From an optimization exercise on the open Yosys and OpenROAD flow, aimed at small area and a short achievable clock period; shortcuts taken in it are not production practice. In this exercise RTL edits were held to simulation tests only and were not proved equivalent to the original. Not every run is shown, and edits may drop behaviour that the tests do not exercise. Power is estimated from default activity; no workload was simulated.

run_1/io_fan.png
Bar = 100 um.
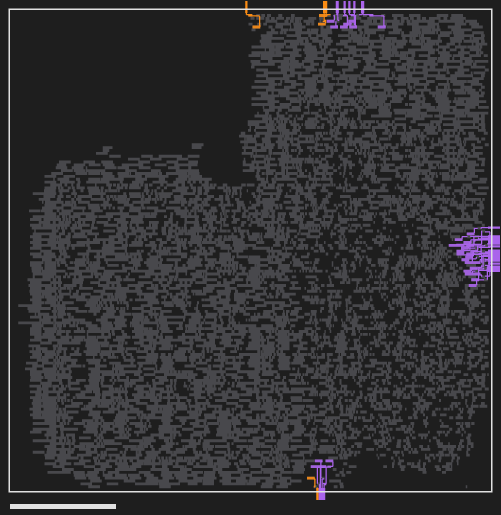
run_1/placement.png
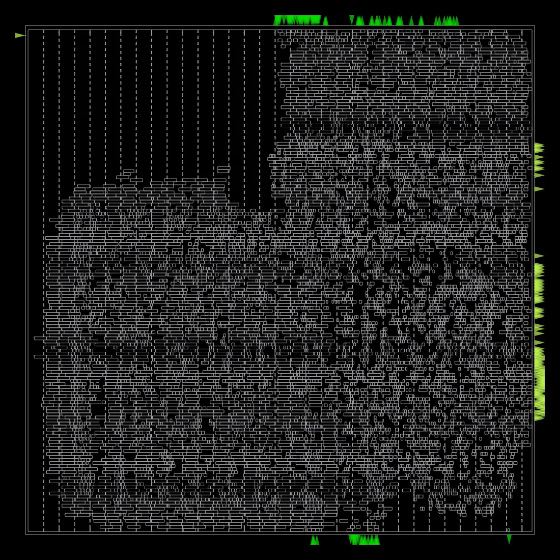
run_1/flops_by_reg.png
Other sequential cells in the stronger gray, the rest of the logic in the fainter gray.
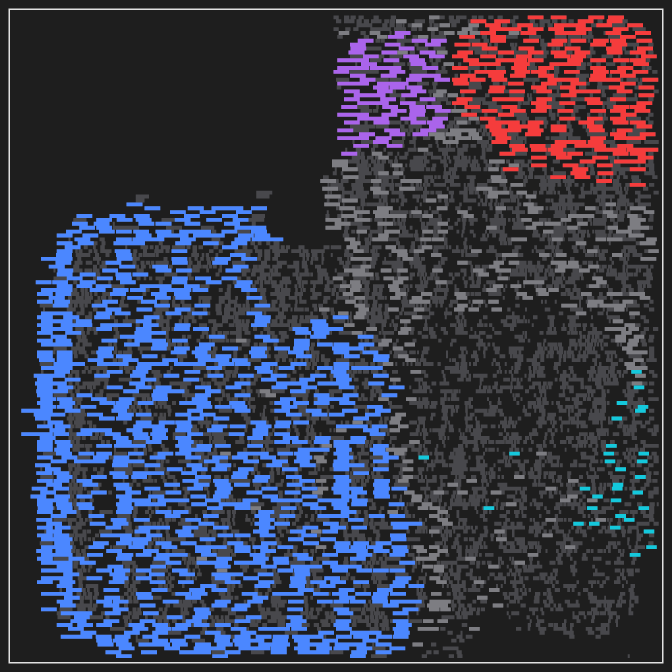
run_1/io_placement.png
Pins as bars across the die edge, other pins in gray.
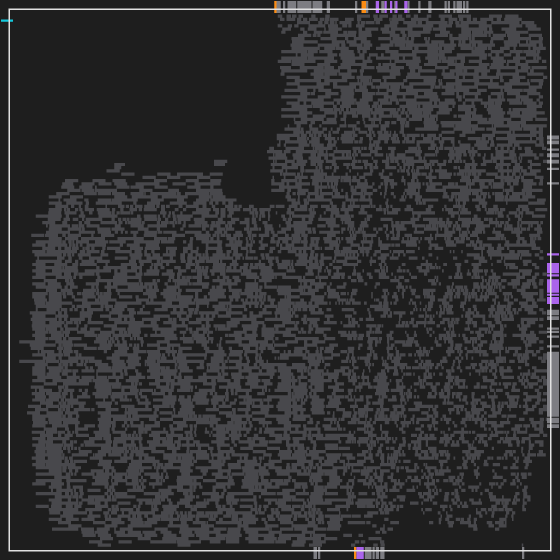
**flow/design.v**
```verilog
`timescale 1ns / 1ps
module RV32ICore(
    input wire CPU_CLK,
    input wire CPU_RST,
    output wire [31:0] imem_addr,
    input wire [31:0] imem_rdata,
    output wire [31:0] dmem_addr,
    output wire [31:0] dmem_wdata,
    output wire [3:0] dmem_we,
    input wire [31:0] dmem_rdata
    );
    wire clk = CPU_CLK;
    wire rst = CPU_RST;
    reg  [31:2] pc_if;
    reg         pred_id, pred_ex;       
    reg  [31:5] btb_tag [0:7];
    reg  [7:1]  btb_val;                
    reg  [10:0] btb_ofs [0:7];
    reg  [7:0]  btb_st;
    reg  [1:0]  bht [0:7];
    reg  [31:2] pc_id;
    reg         found_id;
    reg         bub_d, fl_d;            
    reg  [31:0] ir_old;
    reg  [31:2] pc_ex;
    reg  [31:0] reg1_ex, reg2_ex;
    reg  [31:0] imm_ex;                 
    reg  [10:0] bofs_ex;                
    reg  [4:0]  rs1_ex, rs2_ex, rd_ex;
    reg         found_ex;
    reg         e_wen, e_ld, e_jalr, e_link, e_br, e_brinv, e_fwd1, e_pc1, e_fwd2, e_rr;
    reg  [1:0]  e_brk;
    reg  [2:0]  e_ldt;
    reg  [2:0]  e_st;                   
    reg  [3:0]  e_alu;
    reg  [31:0] res_m, wdata_m;
    reg  [3:0]  we_m;
    reg  [4:0]  rd_m;
    reg         wen_m, ld_m;
    reg  [2:0]  ldt_m;
    reg  [31:0] res_w;
    reg  [4:0]  rd_w;
    reg         wen_w, ld_w;
    reg  [2:0]  ldt_w;
    reg [31:0] ext;
    always @(*) begin
        case (ldt_w)
            3'd1: case (res_w[1:0])
                      2'b00: ext = {{24{dmem_rdata[7]}},  dmem_rdata[7:0]};
                      2'b01: ext = {{24{dmem_rdata[15]}}, dmem_rdata[15:8]};
                      2'b10: ext = {{24{dmem_rdata[23]}}, dmem_rdata[23:16]};
                      default: ext = {{24{dmem_rdata[31]}}, dmem_rdata[31:24]};
                  endcase
            3'd2: case (res_w[1:0])
                      2'b00: ext = {{16{dmem_rdata[15]}}, dmem_rdata[15:0]};
                      2'b10: ext = {{16{dmem_rdata[31]}}, dmem_rdata[31:16]};
                      default: ext = 32'b0;
                  endcase
            3'd3: ext = (res_w[1:0] == 2'b00) ? dmem_rdata : 32'b0;
            3'd4: case (res_w[1:0])
                      2'b00: ext = {24'b0, dmem_rdata[7:0]};
                      2'b01: ext = {24'b0, dmem_rdata[15:8]};
                      2'b10: ext = {24'b0, dmem_rdata[23:16]};
                      default: ext = {24'b0, dmem_rdata[31:24]};
                  endcase
            3'd5: case (res_w[1:0])
                      2'b00: ext = {16'b0, dmem_rdata[15:0]};
                      2'b10: ext = {16'b0, dmem_rdata[31:16]};
                      default: ext = 32'b0;
                  endcase
            default: ext = 32'b0;
        endcase
    end
    wire [31:0] data_wb = ld_w ? ext : res_w;
    wire [2:0]  idx_if   = pc_if[4:2];
    wire [7:0]  valv     = {btb_val, 1'b1};
    wire        val_if   = valv[idx_if];
    wire        found_if = val_if & (btb_tag[idx_if] == pc_if[31:5]);
    wire        pred_if  = found_if & btb_st[idx_if] & bht[idx_if][1];
    wire [29:0] step_if  = pred_if ? {{19{btb_ofs[idx_if][10]}}, btb_ofs[idx_if]} : 30'd1;
    wire [31:2] npc_pred = pc_if + step_if;
    wire [31:0] inst = bub_d ? ir_old : (fl_d ? 32'b0 : imem_rdata);
    wire [6:0]  opc = inst[6:0];
    wire [2:0]  f3  = inst[14:12];
    wire [6:0]  f7  = inst[31:25];
    wire [4:0]  rs1 = inst[19:15];
    wire [4:0]  rs2 = inst[24:20];
    wire is_op   = opc == 7'b0110011;
    wire is_opi  = opc == 7'b0010011;
    wire is_lui  = opc == 7'b0110111;
    wire is_aui  = opc == 7'b0010111;
    wire is_jal  = opc == 7'b1101111;
    wire is_jalr = opc == 7'b1100111;
    wire is_br   = opc == 7'b1100011;
    wire is_ld   = opc == 7'b0000011;
    wire is_st   = opc == 7'b0100011;
    wire is_sys  = opc == 7'b1110011;
    wire f7_0  = f7 == 7'h00;
    wire f7_20 = f7 == 7'h20;
    wire f7_ok = f7_0 | f7_20;
    wire op_ok  = is_op  & (((f3 == 3'b000) | (f3 == 3'b101)) ? f7_ok : 1'b1);
    wire opi_ok = is_opi & ((f3 == 3'b101) ? f7_ok : 1'b1);
    wire br_ok  = is_br  & (f3 != 3'b010) & (f3 != 3'b011);
    wire ld_ok  = is_ld  & (f3 != 3'b011) & (f3 != 3'b110) & (f3 != 3'b111);
    wire st_ok  = is_st  & ~f3[2] & (f3[1:0] != 2'b11);
    wire sys_ok = is_sys & (f3[1:0] != 2'b00);
    wire sys_rs = sys_ok & ~f3[2];
    reg [3:0] alu_f;
    always @(*) begin
        case (f3)
            3'b000: alu_f = (is_op & f7_20) ? 4'd4 : 4'd3;
            3'b001: alu_f = 4'd0;
            3'b010: alu_f = 4'd8;
            3'b011: alu_f = 4'd9;
            3'b100: alu_f = 4'd5;
            3'b101: alu_f = f7_20 ? 4'd2 : 4'd1;
            3'b110: alu_f = 4'd6;
            default: alu_f = 4'd7;
        endcase
    end
    wire alu_rr   = op_ok | opi_ok;
    wire [3:0] d_alu = alu_rr ? alu_f : (is_lui ? 4'd10 : 4'd3);
    wire d_wen  = op_ok | opi_ok | is_lui | is_aui | is_jal | is_jalr | ld_ok | sys_ok;
    wire d_src1 = op_ok | opi_ok | is_jalr | br_ok | ld_ok | st_ok | sys_rs;
    wire d_src2 = op_ok | br_ok | st_ok;
    wire d_rr   = is_op | is_br;                       
    wire [2:0] d_ldt = ld_ok ? ((f3 == 3'b000) ? 3'd1 : (f3 == 3'b001) ? 3'd2 :
                                (f3 == 3'b010) ? 3'd3 : (f3 == 3'b100) ? 3'd4 : 3'd5) : 3'd0;
    wire [2:0] d_st = st_ok ? {f3[1], f3[1] | f3[0], 1'b1} : 3'b000;
    wire [1:0] d_brk = f3[2] ? (f3[1] ? 2'd2 : 2'd1) : 2'd0;
    wire       d_brinv = f3[0];
    wire [31:0] imm_i = {{21{inst[31]}}, inst[30:20]};
    wire [31:0] imm_s = {{21{inst[31]}}, inst[30:25], inst[11:7]};
    wire [31:0] imm_b = {{20{inst[31]}}, inst[7], inst[30:25], inst[11:8], 1'b0};
    wire [31:0] imm_u = {inst[31:12], 12'b0};
    wire [31:0] imm_j = {{12{inst[31]}}, inst[19:12], inst[20], inst[30:25], inst[24:21], 1'b0};
    wire [31:0] imm = is_st ? imm_s : ((is_lui | is_aui) ? imm_u : (is_sys ? 32'b0 : imm_i));
    wire [31:2] tgt_id = pc_id + (inst[3] ? imm_j[31:2] : imm_b[31:2]);
    wire [31:0] rf_q [0:31];
    assign rf_q[0] = 32'b0;
    genvar g;
    generate
        for (g = 1; g < 32; g = g + 1) begin : rf
            reg [31:0] r;
            always @(posedge clk)
                if (wen_w && rd_w == g)
                    r <= data_wb;
            assign rf_q[g] = r;
        end
    endgenerate
    wire [31:0] reg1 = (rs1 == 5'd0) ? 32'b0 : ((wen_w && rd_w == rs1) ? data_wb : rf_q[rs1]);
    wire [31:0] reg2 = (rs2 == 5'd0) ? 32'b0 : ((wen_w && rd_w == rs2) ? data_wb : rf_q[rs2]);
    wire m1 = e_fwd1 && wen_m && rs1_ex == rd_m && rs1_ex != 5'd0;
    wire w1 = e_fwd1 && wen_w && rs1_ex == rd_w && rs1_ex != 5'd0;
    wire m2 = e_fwd2 && wen_m && rs2_ex == rd_m && rs2_ex != 5'd0;
    wire w2 = e_fwd2 && wen_w && rs2_ex == rd_w && rs2_ex != 5'd0;
    wire [31:0] op1_early = m1 ? res_m : (e_pc1 ? {pc_ex, 2'b00} : reg1_ex);
    wire [31:0] op1  = (w1 & ~m1) ? data_wb : op1_early;
    wire [31:0] fwd2_early = m2 ? res_m : reg2_ex;
    wire [31:0] fwd2 = (w2 & ~m2) ? data_wb : fwd2_early;
    wire [31:0] op2  = e_rr ? fwd2 : imm_ex;
    wire a_sll = e_alu == 4'd0;
    wire a_srl = e_alu == 4'd1;
    wire a_sra = e_alu == 4'd2;
    wire a_add = e_alu == 4'd3;
    wire a_sub = e_alu == 4'd4;
    wire a_xor = e_alu == 4'd5;
    wire a_or  = e_alu == 4'd6;
    wire a_and = e_alu == 4'd7;
    wire a_slt = e_alu == 4'd8;
    wire a_sltu= e_alu == 4'd9;
    wire a_lui = e_alu == 4'd10;
    wire        sub = a_sub | a_slt | a_sltu | e_br;
    wire [32:0] sum = {1'b0, op1} + {1'b0, op2 ^ {32{sub}}} + {32'b0, sub};
    wire        lt_s = (op1[31] ^ op2[31]) ? op1[31] : sum[31];
    wire        lt_u = ~sum[32];
    wire        eq   = op1 == op2;
    function [31:0] rev32(input [31:0] x);
        integer k;
        for (k = 0; k < 32; k = k + 1) rev32[k] = x[31 - k];
    endfunction
    wire [31:0] sh_in  = a_sll ? rev32(op1) : op1;
    wire [32:0] sh_ext = {a_sra & op1[31], sh_in};
    wire [32:0] sh_r   = $signed(sh_ext) >>> op2[4:0];
    wire [31:0] sh_out = a_sll ? rev32(sh_r[31:0]) : sh_r[31:0];
    wire [31:0] alu_out =
        ({32{a_add | a_sub}} & sum[31:0]) |
        ({32{a_sll | a_srl | a_sra}} & sh_out) |
        ({32{a_xor}} & (op1 ^ op2)) |
        ({32{a_or}}  & (op1 | op2)) |
        ({32{a_and}} & (op1 & op2)) |
        {31'b0, (a_slt & lt_s) | (a_sltu & lt_u)} |
        ({32{a_lui}} & op2);
    wire cond = (e_brk == 2'd0) ? eq : ((e_brk == 2'd1) ? lt_s : lt_u);
    wire br   = e_br & (cond ^ e_brinv);
    wire fail = found_ex ? (br ^ pred_ex) : br;
    wire [31:2] link = pc_ex + 30'd1;
    wire [31:0] result = e_link ? {link, 2'b00} : alu_out;
    wire loaduse = e_ld && (rs1 == rd_ex || rs2 == rd_ex);
    wire flush_d = rst | fail | e_jalr | is_jal;
    wire flush_e = rst | fail | e_jalr | (~is_jal & loaduse);
    wire [31:2] npc = fail ? (br ? imm_ex[31:2] : pc_ex) :
                      e_jalr ? sum[31:2] :
                      is_jal ? tgt_id : npc_pred;
    integer i;
    always @(posedge clk) begin
        if (rst)
            pc_if <= 30'd0;
        else if (!loaduse)
            pc_if <= npc;
        pred_id <= rst ? 1'b0 : pred_if;
        pred_ex <= rst ? 1'b0 : pred_id;
        if (!loaduse) begin
            pc_id    <= pc_if;
            found_id <= flush_d ? 1'b0 : found_if;
        end
        bub_d  <= loaduse;
        fl_d   <= flush_d;
        ir_old <= inst;
        pc_ex   <= pc_id;
        reg1_ex <= reg1;
        reg2_ex <= reg2;
        imm_ex  <= br_ok ? {tgt_id, 2'b00} : imm;
        bofs_ex <= imm_b[12:2];
        rs1_ex  <= rs1;
        rs2_ex  <= rs2;
        rd_ex   <= inst[11:7];
        if (flush_e) begin
            found_ex <= 1'b0;
            e_wen <= 1'b0; e_ld <= 1'b0; e_jalr <= 1'b0; e_link <= 1'b0;
            e_br <= 1'b0; e_brinv <= 1'b0; e_brk <= 2'd0;
            e_fwd1 <= 1'b0; e_pc1 <= 1'b0; e_fwd2 <= 1'b0; e_rr <= 1'b0;
            e_ldt <= 3'd0; e_st <= 3'd0; e_alu <= 4'd0;
        end else begin
            found_ex <= found_id;
            e_wen <= d_wen; e_ld <= is_ld; e_jalr <= is_jalr; e_link <= is_jal | is_jalr;
            e_br <= br_ok; e_brinv <= d_brinv; e_brk <= d_brk;
            e_fwd1 <= d_src1; e_pc1 <= is_aui; e_fwd2 <= d_src2; e_rr <= d_rr;
            e_ldt <= d_ldt; e_st <= d_st; e_alu <= d_alu;
        end
        res_m   <= result;
        wdata_m <= fwd2 << {sum[1:0], 3'b000};
        rd_m    <= rd_ex;
        if (rst) begin
            wen_m <= 1'b0; ld_m <= 1'b0; ldt_m <= 3'd0; we_m <= 4'd0;
        end else begin
            wen_m <= e_wen; ld_m <= e_ld; ldt_m <= e_ldt;
            we_m  <= {e_st[2], e_st[2], e_st[1], e_st[0]} << sum[1:0];
        end
        res_w <= res_m;
        rd_w  <= rd_m;
        ld_w  <= ld_m;
        ldt_w <= ldt_m;
        wen_w <= rst ? 1'b0 : wen_m;
        if (rst) begin
            btb_val    <= 7'd0;
            btb_tag[0] <= 27'd0;
            btb_ofs[0] <= 11'd0;
            btb_st[0]  <= 1'b0;
            for (i = 0; i < 8; i = i + 1)
                bht[i] <= 2'b00;
        end else begin
            if (!found_ex) begin
                if (br) begin
                    btb_tag[pc_ex[4:2]] <= pc_ex[31:5];
                    btb_ofs[pc_ex[4:2]] <= bofs_ex;
                    btb_st[pc_ex[4:2]]  <= 1'b1;
                    if (pc_ex[4:2] != 3'd0)
                        btb_val[pc_ex[4:2]] <= 1'b1;
                end
            end else if (!e_br) begin
                btb_st[pc_ex[4:2]] <= 1'b0;
                if (pred_ex)
                    btb_ofs[pc_ex[4:2]] <= 11'd1;
            end else if (br | pred_ex) begin
                btb_st[pc_ex[4:2]] <= br;
            end
            if (e_br)
                bht[pc_ex[4:2]] <= br ? ((bht[pc_ex[4:2]] == 2'b00) ? 2'b01 : 2'b11)
                                      : ((bht[pc_ex[4:2]] == 2'b11) ? 2'b10 : 2'b00);
        end
    end
    assign imem_addr  = {pc_if, 2'b00};
    assign dmem_addr  = res_m;
    assign dmem_wdata = wdata_m;
    assign dmem_we    = we_m;
endmodule
```
**flow/run.sh**
```bash
#!/bin/bash
# synth_recipe.tcl (not shown) runs the flow's synth.tcl, then flattens the netlist and writes it again
# the make line also repeats each setting of config.mk as NAME=value (left out here)
make -C /OpenROAD-flow-scripts/flow DESIGN_CONFIG=/design/flow/config.mk WORK_HOME=/design/flow/orfs CLKGATE_MAP_FILE= SYNTH_SCRIPT=/design/flow/synth_recipe.tcl finish
```
**flow/config.mk**
```make
export PLATFORM = sky130hd
export DESIGN_NAME = RV32ICore
export DESIGN_NICKNAME = RV32ICore
export VERILOG_FILES = /design/flow/design.v
export SDC_FILE = /design/flow/constraint.sdc
export NUM_CORES = 4
export LEC_CHECK = 0
export CAP_MARGIN = 20
export CORE_MARGIN = 2
export CORE_UTILIZATION = 40
export SLEW_MARGIN = 20
```
**flow/constraint.sdc**
```tcl
create_clock -name core_clock -period 10.0 [get_ports {CPU_CLK}]
set_input_delay 2.0000 -clock core_clock [delete_from_list [all_inputs] [get_ports {CPU_CLK}]]
set_output_delay 2.0000 -clock core_clock [all_outputs]
set_load 0.01 [all_outputs]
```
==> impl_metrics.toml, run 1 <==
[yosys]
synth_area_per_cell_um2 = 11.8
synth-xor-area-share_pct = 2.23
synth_ff_type = "edfxtp_1"
ys_seq_elements = 1696
synth.cell_area_um2 = 81500
synthAdderAreaFrac_pct = 2.61
synth_compound_area_share_pct = 20.1
synth_top_family_by_area = "compound AO/OA/AOI/OAI gates"
synth_top_area_share_pct = 49.8
synth-edff-count = 1350
ys_warn_count = 1
yosys-top-cells-area = "edfxtp_1, dfxtp_1, a22oi_1"
synth-simple-area-share_pct = 9.68
synthArstFlopShare_pct = 0
synthDistinctLibCells = 96
yosysTopAreaCell = "edfxtp_1"
syn-instance-count = 6905
synth_mux_area_share_pct = 4.10
yosysSeqAreaShare_pct = 58.3

[setup_path]
crit_path_start = "dmem_rdata[31]"
reg2reg_from = "ldt_w[1]"
worstPathRequired_ns = 10.45
crit_cells = 25
cp.arrival_ns = 9.81
cp_max_fo = 34
reg2reg_slack_ns = 0.75
slowest_delay_ns = 0.71
worst-r2r-cell-count = 21
cp-endpoint = "btb_ofs[2][7]"
worstSetupPathType = "input port to register"
slowest_stage = "and3_1"
r2r_end = "btb_ofs[2][7]"
startpoint_type = "input port"
cp_top_family = "compound AO/OA/AOI/OAI gates"
crit_buf_inv = 4
endpoint_kind = "register"

[sta]
skew_ns = 0.114
slew_headroom_pct = 7.33
max_freq_mhz = 107
finalHoldViolCount = 0
min_period_ns = 9.36
slew_viol_final = 0
rsz0062_at_grt = "false"
fin_crit_sh_pct = 93.6
worst_pin_slew_ns = 1.38
setup_viol = 0
holdWs_ns = 0.326

[die]
die_h_um = 455
die-area_um2 = 207000
io_pins = 166
die_w_um = 455
core-area_um2 = 202000
initial_utilization_pct = 40.3

[global_routing]
antenna_found_initial = 31
groute.layer.met2.usage_pct = 54.5
grt.busiest_layer = "met2"
grt_pass1_vias = 68000
grt_max_degree = 65
met3_usage_pct = 16.4
grt_use_met1_pct = 46.0
grt_pass1_wl_um = 555000
grt_overflow = 0
grt.total_usage_pct = 38.5

[finish]
mostFrequentLayoutCells = "edfxtp_1, a22oi_1, nor2_1, a21oi_1, dfxtp_1"
top_register = "rf.r"
final_nets = 7317
nFillCells = 18100
multi_input_area_um2 = 32400
final_common_cell = "edfxtp_1"
regArea_um2 = 47500
reg_top3 = "rf.r x992, btb_tag x216, btb_ofs x88"
largest_reg_flops = 992
final_util_pct = 46.5
area_delta_synth_final_pct = 15.4
layout-drive-gt1-share_pct = 11.9

[clocking]
cts.hold.buffers_added = 0
clkLatencyLatePin_ns = 0.89
cts_resized = 0
cts_tree = "yes"
path_clk_slew_ns = 0.06
cts_root_buf = "clkbuf_16"
postCtsSetupBuffers = 0
cts_sinks = 1696
numCtsBuffers = 180
cts_buffer_depth = 3
cts_max_level = 4

[drt]
wirelength_um = 413000
drtAntennaViolNets = 0
drt_iter0_drc = 16400
highest_layer = "met5"
route.met3.wl_um = 66100
dr.pass1.iters = 15
wl_per_cell_um = 41.6
avgViaCountPerCell = 7.36
wl_met2_um = 166000
dr_total_vias = 73000
drt-met1-wl_um = 138000
drcViolationCount = 0

[worst_hold_path]
hold_depth = 0
hold_end = "ldt_w[1]"
worstHoldStart = "ldt_m[1]"
hold_class = "register to register"

[power_and_ir_drop]
pg_seq_w = 0.00832
swShare_pct = 29.9
power_frac_seq_pct = 45.9
power_density_nw_per_um2 = 193
totalPowerFinal_w = 0.0181
combinationalPower_w = 0.00296
pwr-share-clk_pct = 37.8
clk-power_w = 0.00686
switchingPower_w = 0.00543
power.internal_w = 0.0127
combPwrFrac_pct = 16.3
p_leak_nw = 31.9
ir_drop_uv = 200
top_power_group = "sequential cells"

[placement]
dp_hpwl_um = 267000
gp_congestion = 1.09
portBuffers = 163

[status]
status = "no timing/DRC/antenna violations"

[run]
drv_cap = 0
Notes on io_fan.png above:
[orange] dmem_we | bits: 4 | direction: output | edge: 3 top, 1 bottom | end cells: 4 | buffers: 4 | wire: 66.9 um
[purple] dmem_wdata | bits: 32 | direction: output | edge: 21 right, 7 top, 4 bottom | end cells: 32 | buffers: 32 | wire: 742 um

Notes on placement.png above:
Rows: 165
n_taps: 2672

Notes on flops_by_reg.png above:
[cyan] res_m | placed flops: 32 | where: bottom right
[blue] rf.r | placed flops: 992
[purple] btb_ofs | placed flops: 88 | where: top middle
[red] btb_tag | placed flops: 216 | where: top right

Notes on io_placement.png above:
[orange] dmem_we | pins: 4 | direction: output | edge: 3 top, 1 bottom
[purple] dmem_wdata | pins: 32 | direction: output | edge: 21 right, 7 top, 4 bottom
[cyan] CPU_CLK | pins: 1 | direction: input | edge: left
all pins by edge: 86 right, 59 top, 20 bottom, 1 left

==> run 1: final cells by class <==
type	instances	area share, %
multi-input combinational	4577	34.5
inverter	154	0.615
timing repair buffer	474	4.33
clock buffer	228	5.23
clock inverter	110	1.20
sequential	1696	50.5
antenna	16	0.0426
tap	2672	3.56
==> run 1: synth_stat cells (61+ instances only) <==
cell / number
a22oi_1: 642
o21ai_0: 322
mux2i_1: 164
clkbuf_1: 377
xnor2_1: 145
nand4_1: 191
edfxtp_1: 1350
a21oi_1: 394
nand3_1: 169
nor2_1: 495
nor3_1: 133
mux4_2: 61
a22o_1: 168
ha_1: 165
inv_1: 140
nand2_1: 343
a221oi_1: 192
a222oi_1: 64
o211ai_1: 82
dfxtp_1: 346
xor2_1: 62
==> run 1: stage by stage <==
stage,TNS [ns],worst slack [ns],std cells,cell area (um2)
after floorplan,-28.69,-0.531,6906,81500
after global placement,0,0.153,9572,87900
after detailed placement,0,0.156,9572,87900
after CTS,0,0.985,9910,93900
after global routing,0,0.281,9912,93900
final,0,0.639,9927,94000
==> run 1 -> run 2 <==
--- a/flow/config.mk
+++ b/flow/config.mk
@@ -10,2 +10,3 @@
 export CORE_UTILIZATION = 40
+export SETUP_SLACK_MARGIN = 4
 export SLEW_MARGIN = 20
run_2/io_fan.png
Bar = 100 um.
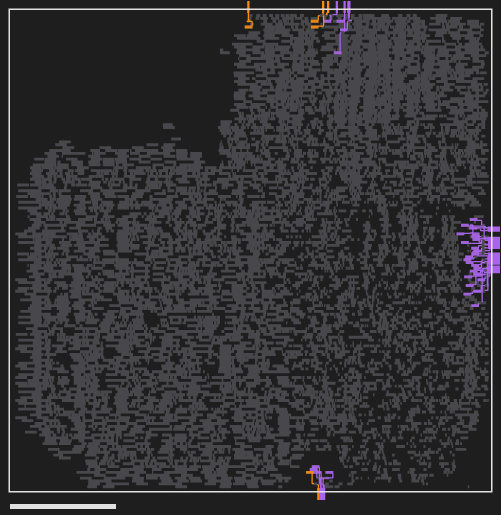
[purple] dmem_wdata | bits: 32 | direction: output | edge: 24 right, 4 top, 4 bottom | end cells: 32 | buffers: 32 | wire: 643 um
[orange] dmem_we | bits: 4 | direction: output | edge: 3 top, 1 bottom | end cells: 4 | buffers: 4 | wire: 71.1 um

run_2/placement.png
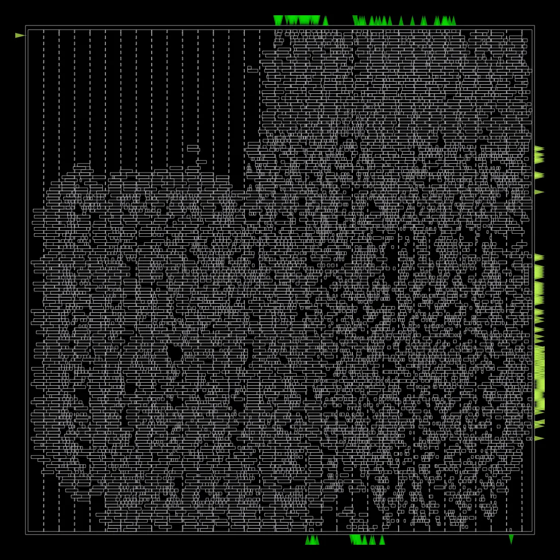
fillcell total: 17700
Seq cells: 1696
fraction of area in registers: 47.3%

==> impl_metrics.toml, run 2 <==
[placement]
gp_congestion = 1.09
preCtsSetupSlack_ns = 0.615
portBuffers = 163

[setup_path]
reg2reg_from = "ir_old[19]"
cp_max_fo = 17
crit_path_start = "ir_old[19]"
crit_buf_inv = 6
cp_top_family = "simple AND/OR/NAND/NOR gates"
worstPathRequired_ns = 10.73
cp.arrival_ns = 7.49
startpoint_type = "register"
endpoint_kind = "register"
slowest_delay_ns = 0.76

[finish]
area_delta_synth_final_pct = 23.2
top_register = "rf.r"
signal_buffers = 769
multi_input_area_um2 = 35200
multi_input_area_share_pct = 35.0
mostFrequentLayoutCells = "edfxtp_1, a22oi_1, buf_4, nor2_1, dfxtp_1"
layout-drive-gt1-share_pct = 21.0
non_clock_inverter_count = 154
largest_reg_flops = 992
nonClkBufAreaFrac_pct = 7.67
antenna_cells = 22
regArea_um2 = 47500
n_clock_buffer = 208
final_nets = 7628
final_common_cell = "edfxtp_1"

[die]
die_w_um = 455
num_rows = 165
core-area_um2 = 202000
tapCellCount = 2672
die-area_um2 = 207000
initial_utilization_pct = 40.3

[worst_hold_path]
worstHoldStart = "ldt_m[0]"
hold_class = "register to register"

[clocking]
path_clk_slew_ns = 0.06
cts_tree = "yes"
cts_root_buf = "clkbuf_16"
postCtsSetupBuffers = 192
cts_resized = 548
cts.hold.buffers_added = 0

[yosys]
synthTopCellsByCount = "edfxtp_1, a22oi_1, nor2_1"
synth.cell_area_um2 = 81500
synth_top_area_share_pct = 49.8
yosys-top-cells-area = "edfxtp_1, dfxtp_1, a22oi_1"
synthDistinctLibCells = 96
syn-instance-count = 6905
yosysSeqAreaShare_pct = 58.3
yosysTopAreaCell = "edfxtp_1"
synth_area_per_cell_um2 = 11.8
synth-edff-count = 1350
yosysMostFrequentCell = "edfxtp_1"
synthArstFlopShare_pct = 0

[power_and_ir_drop]
power_density_nw_per_um2 = 186
top_power_group = "sequential cells"
pwr-share-clk_pct = 37.0
power_frac_seq_pct = 44.6
power.internal_w = 0.0129
pg_seq_w = 0.00832
p_leak_nw = 34.4
switchingPower_w = 0.00572
swShare_pct = 30.7

[drt]
wl_per_cell_um = 42.6
drt_iter0_drc = 16100
dr_total_vias = 75600
wirelength_um = 437000
drcViolationCount = 0
avgViaCountPerCell = 7.38
dr.pass1.iters = 10
drtAntennaViolNets = 0

[sta]
slew_headroom_pct = 9.05
skew_ns = 0.0836
min_period_ns = 6.76
fin_crit_sh_pct = 67.6
setup_viol = 0
max_freq_mhz = 148

[global_routing]
met3_usage_pct = 17.1
grt_use_met1_pct = 49.0
grt_overflow = 0
grt.total_usage_pct = 40.5
grt_pass1_wl_um = 579000
grt_max_degree = 65

[run]
drv_cap = 0

[status]
status = "no timing/DRC/antenna violations"
[run 2: cell counts after synthesis]
No cell type changed its count.
[run 2: per-stage QoR]
stage | util (%) | total power (W) | instance area (um2) | hold slack (ns) | std cells
floorplan | - | 0.00971 | 81900 | 0.310 | 6906
global placement | 43.5 | 0.0113 | 88000 | 0.313 | 9567
detailed placement | 43.5 | 0.0113 | 88100 | 0.319 | 9571
CTS | 48.7 | 0.0183 | 98600 | 0.327 | 10100
global route | 49.6 | 0.0189 | 100000 | 0.334 | 10200
finish | 49.6 | 0.0187 | 100000 | 0.321 | 10200
[run 2: metal layers]
layer  wire length (um)  share of wire [%]
met5                195              0.045
met4              44700                 10
met3              70700                 16
met2             175000                 40
met1             146000                 34
[run 2: cell families after synthesis]
kind of cell,Yosys count,share of synthesized area [%]
buf+inv,633,3.02
flops,1696,58.3
mux,254,4.10
simple gates,1640,9.68
fa+ha+maj,168,2.61
xor+xnor,207,2.23
other cells,1,0.00460
compound gates,2306,20.1
[run 2: final timing paths]
kind                            cells after the start  slack (ns)   endpoint
worst max-delay path                               27        3.24  pc_if[14]
worst min-delay path                                0        0.32   ldt_w[0]
worst max register to register                     27        3.24  pc_if[14]
worst min register to register                      0        0.32   ldt_w[0]
run_2/io_placement.png
Pins as bars across the die edge, other pins in gray.
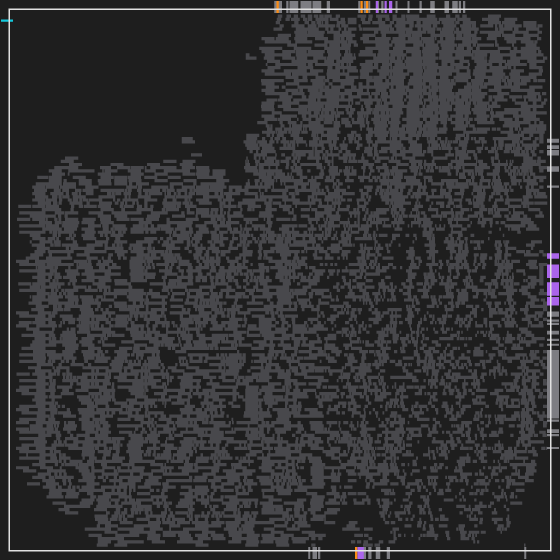

==> run 2 -> run 3 <==
--- a/flow/design.v
+++ b/flow/design.v
@@ -20,2 +20,6 @@
     reg  [1:0]  bht [0:7];
+    reg         pa_v, pa_alloc;
+    reg  [2:0]  pa_idx;
+    reg  [31:5] pa_tag;
+    reg  [10:0] pa_ofs;
     reg  [31:2] pc_id;
@@ -30,3 +34,4 @@
     reg         found_ex;
-    reg         e_wen, e_ld, e_jalr, e_link, e_br, e_brinv, e_fwd1, e_pc1, e_fwd2, e_rr;
+    reg         ex_v;                   
+    reg         e_wen, e_ld, e_jalr, e_br, e_brinv, e_fwd1, e_pc1, e_fwd2, e_rr;
     reg  [1:0]  e_brk;
@@ -76,6 +81,10 @@
     wire [7:0]  valv     = {btb_val, 1'b1};
-    wire        val_if   = valv[idx_if];
-    wire        found_if = val_if & (btb_tag[idx_if] == pc_if[31:5]);
+    wire        pa_hit   = pa_v & (pa_idx == idx_if);
+    wire        pa_new   = pa_hit & pa_alloc;
+    wire        val_if   = pa_new | valv[idx_if];
+    wire [31:5] tag_if   = pa_new ? pa_tag : btb_tag[idx_if];
+    wire [10:0] ofs_if   = pa_hit ? pa_ofs : btb_ofs[idx_if];
+    wire        found_if = val_if & (tag_if == pc_if[31:5]);
     wire        pred_if  = found_if & btb_st[idx_if] & bht[idx_if][1];
-    wire [29:0] step_if  = pred_if ? {{19{btb_ofs[idx_if][10]}}, btb_ofs[idx_if]} : 30'd1;
+    wire [29:0] step_if  = pred_if ? {{19{ofs_if[10]}}, ofs_if} : 30'd1;
     wire [31:2] npc_pred = pc_if + step_if;
@@ -136,4 +145,5 @@
     wire [31:0] imm_j = {{12{inst[31]}}, inst[19:12], inst[20], inst[30:25], inst[24:21], 1'b0};
-    wire [31:0] imm = is_st ? imm_s : ((is_lui | is_aui) ? imm_u : (is_sys ? 32'b0 : imm_i));
-    wire [31:2] tgt_id = pc_id + (inst[3] ? imm_j[31:2] : imm_b[31:2]);
+    wire [31:0] imm = is_st ? imm_s : ((is_lui | is_aui) ? imm_u :
+                      (is_sys ? 32'b0 : (is_jal ? 32'd4 : imm_i)));
+    wire [31:2] tgt_id = pc_id + (inst[3] ? imm_j[31:2] : (inst[2] ? 30'd1 : imm_b[31:2]));
     wire [31:0] rf_q [0:31];
@@ -172,4 +182,5 @@
     wire a_lui = e_alu == 4'd10;
-    wire        sub = a_sub | a_slt | a_sltu | e_br;
-    wire [32:0] sum = {1'b0, op1} + {1'b0, op2 ^ {32{sub}}} + {32'b0, sub};
+    wire        sub = a_sub | a_slt | a_sltu | e_br;    
+    wire [33:0] sum2 = {1'b0, op1, 1'b1} + {1'b0, op2 ^ {32{sub}}, sub};
+    wire [32:0] sum  = sum2[33:1];
     wire        lt_s = (op1[31] ^ op2[31]) ? op1[31] : sum[31];
@@ -193,13 +204,16 @@
         ({32{a_lui}} & op2);
+    wire v_br    = ex_v & e_br;
+    wire v_found = ex_v & found_ex;
+    wire v_jalr  = ex_v & e_jalr;
+    wire v_ld    = ex_v & e_ld;
     wire cond = (e_brk == 2'd0) ? eq : ((e_brk == 2'd1) ? lt_s : lt_u);
-    wire br   = e_br & (cond ^ e_brinv);
-    wire fail = found_ex ? (br ^ pred_ex) : br;
-    wire [31:2] link = pc_ex + 30'd1;
-    wire [31:0] result = e_link ? {link, 2'b00} : alu_out;
-    wire loaduse = e_ld && (rs1 == rd_ex || rs2 == rd_ex);
-    wire flush_d = rst | fail | e_jalr | is_jal;
-    wire flush_e = rst | fail | e_jalr | (~is_jal & loaduse);
-    wire [31:2] npc = fail ? (br ? imm_ex[31:2] : pc_ex) :
-                      e_jalr ? sum[31:2] :
-                      is_jal ? tgt_id : npc_pred;
+    wire br   = v_br & (cond ^ e_brinv);
+    wire fail = v_found ? (br ^ pred_ex) : br;
+    wire [31:0] result = e_jalr ? reg2_ex : alu_out;    
+    wire loaduse = v_ld && (rs1 == rd_ex || rs2 == rd_ex);
+    wire flush_d = rst | fail | v_jalr | is_jal;
+    wire flush_e = rst | fail | v_jalr | (~is_jal & loaduse);
+    wire [31:2] npc_nf = v_jalr ? sum[31:2] : (is_jal ? tgt_id : npc_pred);
+    wire        fp     = v_found & pred_ex;
+    wire [31:2] npc = br ? (fp ? npc_nf : imm_ex[31:2]) : (fp ? pc_ex : npc_nf);
     integer i;
@@ -221,3 +235,3 @@
         reg1_ex <= reg1;
-        reg2_ex <= reg2;
+        reg2_ex <= is_jalr ? {tgt_id, 2'b00} : reg2;
         imm_ex  <= br_ok ? {tgt_id, 2'b00} : imm;
@@ -227,13 +241,8 @@
         rd_ex   <= inst[11:7];
-        if (flush_e) begin
-            found_ex <= 1'b0;
-            e_wen <= 1'b0; e_ld <= 1'b0; e_jalr <= 1'b0; e_link <= 1'b0;
-            e_br <= 1'b0; e_brinv <= 1'b0; e_brk <= 2'd0;
-            e_fwd1 <= 1'b0; e_pc1 <= 1'b0; e_fwd2 <= 1'b0; e_rr <= 1'b0;
-            e_ldt <= 3'd0; e_st <= 3'd0; e_alu <= 4'd0;
-        end else begin
+        ex_v <= ~flush_e;
+        begin
             found_ex <= found_id;
-            e_wen <= d_wen; e_ld <= is_ld; e_jalr <= is_jalr; e_link <= is_jal | is_jalr;
+            e_wen <= d_wen; e_ld <= is_ld; e_jalr <= is_jalr; 
             e_br <= br_ok; e_brinv <= d_brinv; e_brk <= d_brk;
-            e_fwd1 <= d_src1; e_pc1 <= is_aui; e_fwd2 <= d_src2; e_rr <= d_rr;
+            e_fwd1 <= d_src1; e_pc1 <= is_aui | is_jal; e_fwd2 <= d_src2; e_rr <= d_rr;
             e_ldt <= d_ldt; e_st <= d_st; e_alu <= d_alu;
@@ -246,4 +255,4 @@
         end else begin
-            wen_m <= e_wen; ld_m <= e_ld; ldt_m <= e_ldt;
-            we_m  <= {e_st[2], e_st[2], e_st[1], e_st[0]} << sum[1:0];
+            wen_m <= ex_v & e_wen; ld_m <= e_ld; ldt_m <= e_ldt;
+            we_m  <= {4{ex_v}} & ({e_st[2], e_st[2], e_st[1], e_st[0]} << sum[1:0]);
         end
@@ -254,2 +263,7 @@
         wen_w <= rst ? 1'b0 : wen_m;
+        pa_v     <= ~rst & (v_found ? (~v_br & pred_ex) : br);
+        pa_alloc <= ~v_found;
+        pa_idx   <= pc_ex[4:2];
+        pa_tag   <= pc_ex[31:5];
+        pa_ofs   <= v_found ? 11'd1 : bofs_ex;
         if (rst) begin
@@ -262,18 +276,13 @@
         end else begin
-            if (!found_ex) begin
-                if (br) begin
-                    btb_tag[pc_ex[4:2]] <= pc_ex[31:5];
-                    btb_ofs[pc_ex[4:2]] <= bofs_ex;
-                    btb_st[pc_ex[4:2]]  <= 1'b1;
-                    if (pc_ex[4:2] != 3'd0)
-                        btb_val[pc_ex[4:2]] <= 1'b1;
+            if (pa_v) begin
+                btb_ofs[pa_idx] <= pa_ofs;
+                if (pa_alloc) begin
+                    btb_tag[pa_idx] <= pa_tag;
+                    if (pa_idx != 3'd0)
+                        btb_val[pa_idx] <= 1'b1;
                 end
-            end else if (!e_br) begin
-                btb_st[pc_ex[4:2]] <= 1'b0;
-                if (pred_ex)
-                    btb_ofs[pc_ex[4:2]] <= 11'd1;
-            end else if (br | pred_ex) begin
-                btb_st[pc_ex[4:2]] <= br;
             end
-            if (e_br)
+            if (v_found | v_br)
+                btb_st[pc_ex[4:2]] <= v_br & (br | (btb_st[pc_ex[4:2]] & ~(v_found & pred_ex)));
+            if (v_br)
                 bht[pc_ex[4:2]] <= br ? ((bht[pc_ex[4:2]] == 2'b00) ? 2'b01 : 2'b11)
run_3/io_placement.png
Pins as bars across the die edge, other pins in gray.
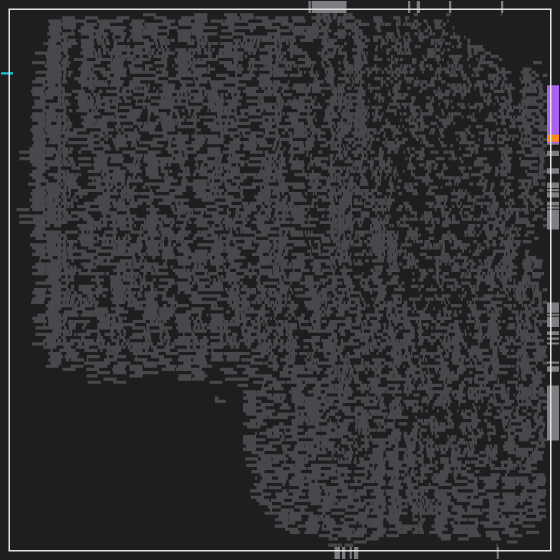
[orange] dmem_we | pins: 4 | direction: output | edge: right
[purple] dmem_wdata | pins: 32 | direction: output | edge: right
[cyan] CPU_CLK | pins: 1 | direction: input | edge: left

==> impl_metrics.toml, run 3 <==
[status]
status = "no timing/DRC/antenna violations"

[global_routing]
antenna_found_initial = 42
grt_max_degree = 62
grt_overflow = 0
grt_pass1_wl_um = 570000

[finish]
mostFrequentLayoutCells = "edfxtp_1, a22oi_1, buf_4, nor2_1, a21oi_1"
area_delta_synth_final_pct = 20.5
largest_reg_flops = 992
layout-drive-gt1-share_pct = 18.8
final_util_pct = 48.4

[clocking]
cts_tree = "yes"
numCtsBuffers = 180
postCtsSetupBuffers = 131
clkLatencyLatePin_ns = 0.91
cts_max_level = 4
cts_sinks = 1738
cts_resized = 304
path_clk_slew_ns = 0.07

[power_and_ir_drop]
pwr-share-clk_pct = 36.4
clk-power_w = 0.00697
p_leak_nw = 34.2
ir_drop_uv = 208
top_power_group = "sequential cells"
power.internal_w = 0.0134
pg_seq_w = 0.00867
swShare_pct = 30.3

[yosys]
synth_mux_area_share_pct = 4.13
synth_compound_area_share_pct = 20.1
synthArstFlopShare_pct = 0
synth-edff-count = 1350
synth-simple-area-share_pct = 10.2
synthDistinctLibCells = 95
yosysTopAreaCell = "edfxtp_1"
synthTopCellsByCount = "edfxtp_1, a22oi_1, nor2_1"
synth_ff_type = "edfxtp_1"
syn-instance-count = 7087
synth_area_per_cell_um2 = 11.7
yosys-top-cells-area = "edfxtp_1, dfxtp_1, a22oi_1"
yosysSeqAreaShare_pct = 58.2
ys_warn_count = 1
synth_top_family_by_area = "compound AO/OA/AOI/OAI gates"

[sta]
worst_pin_slew_ns = 1.32
fin_crit_sh_pct = 69.5
finalHoldViolCount = 0
slew_headroom_pct = 11.2
min_period_ns = 6.95
holdWs_ns = 0.303
slew_viol_final = 0
setup_viol = 0
rsz0062_at_grt = "true"
skew_ns = 0.0983

[setup_path]
startpoint_type = "input port"
worstSetupPathType = "input port to register"
slowest_stage = "a2111o_2"
cp_max_fo = 7
endpoint_kind = "register"
slowest_delay_ns = 0.64
cp.arrival_ns = 7.72

[placement]
place_area_um2 = 89700
gp_congestion = 1.07
preCtsSetupSlack_ns = 0.818
portBuffers = 163

[die]
die-area_um2 = 211000
io_pins = 166
die_w_um = 460

[drt]
wirelength_um = 428000
drt_iter0_drc = 17600
wl_per_cell_um = 41.3

[worst_hold_path]
hold_class = "register to register"
run_3/flops_by_reg.png
Other sequential cells in the stronger gray, the rest of the logic in the fainter gray.
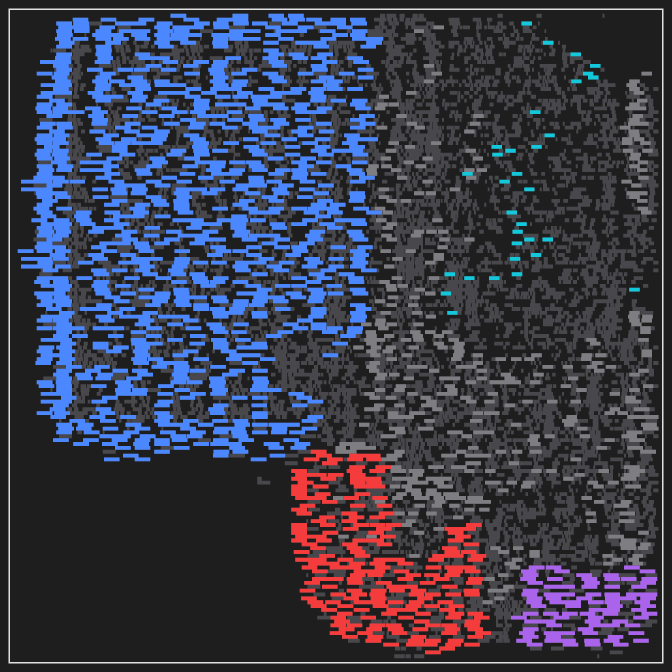
[red] btb_tag | placed flops: 216 | where: bottom middle
[purple] btb_ofs | placed flops: 88 | where: bottom right
[cyan] res_m | placed flops: 32
[blue] rf.r | placed flops: 992

==> run 3: per-layer routing <==
metal | track usage, % | wire length (um)
met1 | 47.7 | 146000
met5 | 0.896 | 990
met3 | 17.2 | 70500
met4 | 29.5 | 41700
met2 | 53.3 | 169000
==> run 3: layout make-up <==
type,instances,area (um2),share of cell area (%)
Sequential cell,1738,48300,48.3
Multi-Input combinational cell,4692,35600,35.6
Timing Repair Buffer,675,5940,5.93
Clock buffer,229,4800,4.80
Tap cell,2704,3380,3.38
Clock inverter,105,1260,1.26
Inverter,182,703,0.702
Antenna cell,31,77.6,0.0775
==> run 3: critical path: cells and delay by family <==
kind                     cells  cell delay, ns
AO/OA/AOI/OAI                9            2.03
AND/OR/NAND/NOR             10            1.83
buffers and inverters        5            0.73
multiplexers                 1            0.60
adder cells (fa/ha/maj)      1            0.36
XOR/XNOR                     1            0.11
==> run 3: worst paths after layout <==
kind | start | endpoint | slack [ns] | cells past startpoint
max | dmem_rdata[31] | register | 3.05 | 27
min | pc_id[19] | pc_ex[19] | 0.30 | 0
max reg2reg | pa_alloc | pc_if[20] | 3.31 | 24
min reg2reg | pc_id[19] | pc_ex[19] | 0.30 | 0
run_3/io_fan.png
Bar = 100 um.
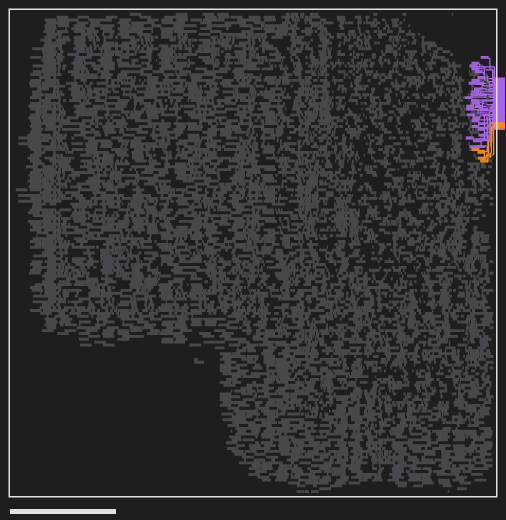

==> run 3 -> run 4 <==
--- a/flow/design.v
+++ b/flow/design.v
@@ -32,6 +32,7 @@
     reg  [10:0] bofs_ex;                
-    reg  [4:0]  rs1_ex, rs2_ex, rd_ex;
+    reg  [4:0]  rd_ex;
+    reg         f1_m, f1_w, f1_l, f2_m, f2_w, f2_l;    
     reg         found_ex;
     reg         ex_v;                   
-    reg         e_wen, e_ld, e_jalr, e_br, e_brinv, e_fwd1, e_pc1, e_fwd2, e_rr;
+    reg         e_wen, e_ld, e_jalr, e_br, e_brinv, e_pc1, e_rr;
     reg  [1:0]  e_brk;
@@ -79,2 +80,29 @@
     wire [31:0] data_wb = ld_w ? ext : res_w;
+    wire [1:0] la = res_w[1:0];
+    wire x_b  = (ldt_w == 3'd1) | (ldt_w == 3'd4);           
+    wire x_h  = ((ldt_w == 3'd2) | (ldt_w == 3'd5)) & ~la[0];  
+    wire x_w  = (ldt_w == 3'd3) & (la == 2'b00);
+    wire [3:0] s_b0 = ({4{x_b}} & (4'b0001 << la)) |
+                      ({4{x_h}} & (la[1] ? 4'b0100 : 4'b0001)) |
+                      {3'b000, x_w};
+    wire s_b1l1 = (x_h & ~la[1]) | x_w;
+    wire s_b1l3 = x_h & la[1];
+    wire s_hw   = x_w;                                         
+    wire [3:0] s_sg = ({4{ldt_w == 3'd1}} & (4'b0001 << la)) |
+                      ({4{(ldt_w == 3'd2) & ~la[0]}} & (la[1] ? 4'b1000 : 4'b0010));
+    wire s_sb1 = ldt_w == 3'd1;                                
+    wire s_shi = (ldt_w == 3'd1) | ((ldt_w == 3'd2) & ~la[0]);  
+    function [31:0] ld_fwd(input en, input [31:0] d,
+                           input [3:0] b0, input b1l1, input b1l3, input hw,
+                           input [3:0] sg, input sb1, input shi);
+        reg sign;
+        begin
+            sign = |(sg & {d[31], d[23], d[15], d[7]});
+            ld_fwd[7:0]   = {8{en & b0[0]}} & d[7:0]   | {8{en & b0[1]}} & d[15:8] |
+                            {8{en & b0[2]}} & d[23:16] | {8{en & b0[3]}} & d[31:24];
+            ld_fwd[15:8]  = {8{en & b1l1}} & d[15:8] | {8{en & b1l3}} & d[31:24] |
+                            {8{en & sb1 & sign}};
+            ld_fwd[31:16] = {16{en & hw}} & d[31:16] | {16{en & shi & sign}};
+        end
+    endfunction
     wire [2:0]  idx_if   = pc_if[4:2];
@@ -88,4 +116,5 @@
     wire        pred_if  = found_if & btb_st[idx_if] & bht[idx_if][1];
-    wire [29:0] step_if  = pred_if ? {{19{ofs_if[10]}}, ofs_if} : 30'd1;
-    wire [31:2] npc_pred = pc_if + step_if;
+    wire [31:2] pc_inc   = pc_if + 30'd1;
+    wire [31:2] pc_tgt   = pc_if + {{19{ofs_if[10]}}, ofs_if};
+    wire [31:2] npc_pred = pred_if ? pc_tgt : pc_inc;
     wire [31:0] inst = bub_d ? ir_old : (fl_d ? 32'b0 : imem_rdata);
@@ -162,10 +191,14 @@
     wire [31:0] reg2 = (rs2 == 5'd0) ? 32'b0 : ((wen_w && rd_w == rs2) ? data_wb : rf_q[rs2]);
-    wire m1 = e_fwd1 && wen_m && rs1_ex == rd_m && rs1_ex != 5'd0;
-    wire w1 = e_fwd1 && wen_w && rs1_ex == rd_w && rs1_ex != 5'd0;
-    wire m2 = e_fwd2 && wen_m && rs2_ex == rd_m && rs2_ex != 5'd0;
-    wire w2 = e_fwd2 && wen_w && rs2_ex == rd_w && rs2_ex != 5'd0;
-    wire [31:0] op1_early = m1 ? res_m : (e_pc1 ? {pc_ex, 2'b00} : reg1_ex);
-    wire [31:0] op1  = (w1 & ~m1) ? data_wb : op1_early;
-    wire [31:0] fwd2_early = m2 ? res_m : reg2_ex;
-    wire [31:0] fwd2 = (w2 & ~m2) ? data_wb : fwd2_early;
+    wire n1_m = d_src1 && rs1 != 5'd0 && ex_v && e_wen && rs1 == rd_ex;
+    wire n1_w = d_src1 && rs1 != 5'd0 && wen_m && rs1 == rd_m;
+    wire n2_m = d_src2 && rs2 != 5'd0 && ex_v && e_wen && rs2 == rd_ex;
+    wire n2_w = d_src2 && rs2 != 5'd0 && wen_m && rs2 == rd_m;
+    wire l1 = f1_l;
+    wire l2 = f2_l;
+    wire [31:0] op1_early = f1_m ? res_m : (f1_w ? res_w : (e_pc1 ? {pc_ex, 2'b00} : reg1_ex));
+    wire [31:0] op1  = ({32{~l1}} & op1_early) |
+                       ld_fwd(l1, dmem_rdata, s_b0, s_b1l1, s_b1l3, s_hw, s_sg, s_sb1, s_shi);
+    wire [31:0] fwd2_early = f2_m ? res_m : (f2_w ? res_w : reg2_ex);
+    wire [31:0] fwd2 = ({32{~l2}} & fwd2_early) |
+                       ld_fwd(l2, dmem_rdata, s_b0, s_b1l1, s_b1l3, s_hw, s_sg, s_sb1, s_shi);
     wire [31:0] op2  = e_rr ? fwd2 : imm_ex;
@@ -182,3 +215,3 @@
     wire a_lui = e_alu == 4'd10;
-    wire        sub = a_sub | a_slt | a_sltu | e_br;    
+    wire        sub = a_sub | a_slt | a_sltu;
     wire [33:0] sum2 = {1'b0, op1, 1'b1} + {1'b0, op2 ^ {32{sub}}, sub};
@@ -187,3 +220,5 @@
     wire        lt_u = ~sum[32];
-    wire        eq   = op1 == op2;
+    wire        b_ltu = op1 < fwd2;
+    wire        b_lt  = (op1[31] ^ fwd2[31]) ? op1[31] : b_ltu;
+    wire        eq    = op1 == fwd2;
     function [31:0] rev32(input [31:0] x);
@@ -208,3 +243,3 @@
     wire v_ld    = ex_v & e_ld;
-    wire cond = (e_brk == 2'd0) ? eq : ((e_brk == 2'd1) ? lt_s : lt_u);
+    wire cond = (e_brk == 2'd0) ? eq : ((e_brk == 2'd1) ? b_lt : b_ltu);
     wire br   = v_br & (cond ^ e_brinv);
@@ -238,4 +273,8 @@
         bofs_ex <= imm_b[12:2];
-        rs1_ex  <= rs1;
-        rs2_ex  <= rs2;
+        f1_m <= n1_m;
+        f1_w <= n1_w & ~n1_m & ~ld_m;
+        f1_l <= n1_w & ~n1_m & ld_m;
+        f2_m <= n2_m;
+        f2_w <= n2_w & ~n2_m & ~ld_m;
+        f2_l <= n2_w & ~n2_m & ld_m;
         rd_ex   <= inst[11:7];
@@ -246,3 +285,3 @@
             e_br <= br_ok; e_brinv <= d_brinv; e_brk <= d_brk;
-            e_fwd1 <= d_src1; e_pc1 <= is_aui | is_jal; e_fwd2 <= d_src2; e_rr <= d_rr;
+            e_pc1 <= is_aui | is_jal; e_rr <= d_rr;
             e_ldt <= d_ldt; e_st <= d_st; e_alu <= d_alu;
run_4/io_fan.png
Bar = 100 um.
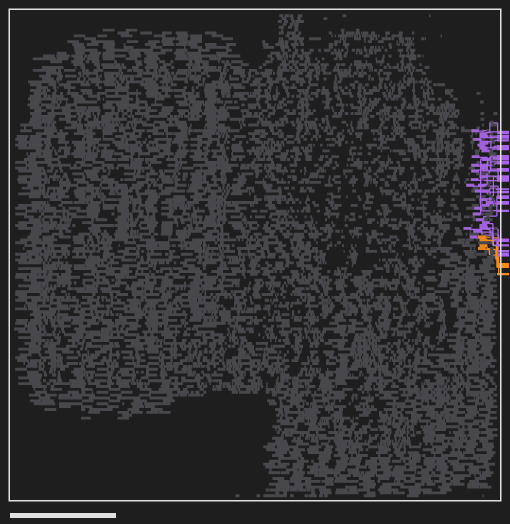
[orange] dmem_we | bits: 4 | direction: output | edge: right | end cells: 4 | buffers: 4 | wire: 128 um
[purple] dmem_wdata | bits: 32 | direction: output | edge: right | end cells: 32 | buffers: 32 | wire: 684 um

run_4/io_placement.png
Pins as bars across the die edge, other pins in gray.
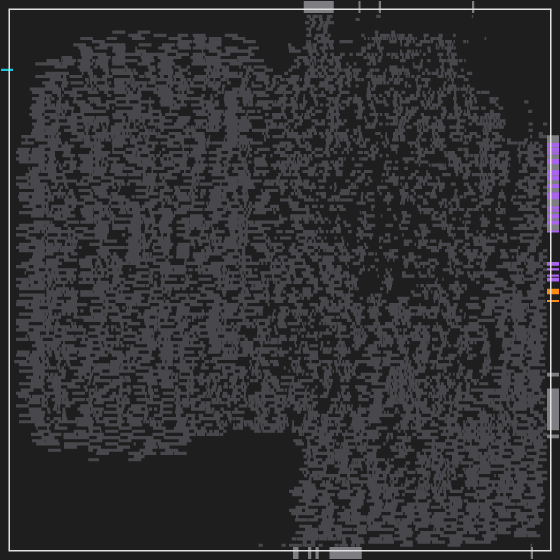
[orange] dmem_we | pins: 4 | direction: output | edge: right
[purple] dmem_wdata | pins: 32 | direction: output | edge: right
[cyan] CPU_CLK | pins: 1 | direction: input | edge: left
all pins by edge: 101 right, 34 bottom, 30 top, 1 left

==> impl_metrics.toml, run 4 <==
[sta]
fin_crit_sh_pct = 60.3
tns_ns = 0
fin_ws_ns = 3.97
min_period_ns = 6.03
holdWs_ns = 0.328
max_freq_mhz = 166
slew_viol_final = 0
skew_ns = 0.0877
setup_viol = 0
finalHoldViolCount = 0
slew_headroom_pct = 8.87
rsz0062_at_grt = "true"
worst_pin_slew_ns = 1.35

[setup_path]
r2r_end = "found_id"
crit_top_cell = "a221oi_1"
endpoint_kind = "register"
slowest_stage = "nor2_4"
slowest_delay_ns = 1.00
cp_max_fo = 18
cp_top_family = "compound AO/OA/AOI/OAI gates"
startpoint_type = "input port"
cp.arrival_ns = 6.72
worstPathRequired_ns = 10.69
worst-r2r-cell-count = 19
crit_cells = 11
crit_buf_inv = 3
path_cells = "clkdlybuf4s50_1 > inv_1 > o41ai_1 > nand2_1 > nor2_4 > buf_4 > a22o_1 > a221oi_1 > nand3_1 > nor3_1 > a221oi_1"
worstSetupPathType = "input port to register"
reg2reg_from = "f1_m"
crit_path_start = "imem_rdata[18]"
reg2reg_slack_ns = 4.08
cp-endpoint = "reg1_ex[21]"

[drt]
avgViaCountPerCell = 7.25
dr_total_vias = 75000
wirelength_um = 425000
drtAntennaViolNets = 0
dr.pass1.iters = 15
wl_per_cell_um = 41.1
drt_iter0_drc = 16100
drcViolationCount = 0

[finish]
antenna_cells = 19
seq_cells = 1742
regArea_um2 = 48400
reg_top3 = "rf.r x992, btb_tag x216, btb_ofs x88"
signal_buffers = 544
nonClkBufAreaFrac_pct = 4.92
multi_input_area_share_pct = 35.9
multi_input_area_um2 = 35700
layout-drive-gt1-share_pct = 15.7
area_delta_synth_final_pct = 17.5
nFillCells = 18800
n_clock_buffer = 246
nMultiInputCombCells = 4705
largest_cell_class = "registers"
fin_area_um2 = 99300
non_clock_inverter_count = 178
final_nets = 7620
mostFrequentLayoutCells = "edfxtp_1, a22oi_1, nand2_1, dfxtp_1, nor2_1"
fin_cells = 10300
largest_reg_flops = 992
clk_share_pct = 6.10
sh_seq_area_pct = 48.8
final_common_cell = "edfxtp_1"
top_register = "rf.r"

[clocking]
cts.hold.buffers_added = 0
numCtsBuffers = 184
cts_root_buf = "clkbuf_16"
clkLatencyLatePin_ns = 0.90
postCtsSetupBuffers = 64
cts_sinks = 1742
cts_max_level = 4
cts_buffer_depth = 3
path_clk_slew_ns = 0.06
cts_tree = "yes"
cts_resized = 189

[yosys]
yosysSeqAreaShare_pct = 57.2
synthTopCellsByCount = "edfxtp_1, a22oi_1, nor2_1"
synth_ff_type = "edfxtp_1"
synthDistinctLibCells = 108
synth.cell_area_um2 = 84600
synth_area_per_cell_um2 = 11.9
ys_warn_count = 1
synthArstFlopShare_pct = 0
yosysTopAreaCell = "edfxtp_1"
yosysMostFrequentCell = "edfxtp_1"
ys_seq_elements = 1742
synth_top_area_share_pct = 47.9
synth-edff-count = 1350
yosys-top-cells-area = "edfxtp_1, dfxtp_1, a22oi_1"
syn-instance-count = 7122

[placement]
portBuffers = 163
place_area_um2 = 91000
dp.cells = 9858
dp_hpwl_um = 272000
preCtsSetupSlack_ns = 1.32
gp_congestion = 1.05

[power_and_ir_drop]
pg_seq_w = 0.00878
ir_drop_uv = 213
pwr-share-clk_pct = 36.4
swShare_pct = 30.3
top_power_group = "sequential cells"
combinationalPower_w = 0.00338
switchingPower_w = 0.00580
combPwrFrac_pct = 17.7
power_frac_seq_pct = 45.9
power_density_nw_per_um2 = 192
power.internal_w = 0.0133
clk-power_w = 0.00696
p_leak_nw = 33.8

[global_routing]
grt_overflow = 0
grt_pass1_wl_um = 573000
grt_max_degree = 71
antenna_found_initial = 28
grt.total_usage_pct = 37.9
grt_pass1_vias = 69800

[die]
num_rows = 168
die-area_um2 = 215000
die_w_um = 464
initial_utilization_pct = 40.3
die_h_um = 464
io_pins = 166
tapCellCount = 2805
core-area_um2 = 210000

[status]
status = "no timing/DRC/antenna violations"

[worst_hold_path]
hold_end = "ldt_w[1]"
worstHoldStart = "ldt_m[1]"
hold_depth = 0
hold_class = "register to register"

[run]
drv_cap = 0
## run 4: cell types whose count changed after synthesis, moves of 36 or more
cell and delta:
a211oi_1 +40, a21oi_1 -101, a221oi_1 +57, a222oi_1 +63, a22oi_1 -118, mux2i_1 +63, nand2_1 +72, nand2b_1 +36
nor2_1 -65, nor3_1 -70
## run 4: cell families (layout without fill, tap and decap cells)
logic type,count (synthesis),after routing,synth area share [%]
flip-flops,1742,1742,57.2
multiplexers,296,296,4.80
other,1,21,0.00444
AO/OA/AOI/OAI,2301,2302,20.1
AND/OR/NAND/NOR,1738,1740,10.0
XOR/XNOR,166,166,1.72
buffers and inverters,679,1064,3.10
adder cells (fa/ha/maj),199,199,2.96
## run 4: metrics by stage
step | power, W | utilization, %
after global routing | 0.0195 | 47.3
after detailed placement | 0.0120 | 43.4
after floorplan | 0.0103 | -
after global placement | 0.0119 | 43.3
after CTS | 0.0189 | 46.9
final | 0.0191 | 47.3
## run 4: layer usage
metal | track usage, % | up-vias | share of wire [%]
met3 | 14.2 | 2066 | 15
met1 | 46.9 | 36500 | 35
li1 | - | 29100 | -
met2 | 54.9 | 7338 | 41
met5 | 0.423 | - | 0.078
met4 | 25.2 | 27 | 8.9
run_4/placement.png
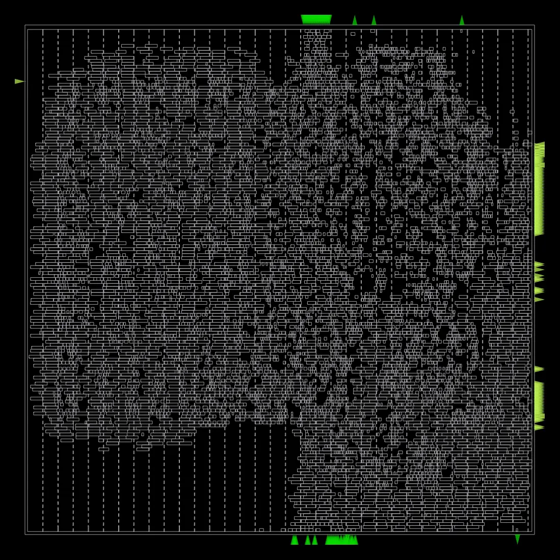

==> run 4 -> run 5 <==
--- a/flow/config.mk
+++ b/flow/config.mk
@@ -9,3 +9,3 @@
 export CORE_MARGIN = 2
-export CORE_UTILIZATION = 40
+export CORE_UTILIZATION = 55
 export SETUP_SLACK_MARGIN = 4
run_5/placement.png
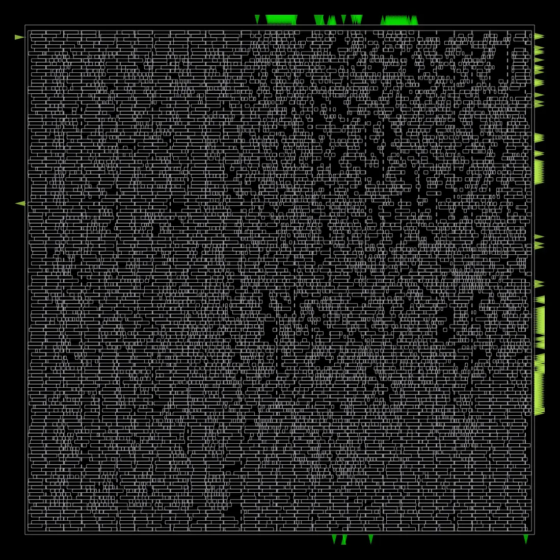
Rows: 143
Final Instance Count excl. Fillers: 9547
area of the core: 152000 um2
fillcell total: 11400
fraction of area in registers: 49.0%

==> impl_metrics.toml, run 5 <==
[status]
status = "no timing/DRC/antenna violations"

[sta]
slew_viol_final = 0
rsz0062_at_grt = "true"
finalHoldViolCount = 0
holdWs_ns = 0.334
slew_headroom_pct = 5.73
min_period_ns = 6.38
tns_ns = 0
setup_viol = 0
skew_ns = 0.0739

[yosys]
ys_seq_elements = 1742
synth_area_per_cell_um2 = 11.9
yosysMostFrequentCell = "edfxtp_1"
synth_ff_type = "edfxtp_1"
syn-instance-count = 7122
yosysTopAreaCell = "edfxtp_1"
ys_warn_count = 1
synth-edff-count = 1350
yosysSeqAreaShare_pct = 57.2
yosys-top-cells-area = "edfxtp_1, dfxtp_1, a22oi_1"

[global_routing]
grt.busiest_layer = "met2"
grt.total_usage_pct = 51.4
grt_pass1_vias = 70200
grt_use_met1_pct = 63.3
grt_overflow = 0
met3_usage_pct = 26.1
grt_max_degree = 71
groute.layer.met2.usage_pct = 68.7

[drt]
wl_per_cell_um = 43.6
wl_met2_um = 161000
dr_total_vias = 76800
avgViaCountPerCell = 8.04
route.met3.wl_um = 75400
drt-met1-wl_um = 137000
dr.pass1.iters = 17
drcViolationCount = 0
highest_layer = "met5"
drt_iter0_drc = 18300

[finish]
largest_reg_flops = 992
nonClkBufAreaFrac_pct = 4.99
non_clock_inverter_count = 179
seq_cells = 1742
clk_share_pct = 6.14
layout-drive-gt1-share_pct = 16.6
regArea_um2 = 48400
area_delta_synth_final_pct = 17.0
signal_buffers = 549
final_common_cell = "edfxtp_1"
antenna_cells = 14
multi_input_area_share_pct = 36.6
top_register = "rf.r"
multi_input_area_um2 = 36200
mostFrequentLayoutCells = "edfxtp_1, a22oi_1, nand2_1, dfxtp_1, nor2_1"
nMultiInputCombCells = 4706
largest_cell_class = "registers"

[power_and_ir_drop]
power_frac_seq_pct = 45.7
pg_seq_w = 0.00876
top_power_group = "sequential cells"
power_density_nw_per_um2 = 194
ir_drop_uv = 173
swShare_pct = 29.9
clk-power_w = 0.00703
combPwrFrac_pct = 17.6
switchingPower_w = 0.00573

[setup_path]
endpoint_kind = "register"
crit_top_cell = "a22o_1"
startpoint_type = "input port"
worstPathRequired_ns = 10.73
crit_path_start = "imem_rdata[24]"
cp-endpoint = "reg2_ex[2]"
cp_top_family = "compound AO/OA/AOI/OAI gates"
worst-r2r-cell-count = 18
worstSetupPathType = "input port to register"
reg2reg_from = "e_pc1"
crit_cells = 12
cp_max_fo = 17
r2r_end = "ex_v"
reg2reg_slack_ns = 3.75
slowest_stage = "nor2_4"

[worst_hold_path]
hold_depth = 0
worstHoldStart = "ldt_m[0]"

[die]
io_pins = 166
initial_utilization_pct = 55.5
die-area_um2 = 157000
tapCellCount = 2030

[clocking]
numCtsBuffers = 176
cts_buffer_depth = 3
cts_root_buf = "clkbuf_16"
cts_max_level = 4
clkLatencyLatePin_ns = 0.85
path_clk_slew_ns = 0.06
cts_tree = "yes"
cts_sinks = 1742

[placement]
portBuffers = 163
gp_congestion = 1.09
run_5/sizes.png
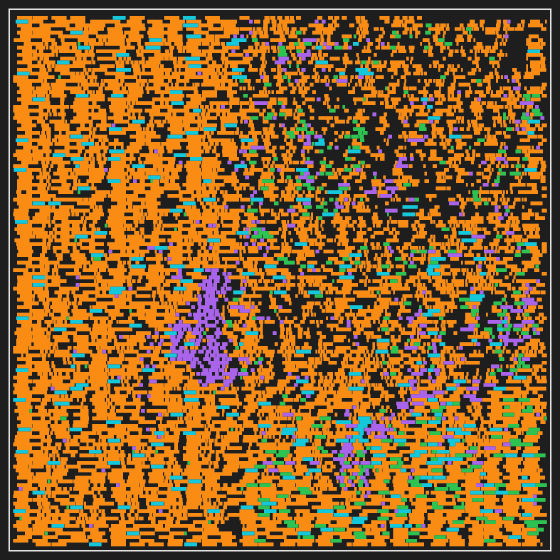
[green] _2 cells | cells: 404
[orange] _0 and _1 cells | cells: 6257
[purple] _3 and _4 cells | cells: 574
[cyan] _6 and larger | cells: 268

-- run 5: cell counts after synthesis --
No cell type changed its count.
-- run 5: logic make-up (layout without fill, tap and decap cells) --
logic type / Yosys count / count (layout) / synth area share (%)
AOI/OAI and AO/OA: 2301 / 2302 / 20.1
DFF: 1742 / 1742 / 57.2
and+or+nand+nor: 1738 / 1741 / 10.0
buffers and inverters: 679 / 1055 / 3.10
muxes: 296 / 296 / 4.80
adders and majority gates: 199 / 199 / 2.96
xor gates and xnor gates: 166 / 166 / 1.72
other: 1 / 16 / 0.00444
-- run 5: through the flow --
stage               total power (W)  instance area, um2  instances  worst slack (ns)
floorplan                    0.0103               84700       7123              3.88
global placement             0.0119               89800       9068              1.22
detailed placement           0.0119               89800       9070              1.19
CTS                          0.0188               97500       9469              4.00
global route                 0.0194               98900       9535              3.87
finish                       0.0192               98900       9547              3.62
-- run 5: what timing repair did --
action                                  CTS  global route
endpoints found under the setup margin  113            87
hold buffers                              0             0
pin swaps                                34            67
cloned                                    9             3
setup buffers                            63            58
gates resized for setup                 214           174
run_5/flops_by_reg.png
Other sequential cells in the stronger gray, the rest of the logic in the fainter gray.
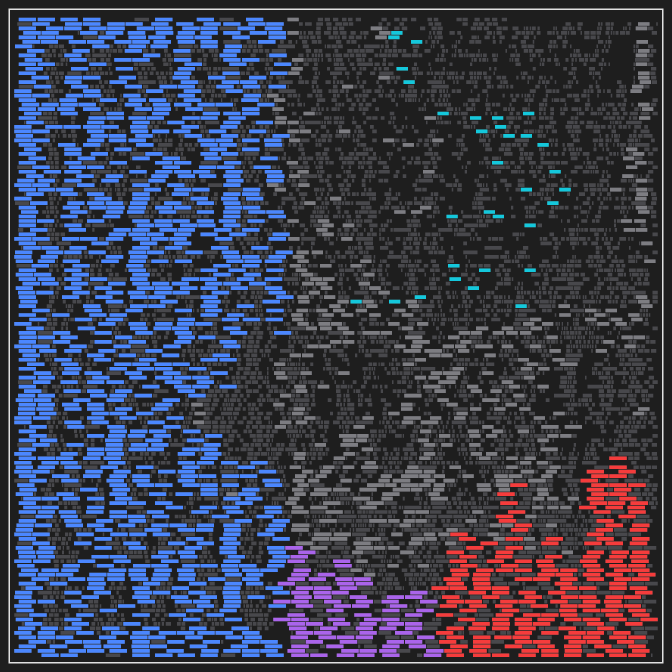

==> run 5 -> run 6 <==
--- a/flow/config.mk
+++ b/flow/config.mk
@@ -9,4 +9,4 @@
 export CORE_MARGIN = 2
-export CORE_UTILIZATION = 55
-export SETUP_SLACK_MARGIN = 4
+export CORE_UTILIZATION = 40
+export SETUP_SLACK_MARGIN = 4.5
 export SLEW_MARGIN = 20
run_6/flops_by_reg.png
Other sequential cells in the stronger gray, the rest of the logic in the fainter gray.
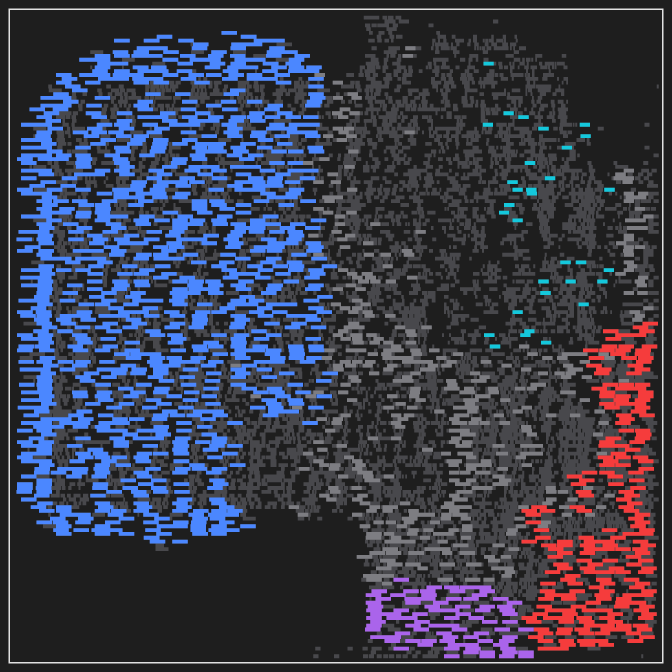
[purple] btb_ofs | placed flops: 88
[red] btb_tag | placed flops: 216 | where: bottom right
[cyan] res_m | placed flops: 32
[blue] rf.r | placed flops: 992

==> impl_metrics.toml, run 6 <==
[status]
status = "no timing/DRC/antenna violations"

[yosys]
ys_seq_elements = 1742
synthArstFlopShare_pct = 0
yosysSeqAreaShare_pct = 57.2
synth.cell_area_um2 = 84600
synth_compound_area_share_pct = 20.1
synth-edff-count = 1350
synth_ff_type = "edfxtp_1"
synth_top_family_by_area = "compound AO/OA/AOI/OAI gates"
synth_mux_area_share_pct = 4.80
syn-instance-count = 7122
synth-xor-area-share_pct = 1.72
synth_area_per_cell_um2 = 11.9
yosys-top-cells-area = "edfxtp_1, dfxtp_1, a22oi_1"
synthDistinctLibCells = 108
synthAdderAreaFrac_pct = 2.96
yosysTopAreaCell = "edfxtp_1"
synthTopCellsByCount = "edfxtp_1, a22oi_1, nor2_1"
yosysMostFrequentCell = "edfxtp_1"
ys_warn_count = 1
synth_top_area_share_pct = 47.9
synth-simple-area-share_pct = 10.0

[placement]
dp.cells = 9860
place_area_um2 = 90900
portBuffers = 163
preCtsSetupSlack_ns = 1.50
gp_congestion = 1.09
dp_hpwl_um = 269000

[setup_path]
startpoint_type = "input port"
worstPathRequired_ns = 10.73
worst-r2r-cell-count = 28
cp.arrival_ns = 6.62
worstSetupPathType = "input port to register"
r2r_end = "pc_if[28]"
crit_path_start = "dmem_rdata[19]"
cp_top_family = "compound AO/OA/AOI/OAI gates"
cp_max_fo = 7
crit_buf_inv = 5
slowest_delay_ns = 0.74
crit_top_cell = "buf_6"
endpoint_kind = "register"
reg2reg_slack_ns = 4.20
slowest_stage = "dlygate4sd2_1"
path_cells = "dlygate4sd2_1 > nand3_1 > a211oi_1 > or2_4 > ha_4 > nand4_1 > or4_4 > buf_6 > a2111oi_4 > a211o_1 > a211oi_2 > buf_6 > buf_6 > nor2_4 > nor2_4 > buf_4 > a221o_1 > a31oi_1 > o2bb2ai_1"
reg2reg_from = "pc_if[3]"

[drt]
drcViolationCount = 0
dr_total_vias = 76300
wl_met2_um = 173000
route.met3.wl_um = 65300
wl_per_cell_um = 40.7
avgViaCountPerCell = 7.30
dr.pass1.iters = 14
wirelength_um = 425000
drtAntennaViolNets = 0
drt-met1-wl_um = 148000
drt_iter0_drc = 16400
highest_layer = "met5"

[sta]
slew_viol_final = 0
slew_headroom_pct = 9.84
skew_ns = 0.0533
setup_viol = 0
fin_crit_sh_pct = 58.9
rsz0062_at_grt = "true"
finalHoldViolCount = 0
max_freq_mhz = 170
min_period_ns = 5.89
tns_ns = 0
fin_ws_ns = 4.11
worst_pin_slew_ns = 1.34
holdWs_ns = 0.322

[clocking]
clkLatencyLatePin_ns = 0.86
path_clk_slew_ns = 0.07
cts_max_level = 4
cts_sinks = 1742
cts_tree = "yes"
numCtsBuffers = 184
cts_buffer_depth = 3
cts_root_buf = "clkbuf_16"

[global_routing]
grt_pass1_vias = 70000
grt.busiest_layer = "met2"
grt_max_degree = 71
grt_overflow = 0
antenna_found_initial = 35
met3_usage_pct = 14.6
grt_use_met1_pct = 46.7
groute.layer.met2.usage_pct = 53.9
grt_pass1_wl_um = 571000
grt.total_usage_pct = 37.7

[finish]
final_common_cell = "edfxtp_1"
layout-drive-gt1-share_pct = 19.7
mostFrequentLayoutCells = "edfxtp_1, a22oi_1, buf_4, nand2_1, dfxtp_1"
largest_reg_flops = 992
nFillCells = 18500
final_util_pct = 48.6
regArea_um2 = 48400
final_nets = 7729
multi_input_area_um2 = 37200
area_delta_synth_final_pct = 20.6
fin_area_um2 = 102000
reg_top3 = "rf.r x992, btb_tag x216, btb_ofs x88"
fin_cells = 10400
top_register = "rf.r"

[power_and_ir_drop]
power_density_nw_per_um2 = 191
totalPowerFinal_w = 0.0195
ir_drop_uv = 227
p_leak_nw = 34.8

[die]
num_rows = 168
core-area_um2 = 210000
die-area_um2 = 215000
initial_utilization_pct = 40.3
die_h_um = 464
io_pins = 166
die_w_um = 464

[run]
drv_cap = 0

[worst_hold_path]
hold_end = "ldt_w[0]"
hold_class = "register to register"
worstHoldStart = "ldt_m[0]"
hold_depth = 0
run_6/io_fan.png
Bar = 100 um.
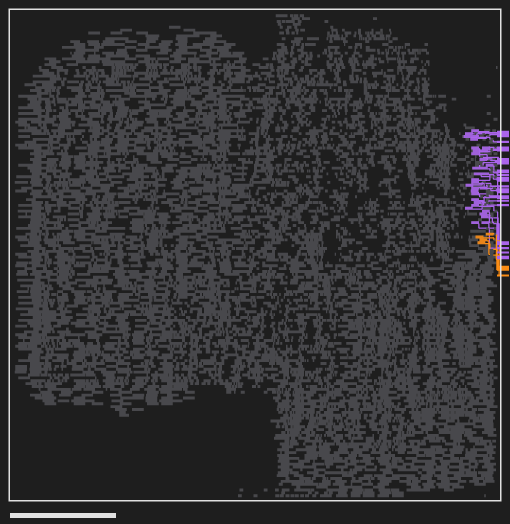
[purple] dmem_wdata | bits: 32 | direction: output | edge: right | end cells: 32 | buffers: 32 | wire: 752 um
[orange] dmem_we | bits: 4 | direction: output | edge: right | end cells: 4 | buffers: 4 | wire: 152 um

run 6: cell counts after synthesis:
No cell type changed its count.
run 6: how the worst max path moves through the flow:
| stage | end | cells past startpoint |
|---|---|---|
| final | pc_if[30] | 19 |
| after global routing | pc_if[28] | 29 |
| after CTS | pc_if[24] | 24 |
| after global placement | pc_if[23] | 19 |
| after floorplan | pc_if[25] | 20 |
| after detailed placement | pc_if[13] | 19 |
run 6: where the power goes:
| group | switching (W) | internal, W | total, W |
|---|---|---|---|
| clock network | 0.00308 | 0.00416 | 0.00724 |
| registers | 0.000386 | 0.00839 | 0.00877 |
| logic | 0.00235 | 0.00113 | 0.00349 |
| total | 0.00582 | 0.0137 | 0.0195 |
run 6: layout make-up:
class / instances / share of cell area [%]
Sequential cell: 1742 / 47.5
Multi-Input combinational cell: 4708 / 36.5
Timing Repair Buffer: 650 / 5.72
Clock buffer: 221 / 4.75
Tap cell: 2805 / 3.44
Clock inverter: 123 / 1.43
Inverter: 178 / 0.666
Antenna cell: 16 / 0.0393
run 6: what timing repair did:
item	in CTS	in global routing
hold buffers	0	0
gates cloned	11	1
setup endpoints to repair	160	121
resized for setup	370	251
pin swaps	94	135
setup buffers	126	84
run_6/io_placement.png
Pins as bars across the die edge, other pins in gray.
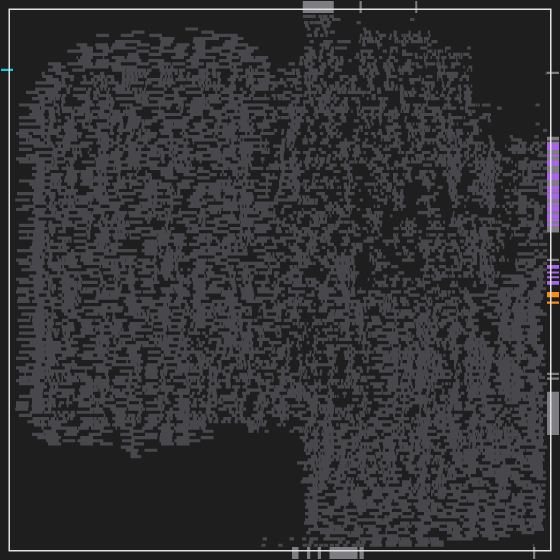

==> run 6 -> run 7 <==
--- a/flow/config.mk
+++ b/flow/config.mk
@@ -10,3 +10,5 @@
 export CORE_UTILIZATION = 40
-export SETUP_SLACK_MARGIN = 4.5
+export CTS_CLUSTER_DIAMETER = 140
+export CTS_CLUSTER_SIZE = 16
+export SETUP_SLACK_MARGIN = 4
 export SLEW_MARGIN = 20
run_7/io_placement.png
Pins as bars across the die edge, other pins in gray.
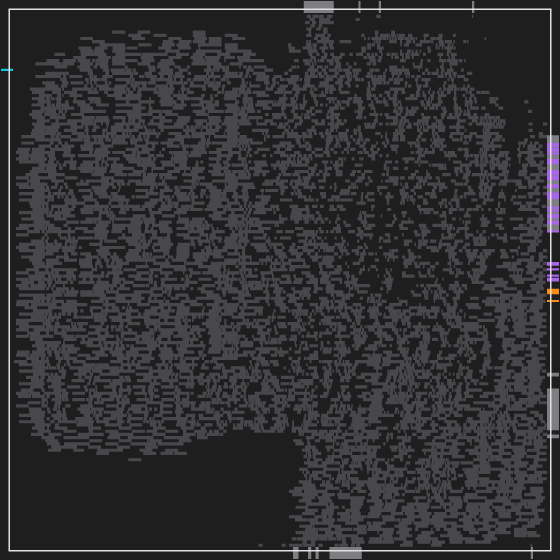
[orange] dmem_we | pins: 4 | direction: output | edge: right
[purple] dmem_wdata | pins: 32 | direction: output | edge: right
[cyan] CPU_CLK | pins: 1 | direction: input | edge: left
all pins by edge: 101 right, 34 bottom, 30 top, 1 left

run_7/io_fan.png
Bar = 100 um.
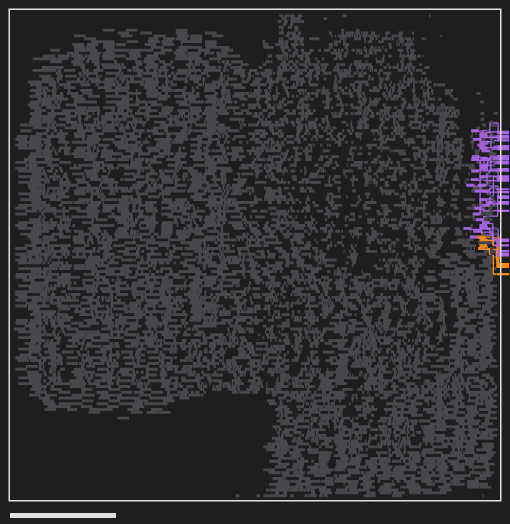
[purple] dmem_wdata | bits: 32 | direction: output | edge: right | end cells: 32 | buffers: 32 | wire: 689 um
[orange] dmem_we | bits: 4 | direction: output | edge: right | end cells: 4 | buffers: 4 | wire: 127 um

==> impl_metrics.toml, run 7 <==
[status]
status = "no timing/DRC/antenna violations"

[clocking]
cts.hold.buffers_added = 0
cts_sinks = 1742
path_clk_slew_ns = 0.08
cts_buffer_depth = 3
clkLatencyLatePin_ns = 0.87
cts_max_level = 3
cts_root_buf = "clkbuf_16"
cts_tree = "yes"
numCtsBuffers = 119

[setup_path]
slowest_stage = "nor2_4"
path_cells = "clkdlybuf4s50_1 > inv_1 > o41ai_1 > nand2_1 > nor2_4 > buf_4 > a22o_1 > a221oi_1 > nand3_1 > nor3_1 > a221oi_1"
crit_path_start = "imem_rdata[18]"
endpoint_kind = "register"
crit_buf_inv = 3
crit_top_cell = "a221oi_1"
startpoint_type = "input port"
slowest_delay_ns = 1.00
worstSetupPathType = "input port to register"
cp.arrival_ns = 6.83
cp_top_family = "compound AO/OA/AOI/OAI gates"
cp_max_fo = 18
worstPathRequired_ns = 10.67
reg2reg_from = "f1_m"

[power_and_ir_drop]
top_power_group = "sequential cells"
power.internal_w = 0.0117
p_leak_nw = 32.5
ir_drop_uv = 202
swShare_pct = 31.3
combinationalPower_w = 0.00337
power_density_nw_per_um2 = 176
totalPowerFinal_w = 0.0170
combPwrFrac_pct = 19.9
pg_seq_w = 0.00877
clk-power_w = 0.00484
pwr-share-clk_pct = 28.5
switchingPower_w = 0.00531
power_frac_seq_pct = 51.6

[finish]
top_register = "rf.r"
nFillCells = 19000
layout-drive-gt1-share_pct = 14.2
area_delta_synth_final_pct = 14.2
largest_reg_flops = 992
regArea_um2 = 48400
mostFrequentLayoutCells = "edfxtp_1, a22oi_1, nand2_1, dfxtp_1, nor2_1"
final_nets = 7546
final_util_pct = 46.0
final_common_cell = "edfxtp_1"
reg_top3 = "rf.r x992, btb_tag x216, btb_ofs x88"
fin_area_um2 = 96500
multi_input_area_um2 = 35700

[yosys]
synthTopCellsByCount = "edfxtp_1, a22oi_1, nor2_1"
synth-edff-count = 1350
ys_warn_count = 1
yosysTopAreaCell = "edfxtp_1"
syn-instance-count = 7122
synth.cell_area_um2 = 84600
synthArstFlopShare_pct = 0
ys_seq_elements = 1742
synth_area_per_cell_um2 = 11.9
synth-simple-area-share_pct = 10.0
synthDistinctLibCells = 108
yosysMostFrequentCell = "edfxtp_1"
synth_top_area_share_pct = 47.9
synth_mux_area_share_pct = 4.80
synthAdderAreaFrac_pct = 2.96
synth_top_family_by_area = "compound AO/OA/AOI/OAI gates"
yosys-top-cells-area = "edfxtp_1, dfxtp_1, a22oi_1"
yosysSeqAreaShare_pct = 57.2
synth_ff_type = "edfxtp_1"
synth-xor-area-share_pct = 1.72
synth_compound_area_share_pct = 20.1

[drt]
wirelength_um = 424000
route.met3.wl_um = 62700
drtAntennaViolNets = 0
highest_layer = "met5"
dr.pass1.iters = 14
avgViaCountPerCell = 7.34
drt-met1-wl_um = 148000
wl_per_cell_um = 41.6
drt_iter0_drc = 15800
wl_met2_um = 175000
dr_total_vias = 74700
drcViolationCount = 0

[die]
die_h_um = 464
die-area_um2 = 215000
initial_utilization_pct = 40.3
core-area_um2 = 210000
num_rows = 168
die_w_um = 464
io_pins = 166

[global_routing]
met3_usage_pct = 13.5
grt.busiest_layer = "met2"
grt_pass1_vias = 68700
grt_overflow = 0
grt_use_met1_pct = 47.2
groute.layer.met2.usage_pct = 54.8
grt_max_degree = 71
grt.total_usage_pct = 37.8
antenna_found_initial = 29
grt_pass1_wl_um = 570000

[placement]
portBuffers = 163
gp_congestion = 1.05
preCtsSetupSlack_ns = 1.32
dp_hpwl_um = 272000
place_area_um2 = 91000

[sta]
slew_viol_final = 0
worst_pin_slew_ns = 1.33
rsz0062_at_grt = "false"
tns_ns = 0
max_freq_mhz = 162
fin_crit_sh_pct = 61.6
skew_ns = 0.100
setup_viol = 0
fin_ws_ns = 3.84
min_period_ns = 6.16
slew_headroom_pct = 10.2
finalHoldViolCount = 0

[worst_hold_path]
hold_class = "register to register"
worstHoldStart = "ldt_m[1]"

[run]
drv_cap = 0
-- run 7: cell types whose count changed in the layout (fill, tap and decap cells not counted), moves of 25 or more --
cell / change
buf_4: -78
clkbuf_16: -64
clkinv_2: -38
buf_6: -30
clkbuf_1: +30
bufinv_16: -25
-- run 7: through the flow --
stage / hold slack, ns / std cells
floorplan: 0.310 / 7123
global placement: 0.315 / 9856
detailed placement: 0.318 / 9858
CTS: 0.338 / 10100
global route: 0.335 / 10200
finish: 0.336 / 10200
-- run 7: worst paths after layout --
path,end,slack [ns],cells after the start
worst max-delay path,reg1_ex[21],3.84,11
worst min-delay path,ldt_w[1],0.34,0
worst min register to register,ldt_w[1],0.34,0
worst max register to register,found_id,4.13,19
-- run 7: area by class of cell --
type,instances,area share [%]
Antenna cell,23,0.0596
Clock buffer,178,3.31
Clock inverter,8,0.205
Inverter,178,0.697
Multi-Input combinational cell,4705,37.0
Sequential cell,1742,50.2
Tap cell,2805,3.64
Timing Repair Buffer,535,4.90
-- run 7: repair_timing --
item	4_1_cts	5_1_grt
pin swaps	26	33
cloned	4	4
endpoints found under the setup margin	109	79
setup buffers	57	40
resized for setup	176	114

==> gallery <==
Where the registers sit.
Other sequential cells in the stronger gray, the rest of the logic in the fainter gray.
panel A
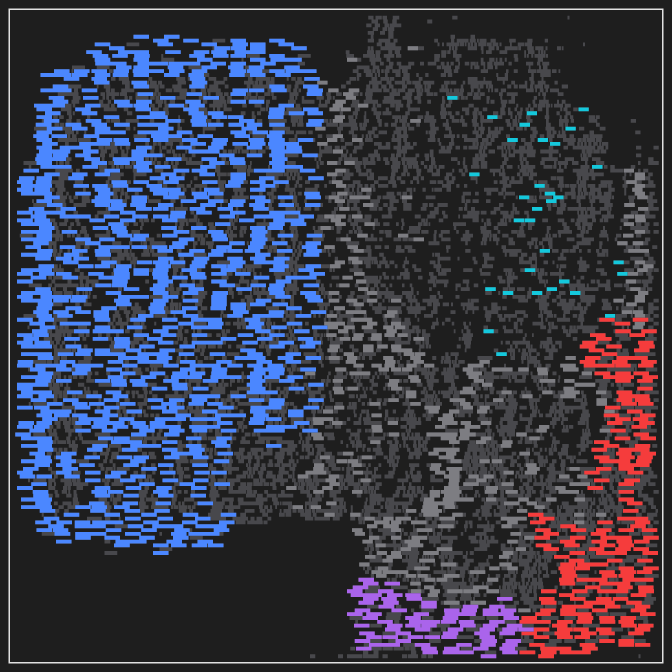
panel B
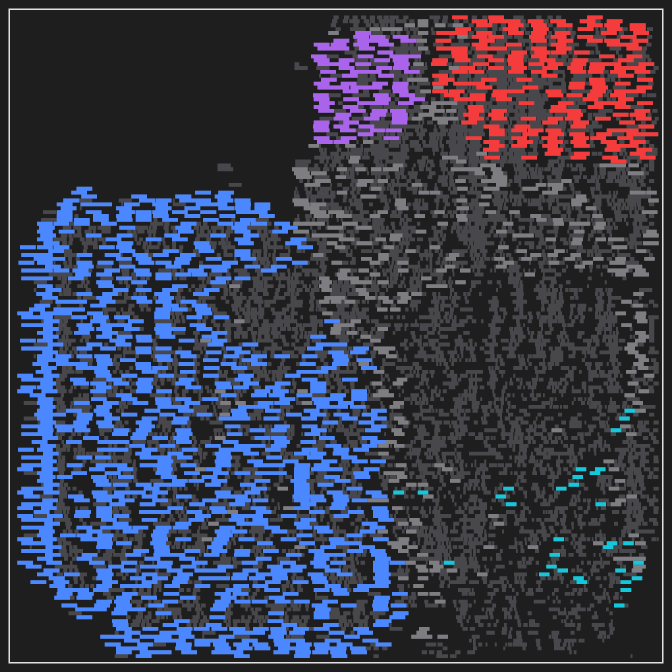
Panel A is run 4.
Panel B is run 2.

Key to panel A:
[red] btb_tag | placed flops: 216 | where: bottom right
[purple] btb_ofs | placed flops: 88
[cyan] res_m | placed flops: 32
[blue] rf.r | placed flops: 992
not colored: 414

port drivers added, routing unchanged:
Ports are ideal in the flow. The routed layouts listed here were re-timed in OpenROAD.
Step 1: set_driving_cell puts a clkbuf_16 on CPU_CLK and a buf_2 on each other input, an assumption about the parent block.
Step 2, shift: input delay + t, output delay - t, t = (earliest + latest rising clock arrival at the registers) / 2. This alone moves slack from input paths to output paths.
Slacks: ideal ports / drivers / drivers and shift; pairs: ideal ports / drivers.
run	t (ns)	slack for setup (ns)	hold slack, ns	worst setup path after step 2	worst slew at a driven data input, ns
run 1	0.920	0.639 / 0.687 / -0.233	0.326 / 0.326 / 0.326	input to register	0.06
run 2	0.949	3.240 / 3.240 / 2.439	0.321 / 0.321 / 0.321	input to register	0.08
run 3	0.949	3.051 / 3.103 / 2.155	0.303 / 0.303 / 0.303	input to register	0.06
run 4	0.948	3.970 / 4.017 / 3.069	0.328 / 0.328 / 0.328	input to register	0.20
run 5	0.902	3.622 / 3.655 / 2.753	0.334 / 0.334 / 0.334	input to register	0.06
run 6	0.939	4.110 / 4.185 / 3.247	0.322 / 0.322 / 0.322	input to register	0.10
run 7	0.913	3.844 / 3.893 / 2.980	0.336 / 0.336 / 0.336	input to register	0.18
Met with ideal ports but missed after step 2: setup timing in run 1. For run 4, which loses most, drivers alone change the setup slack by +0.047 ns; drivers and shift together by -0.901 ns.
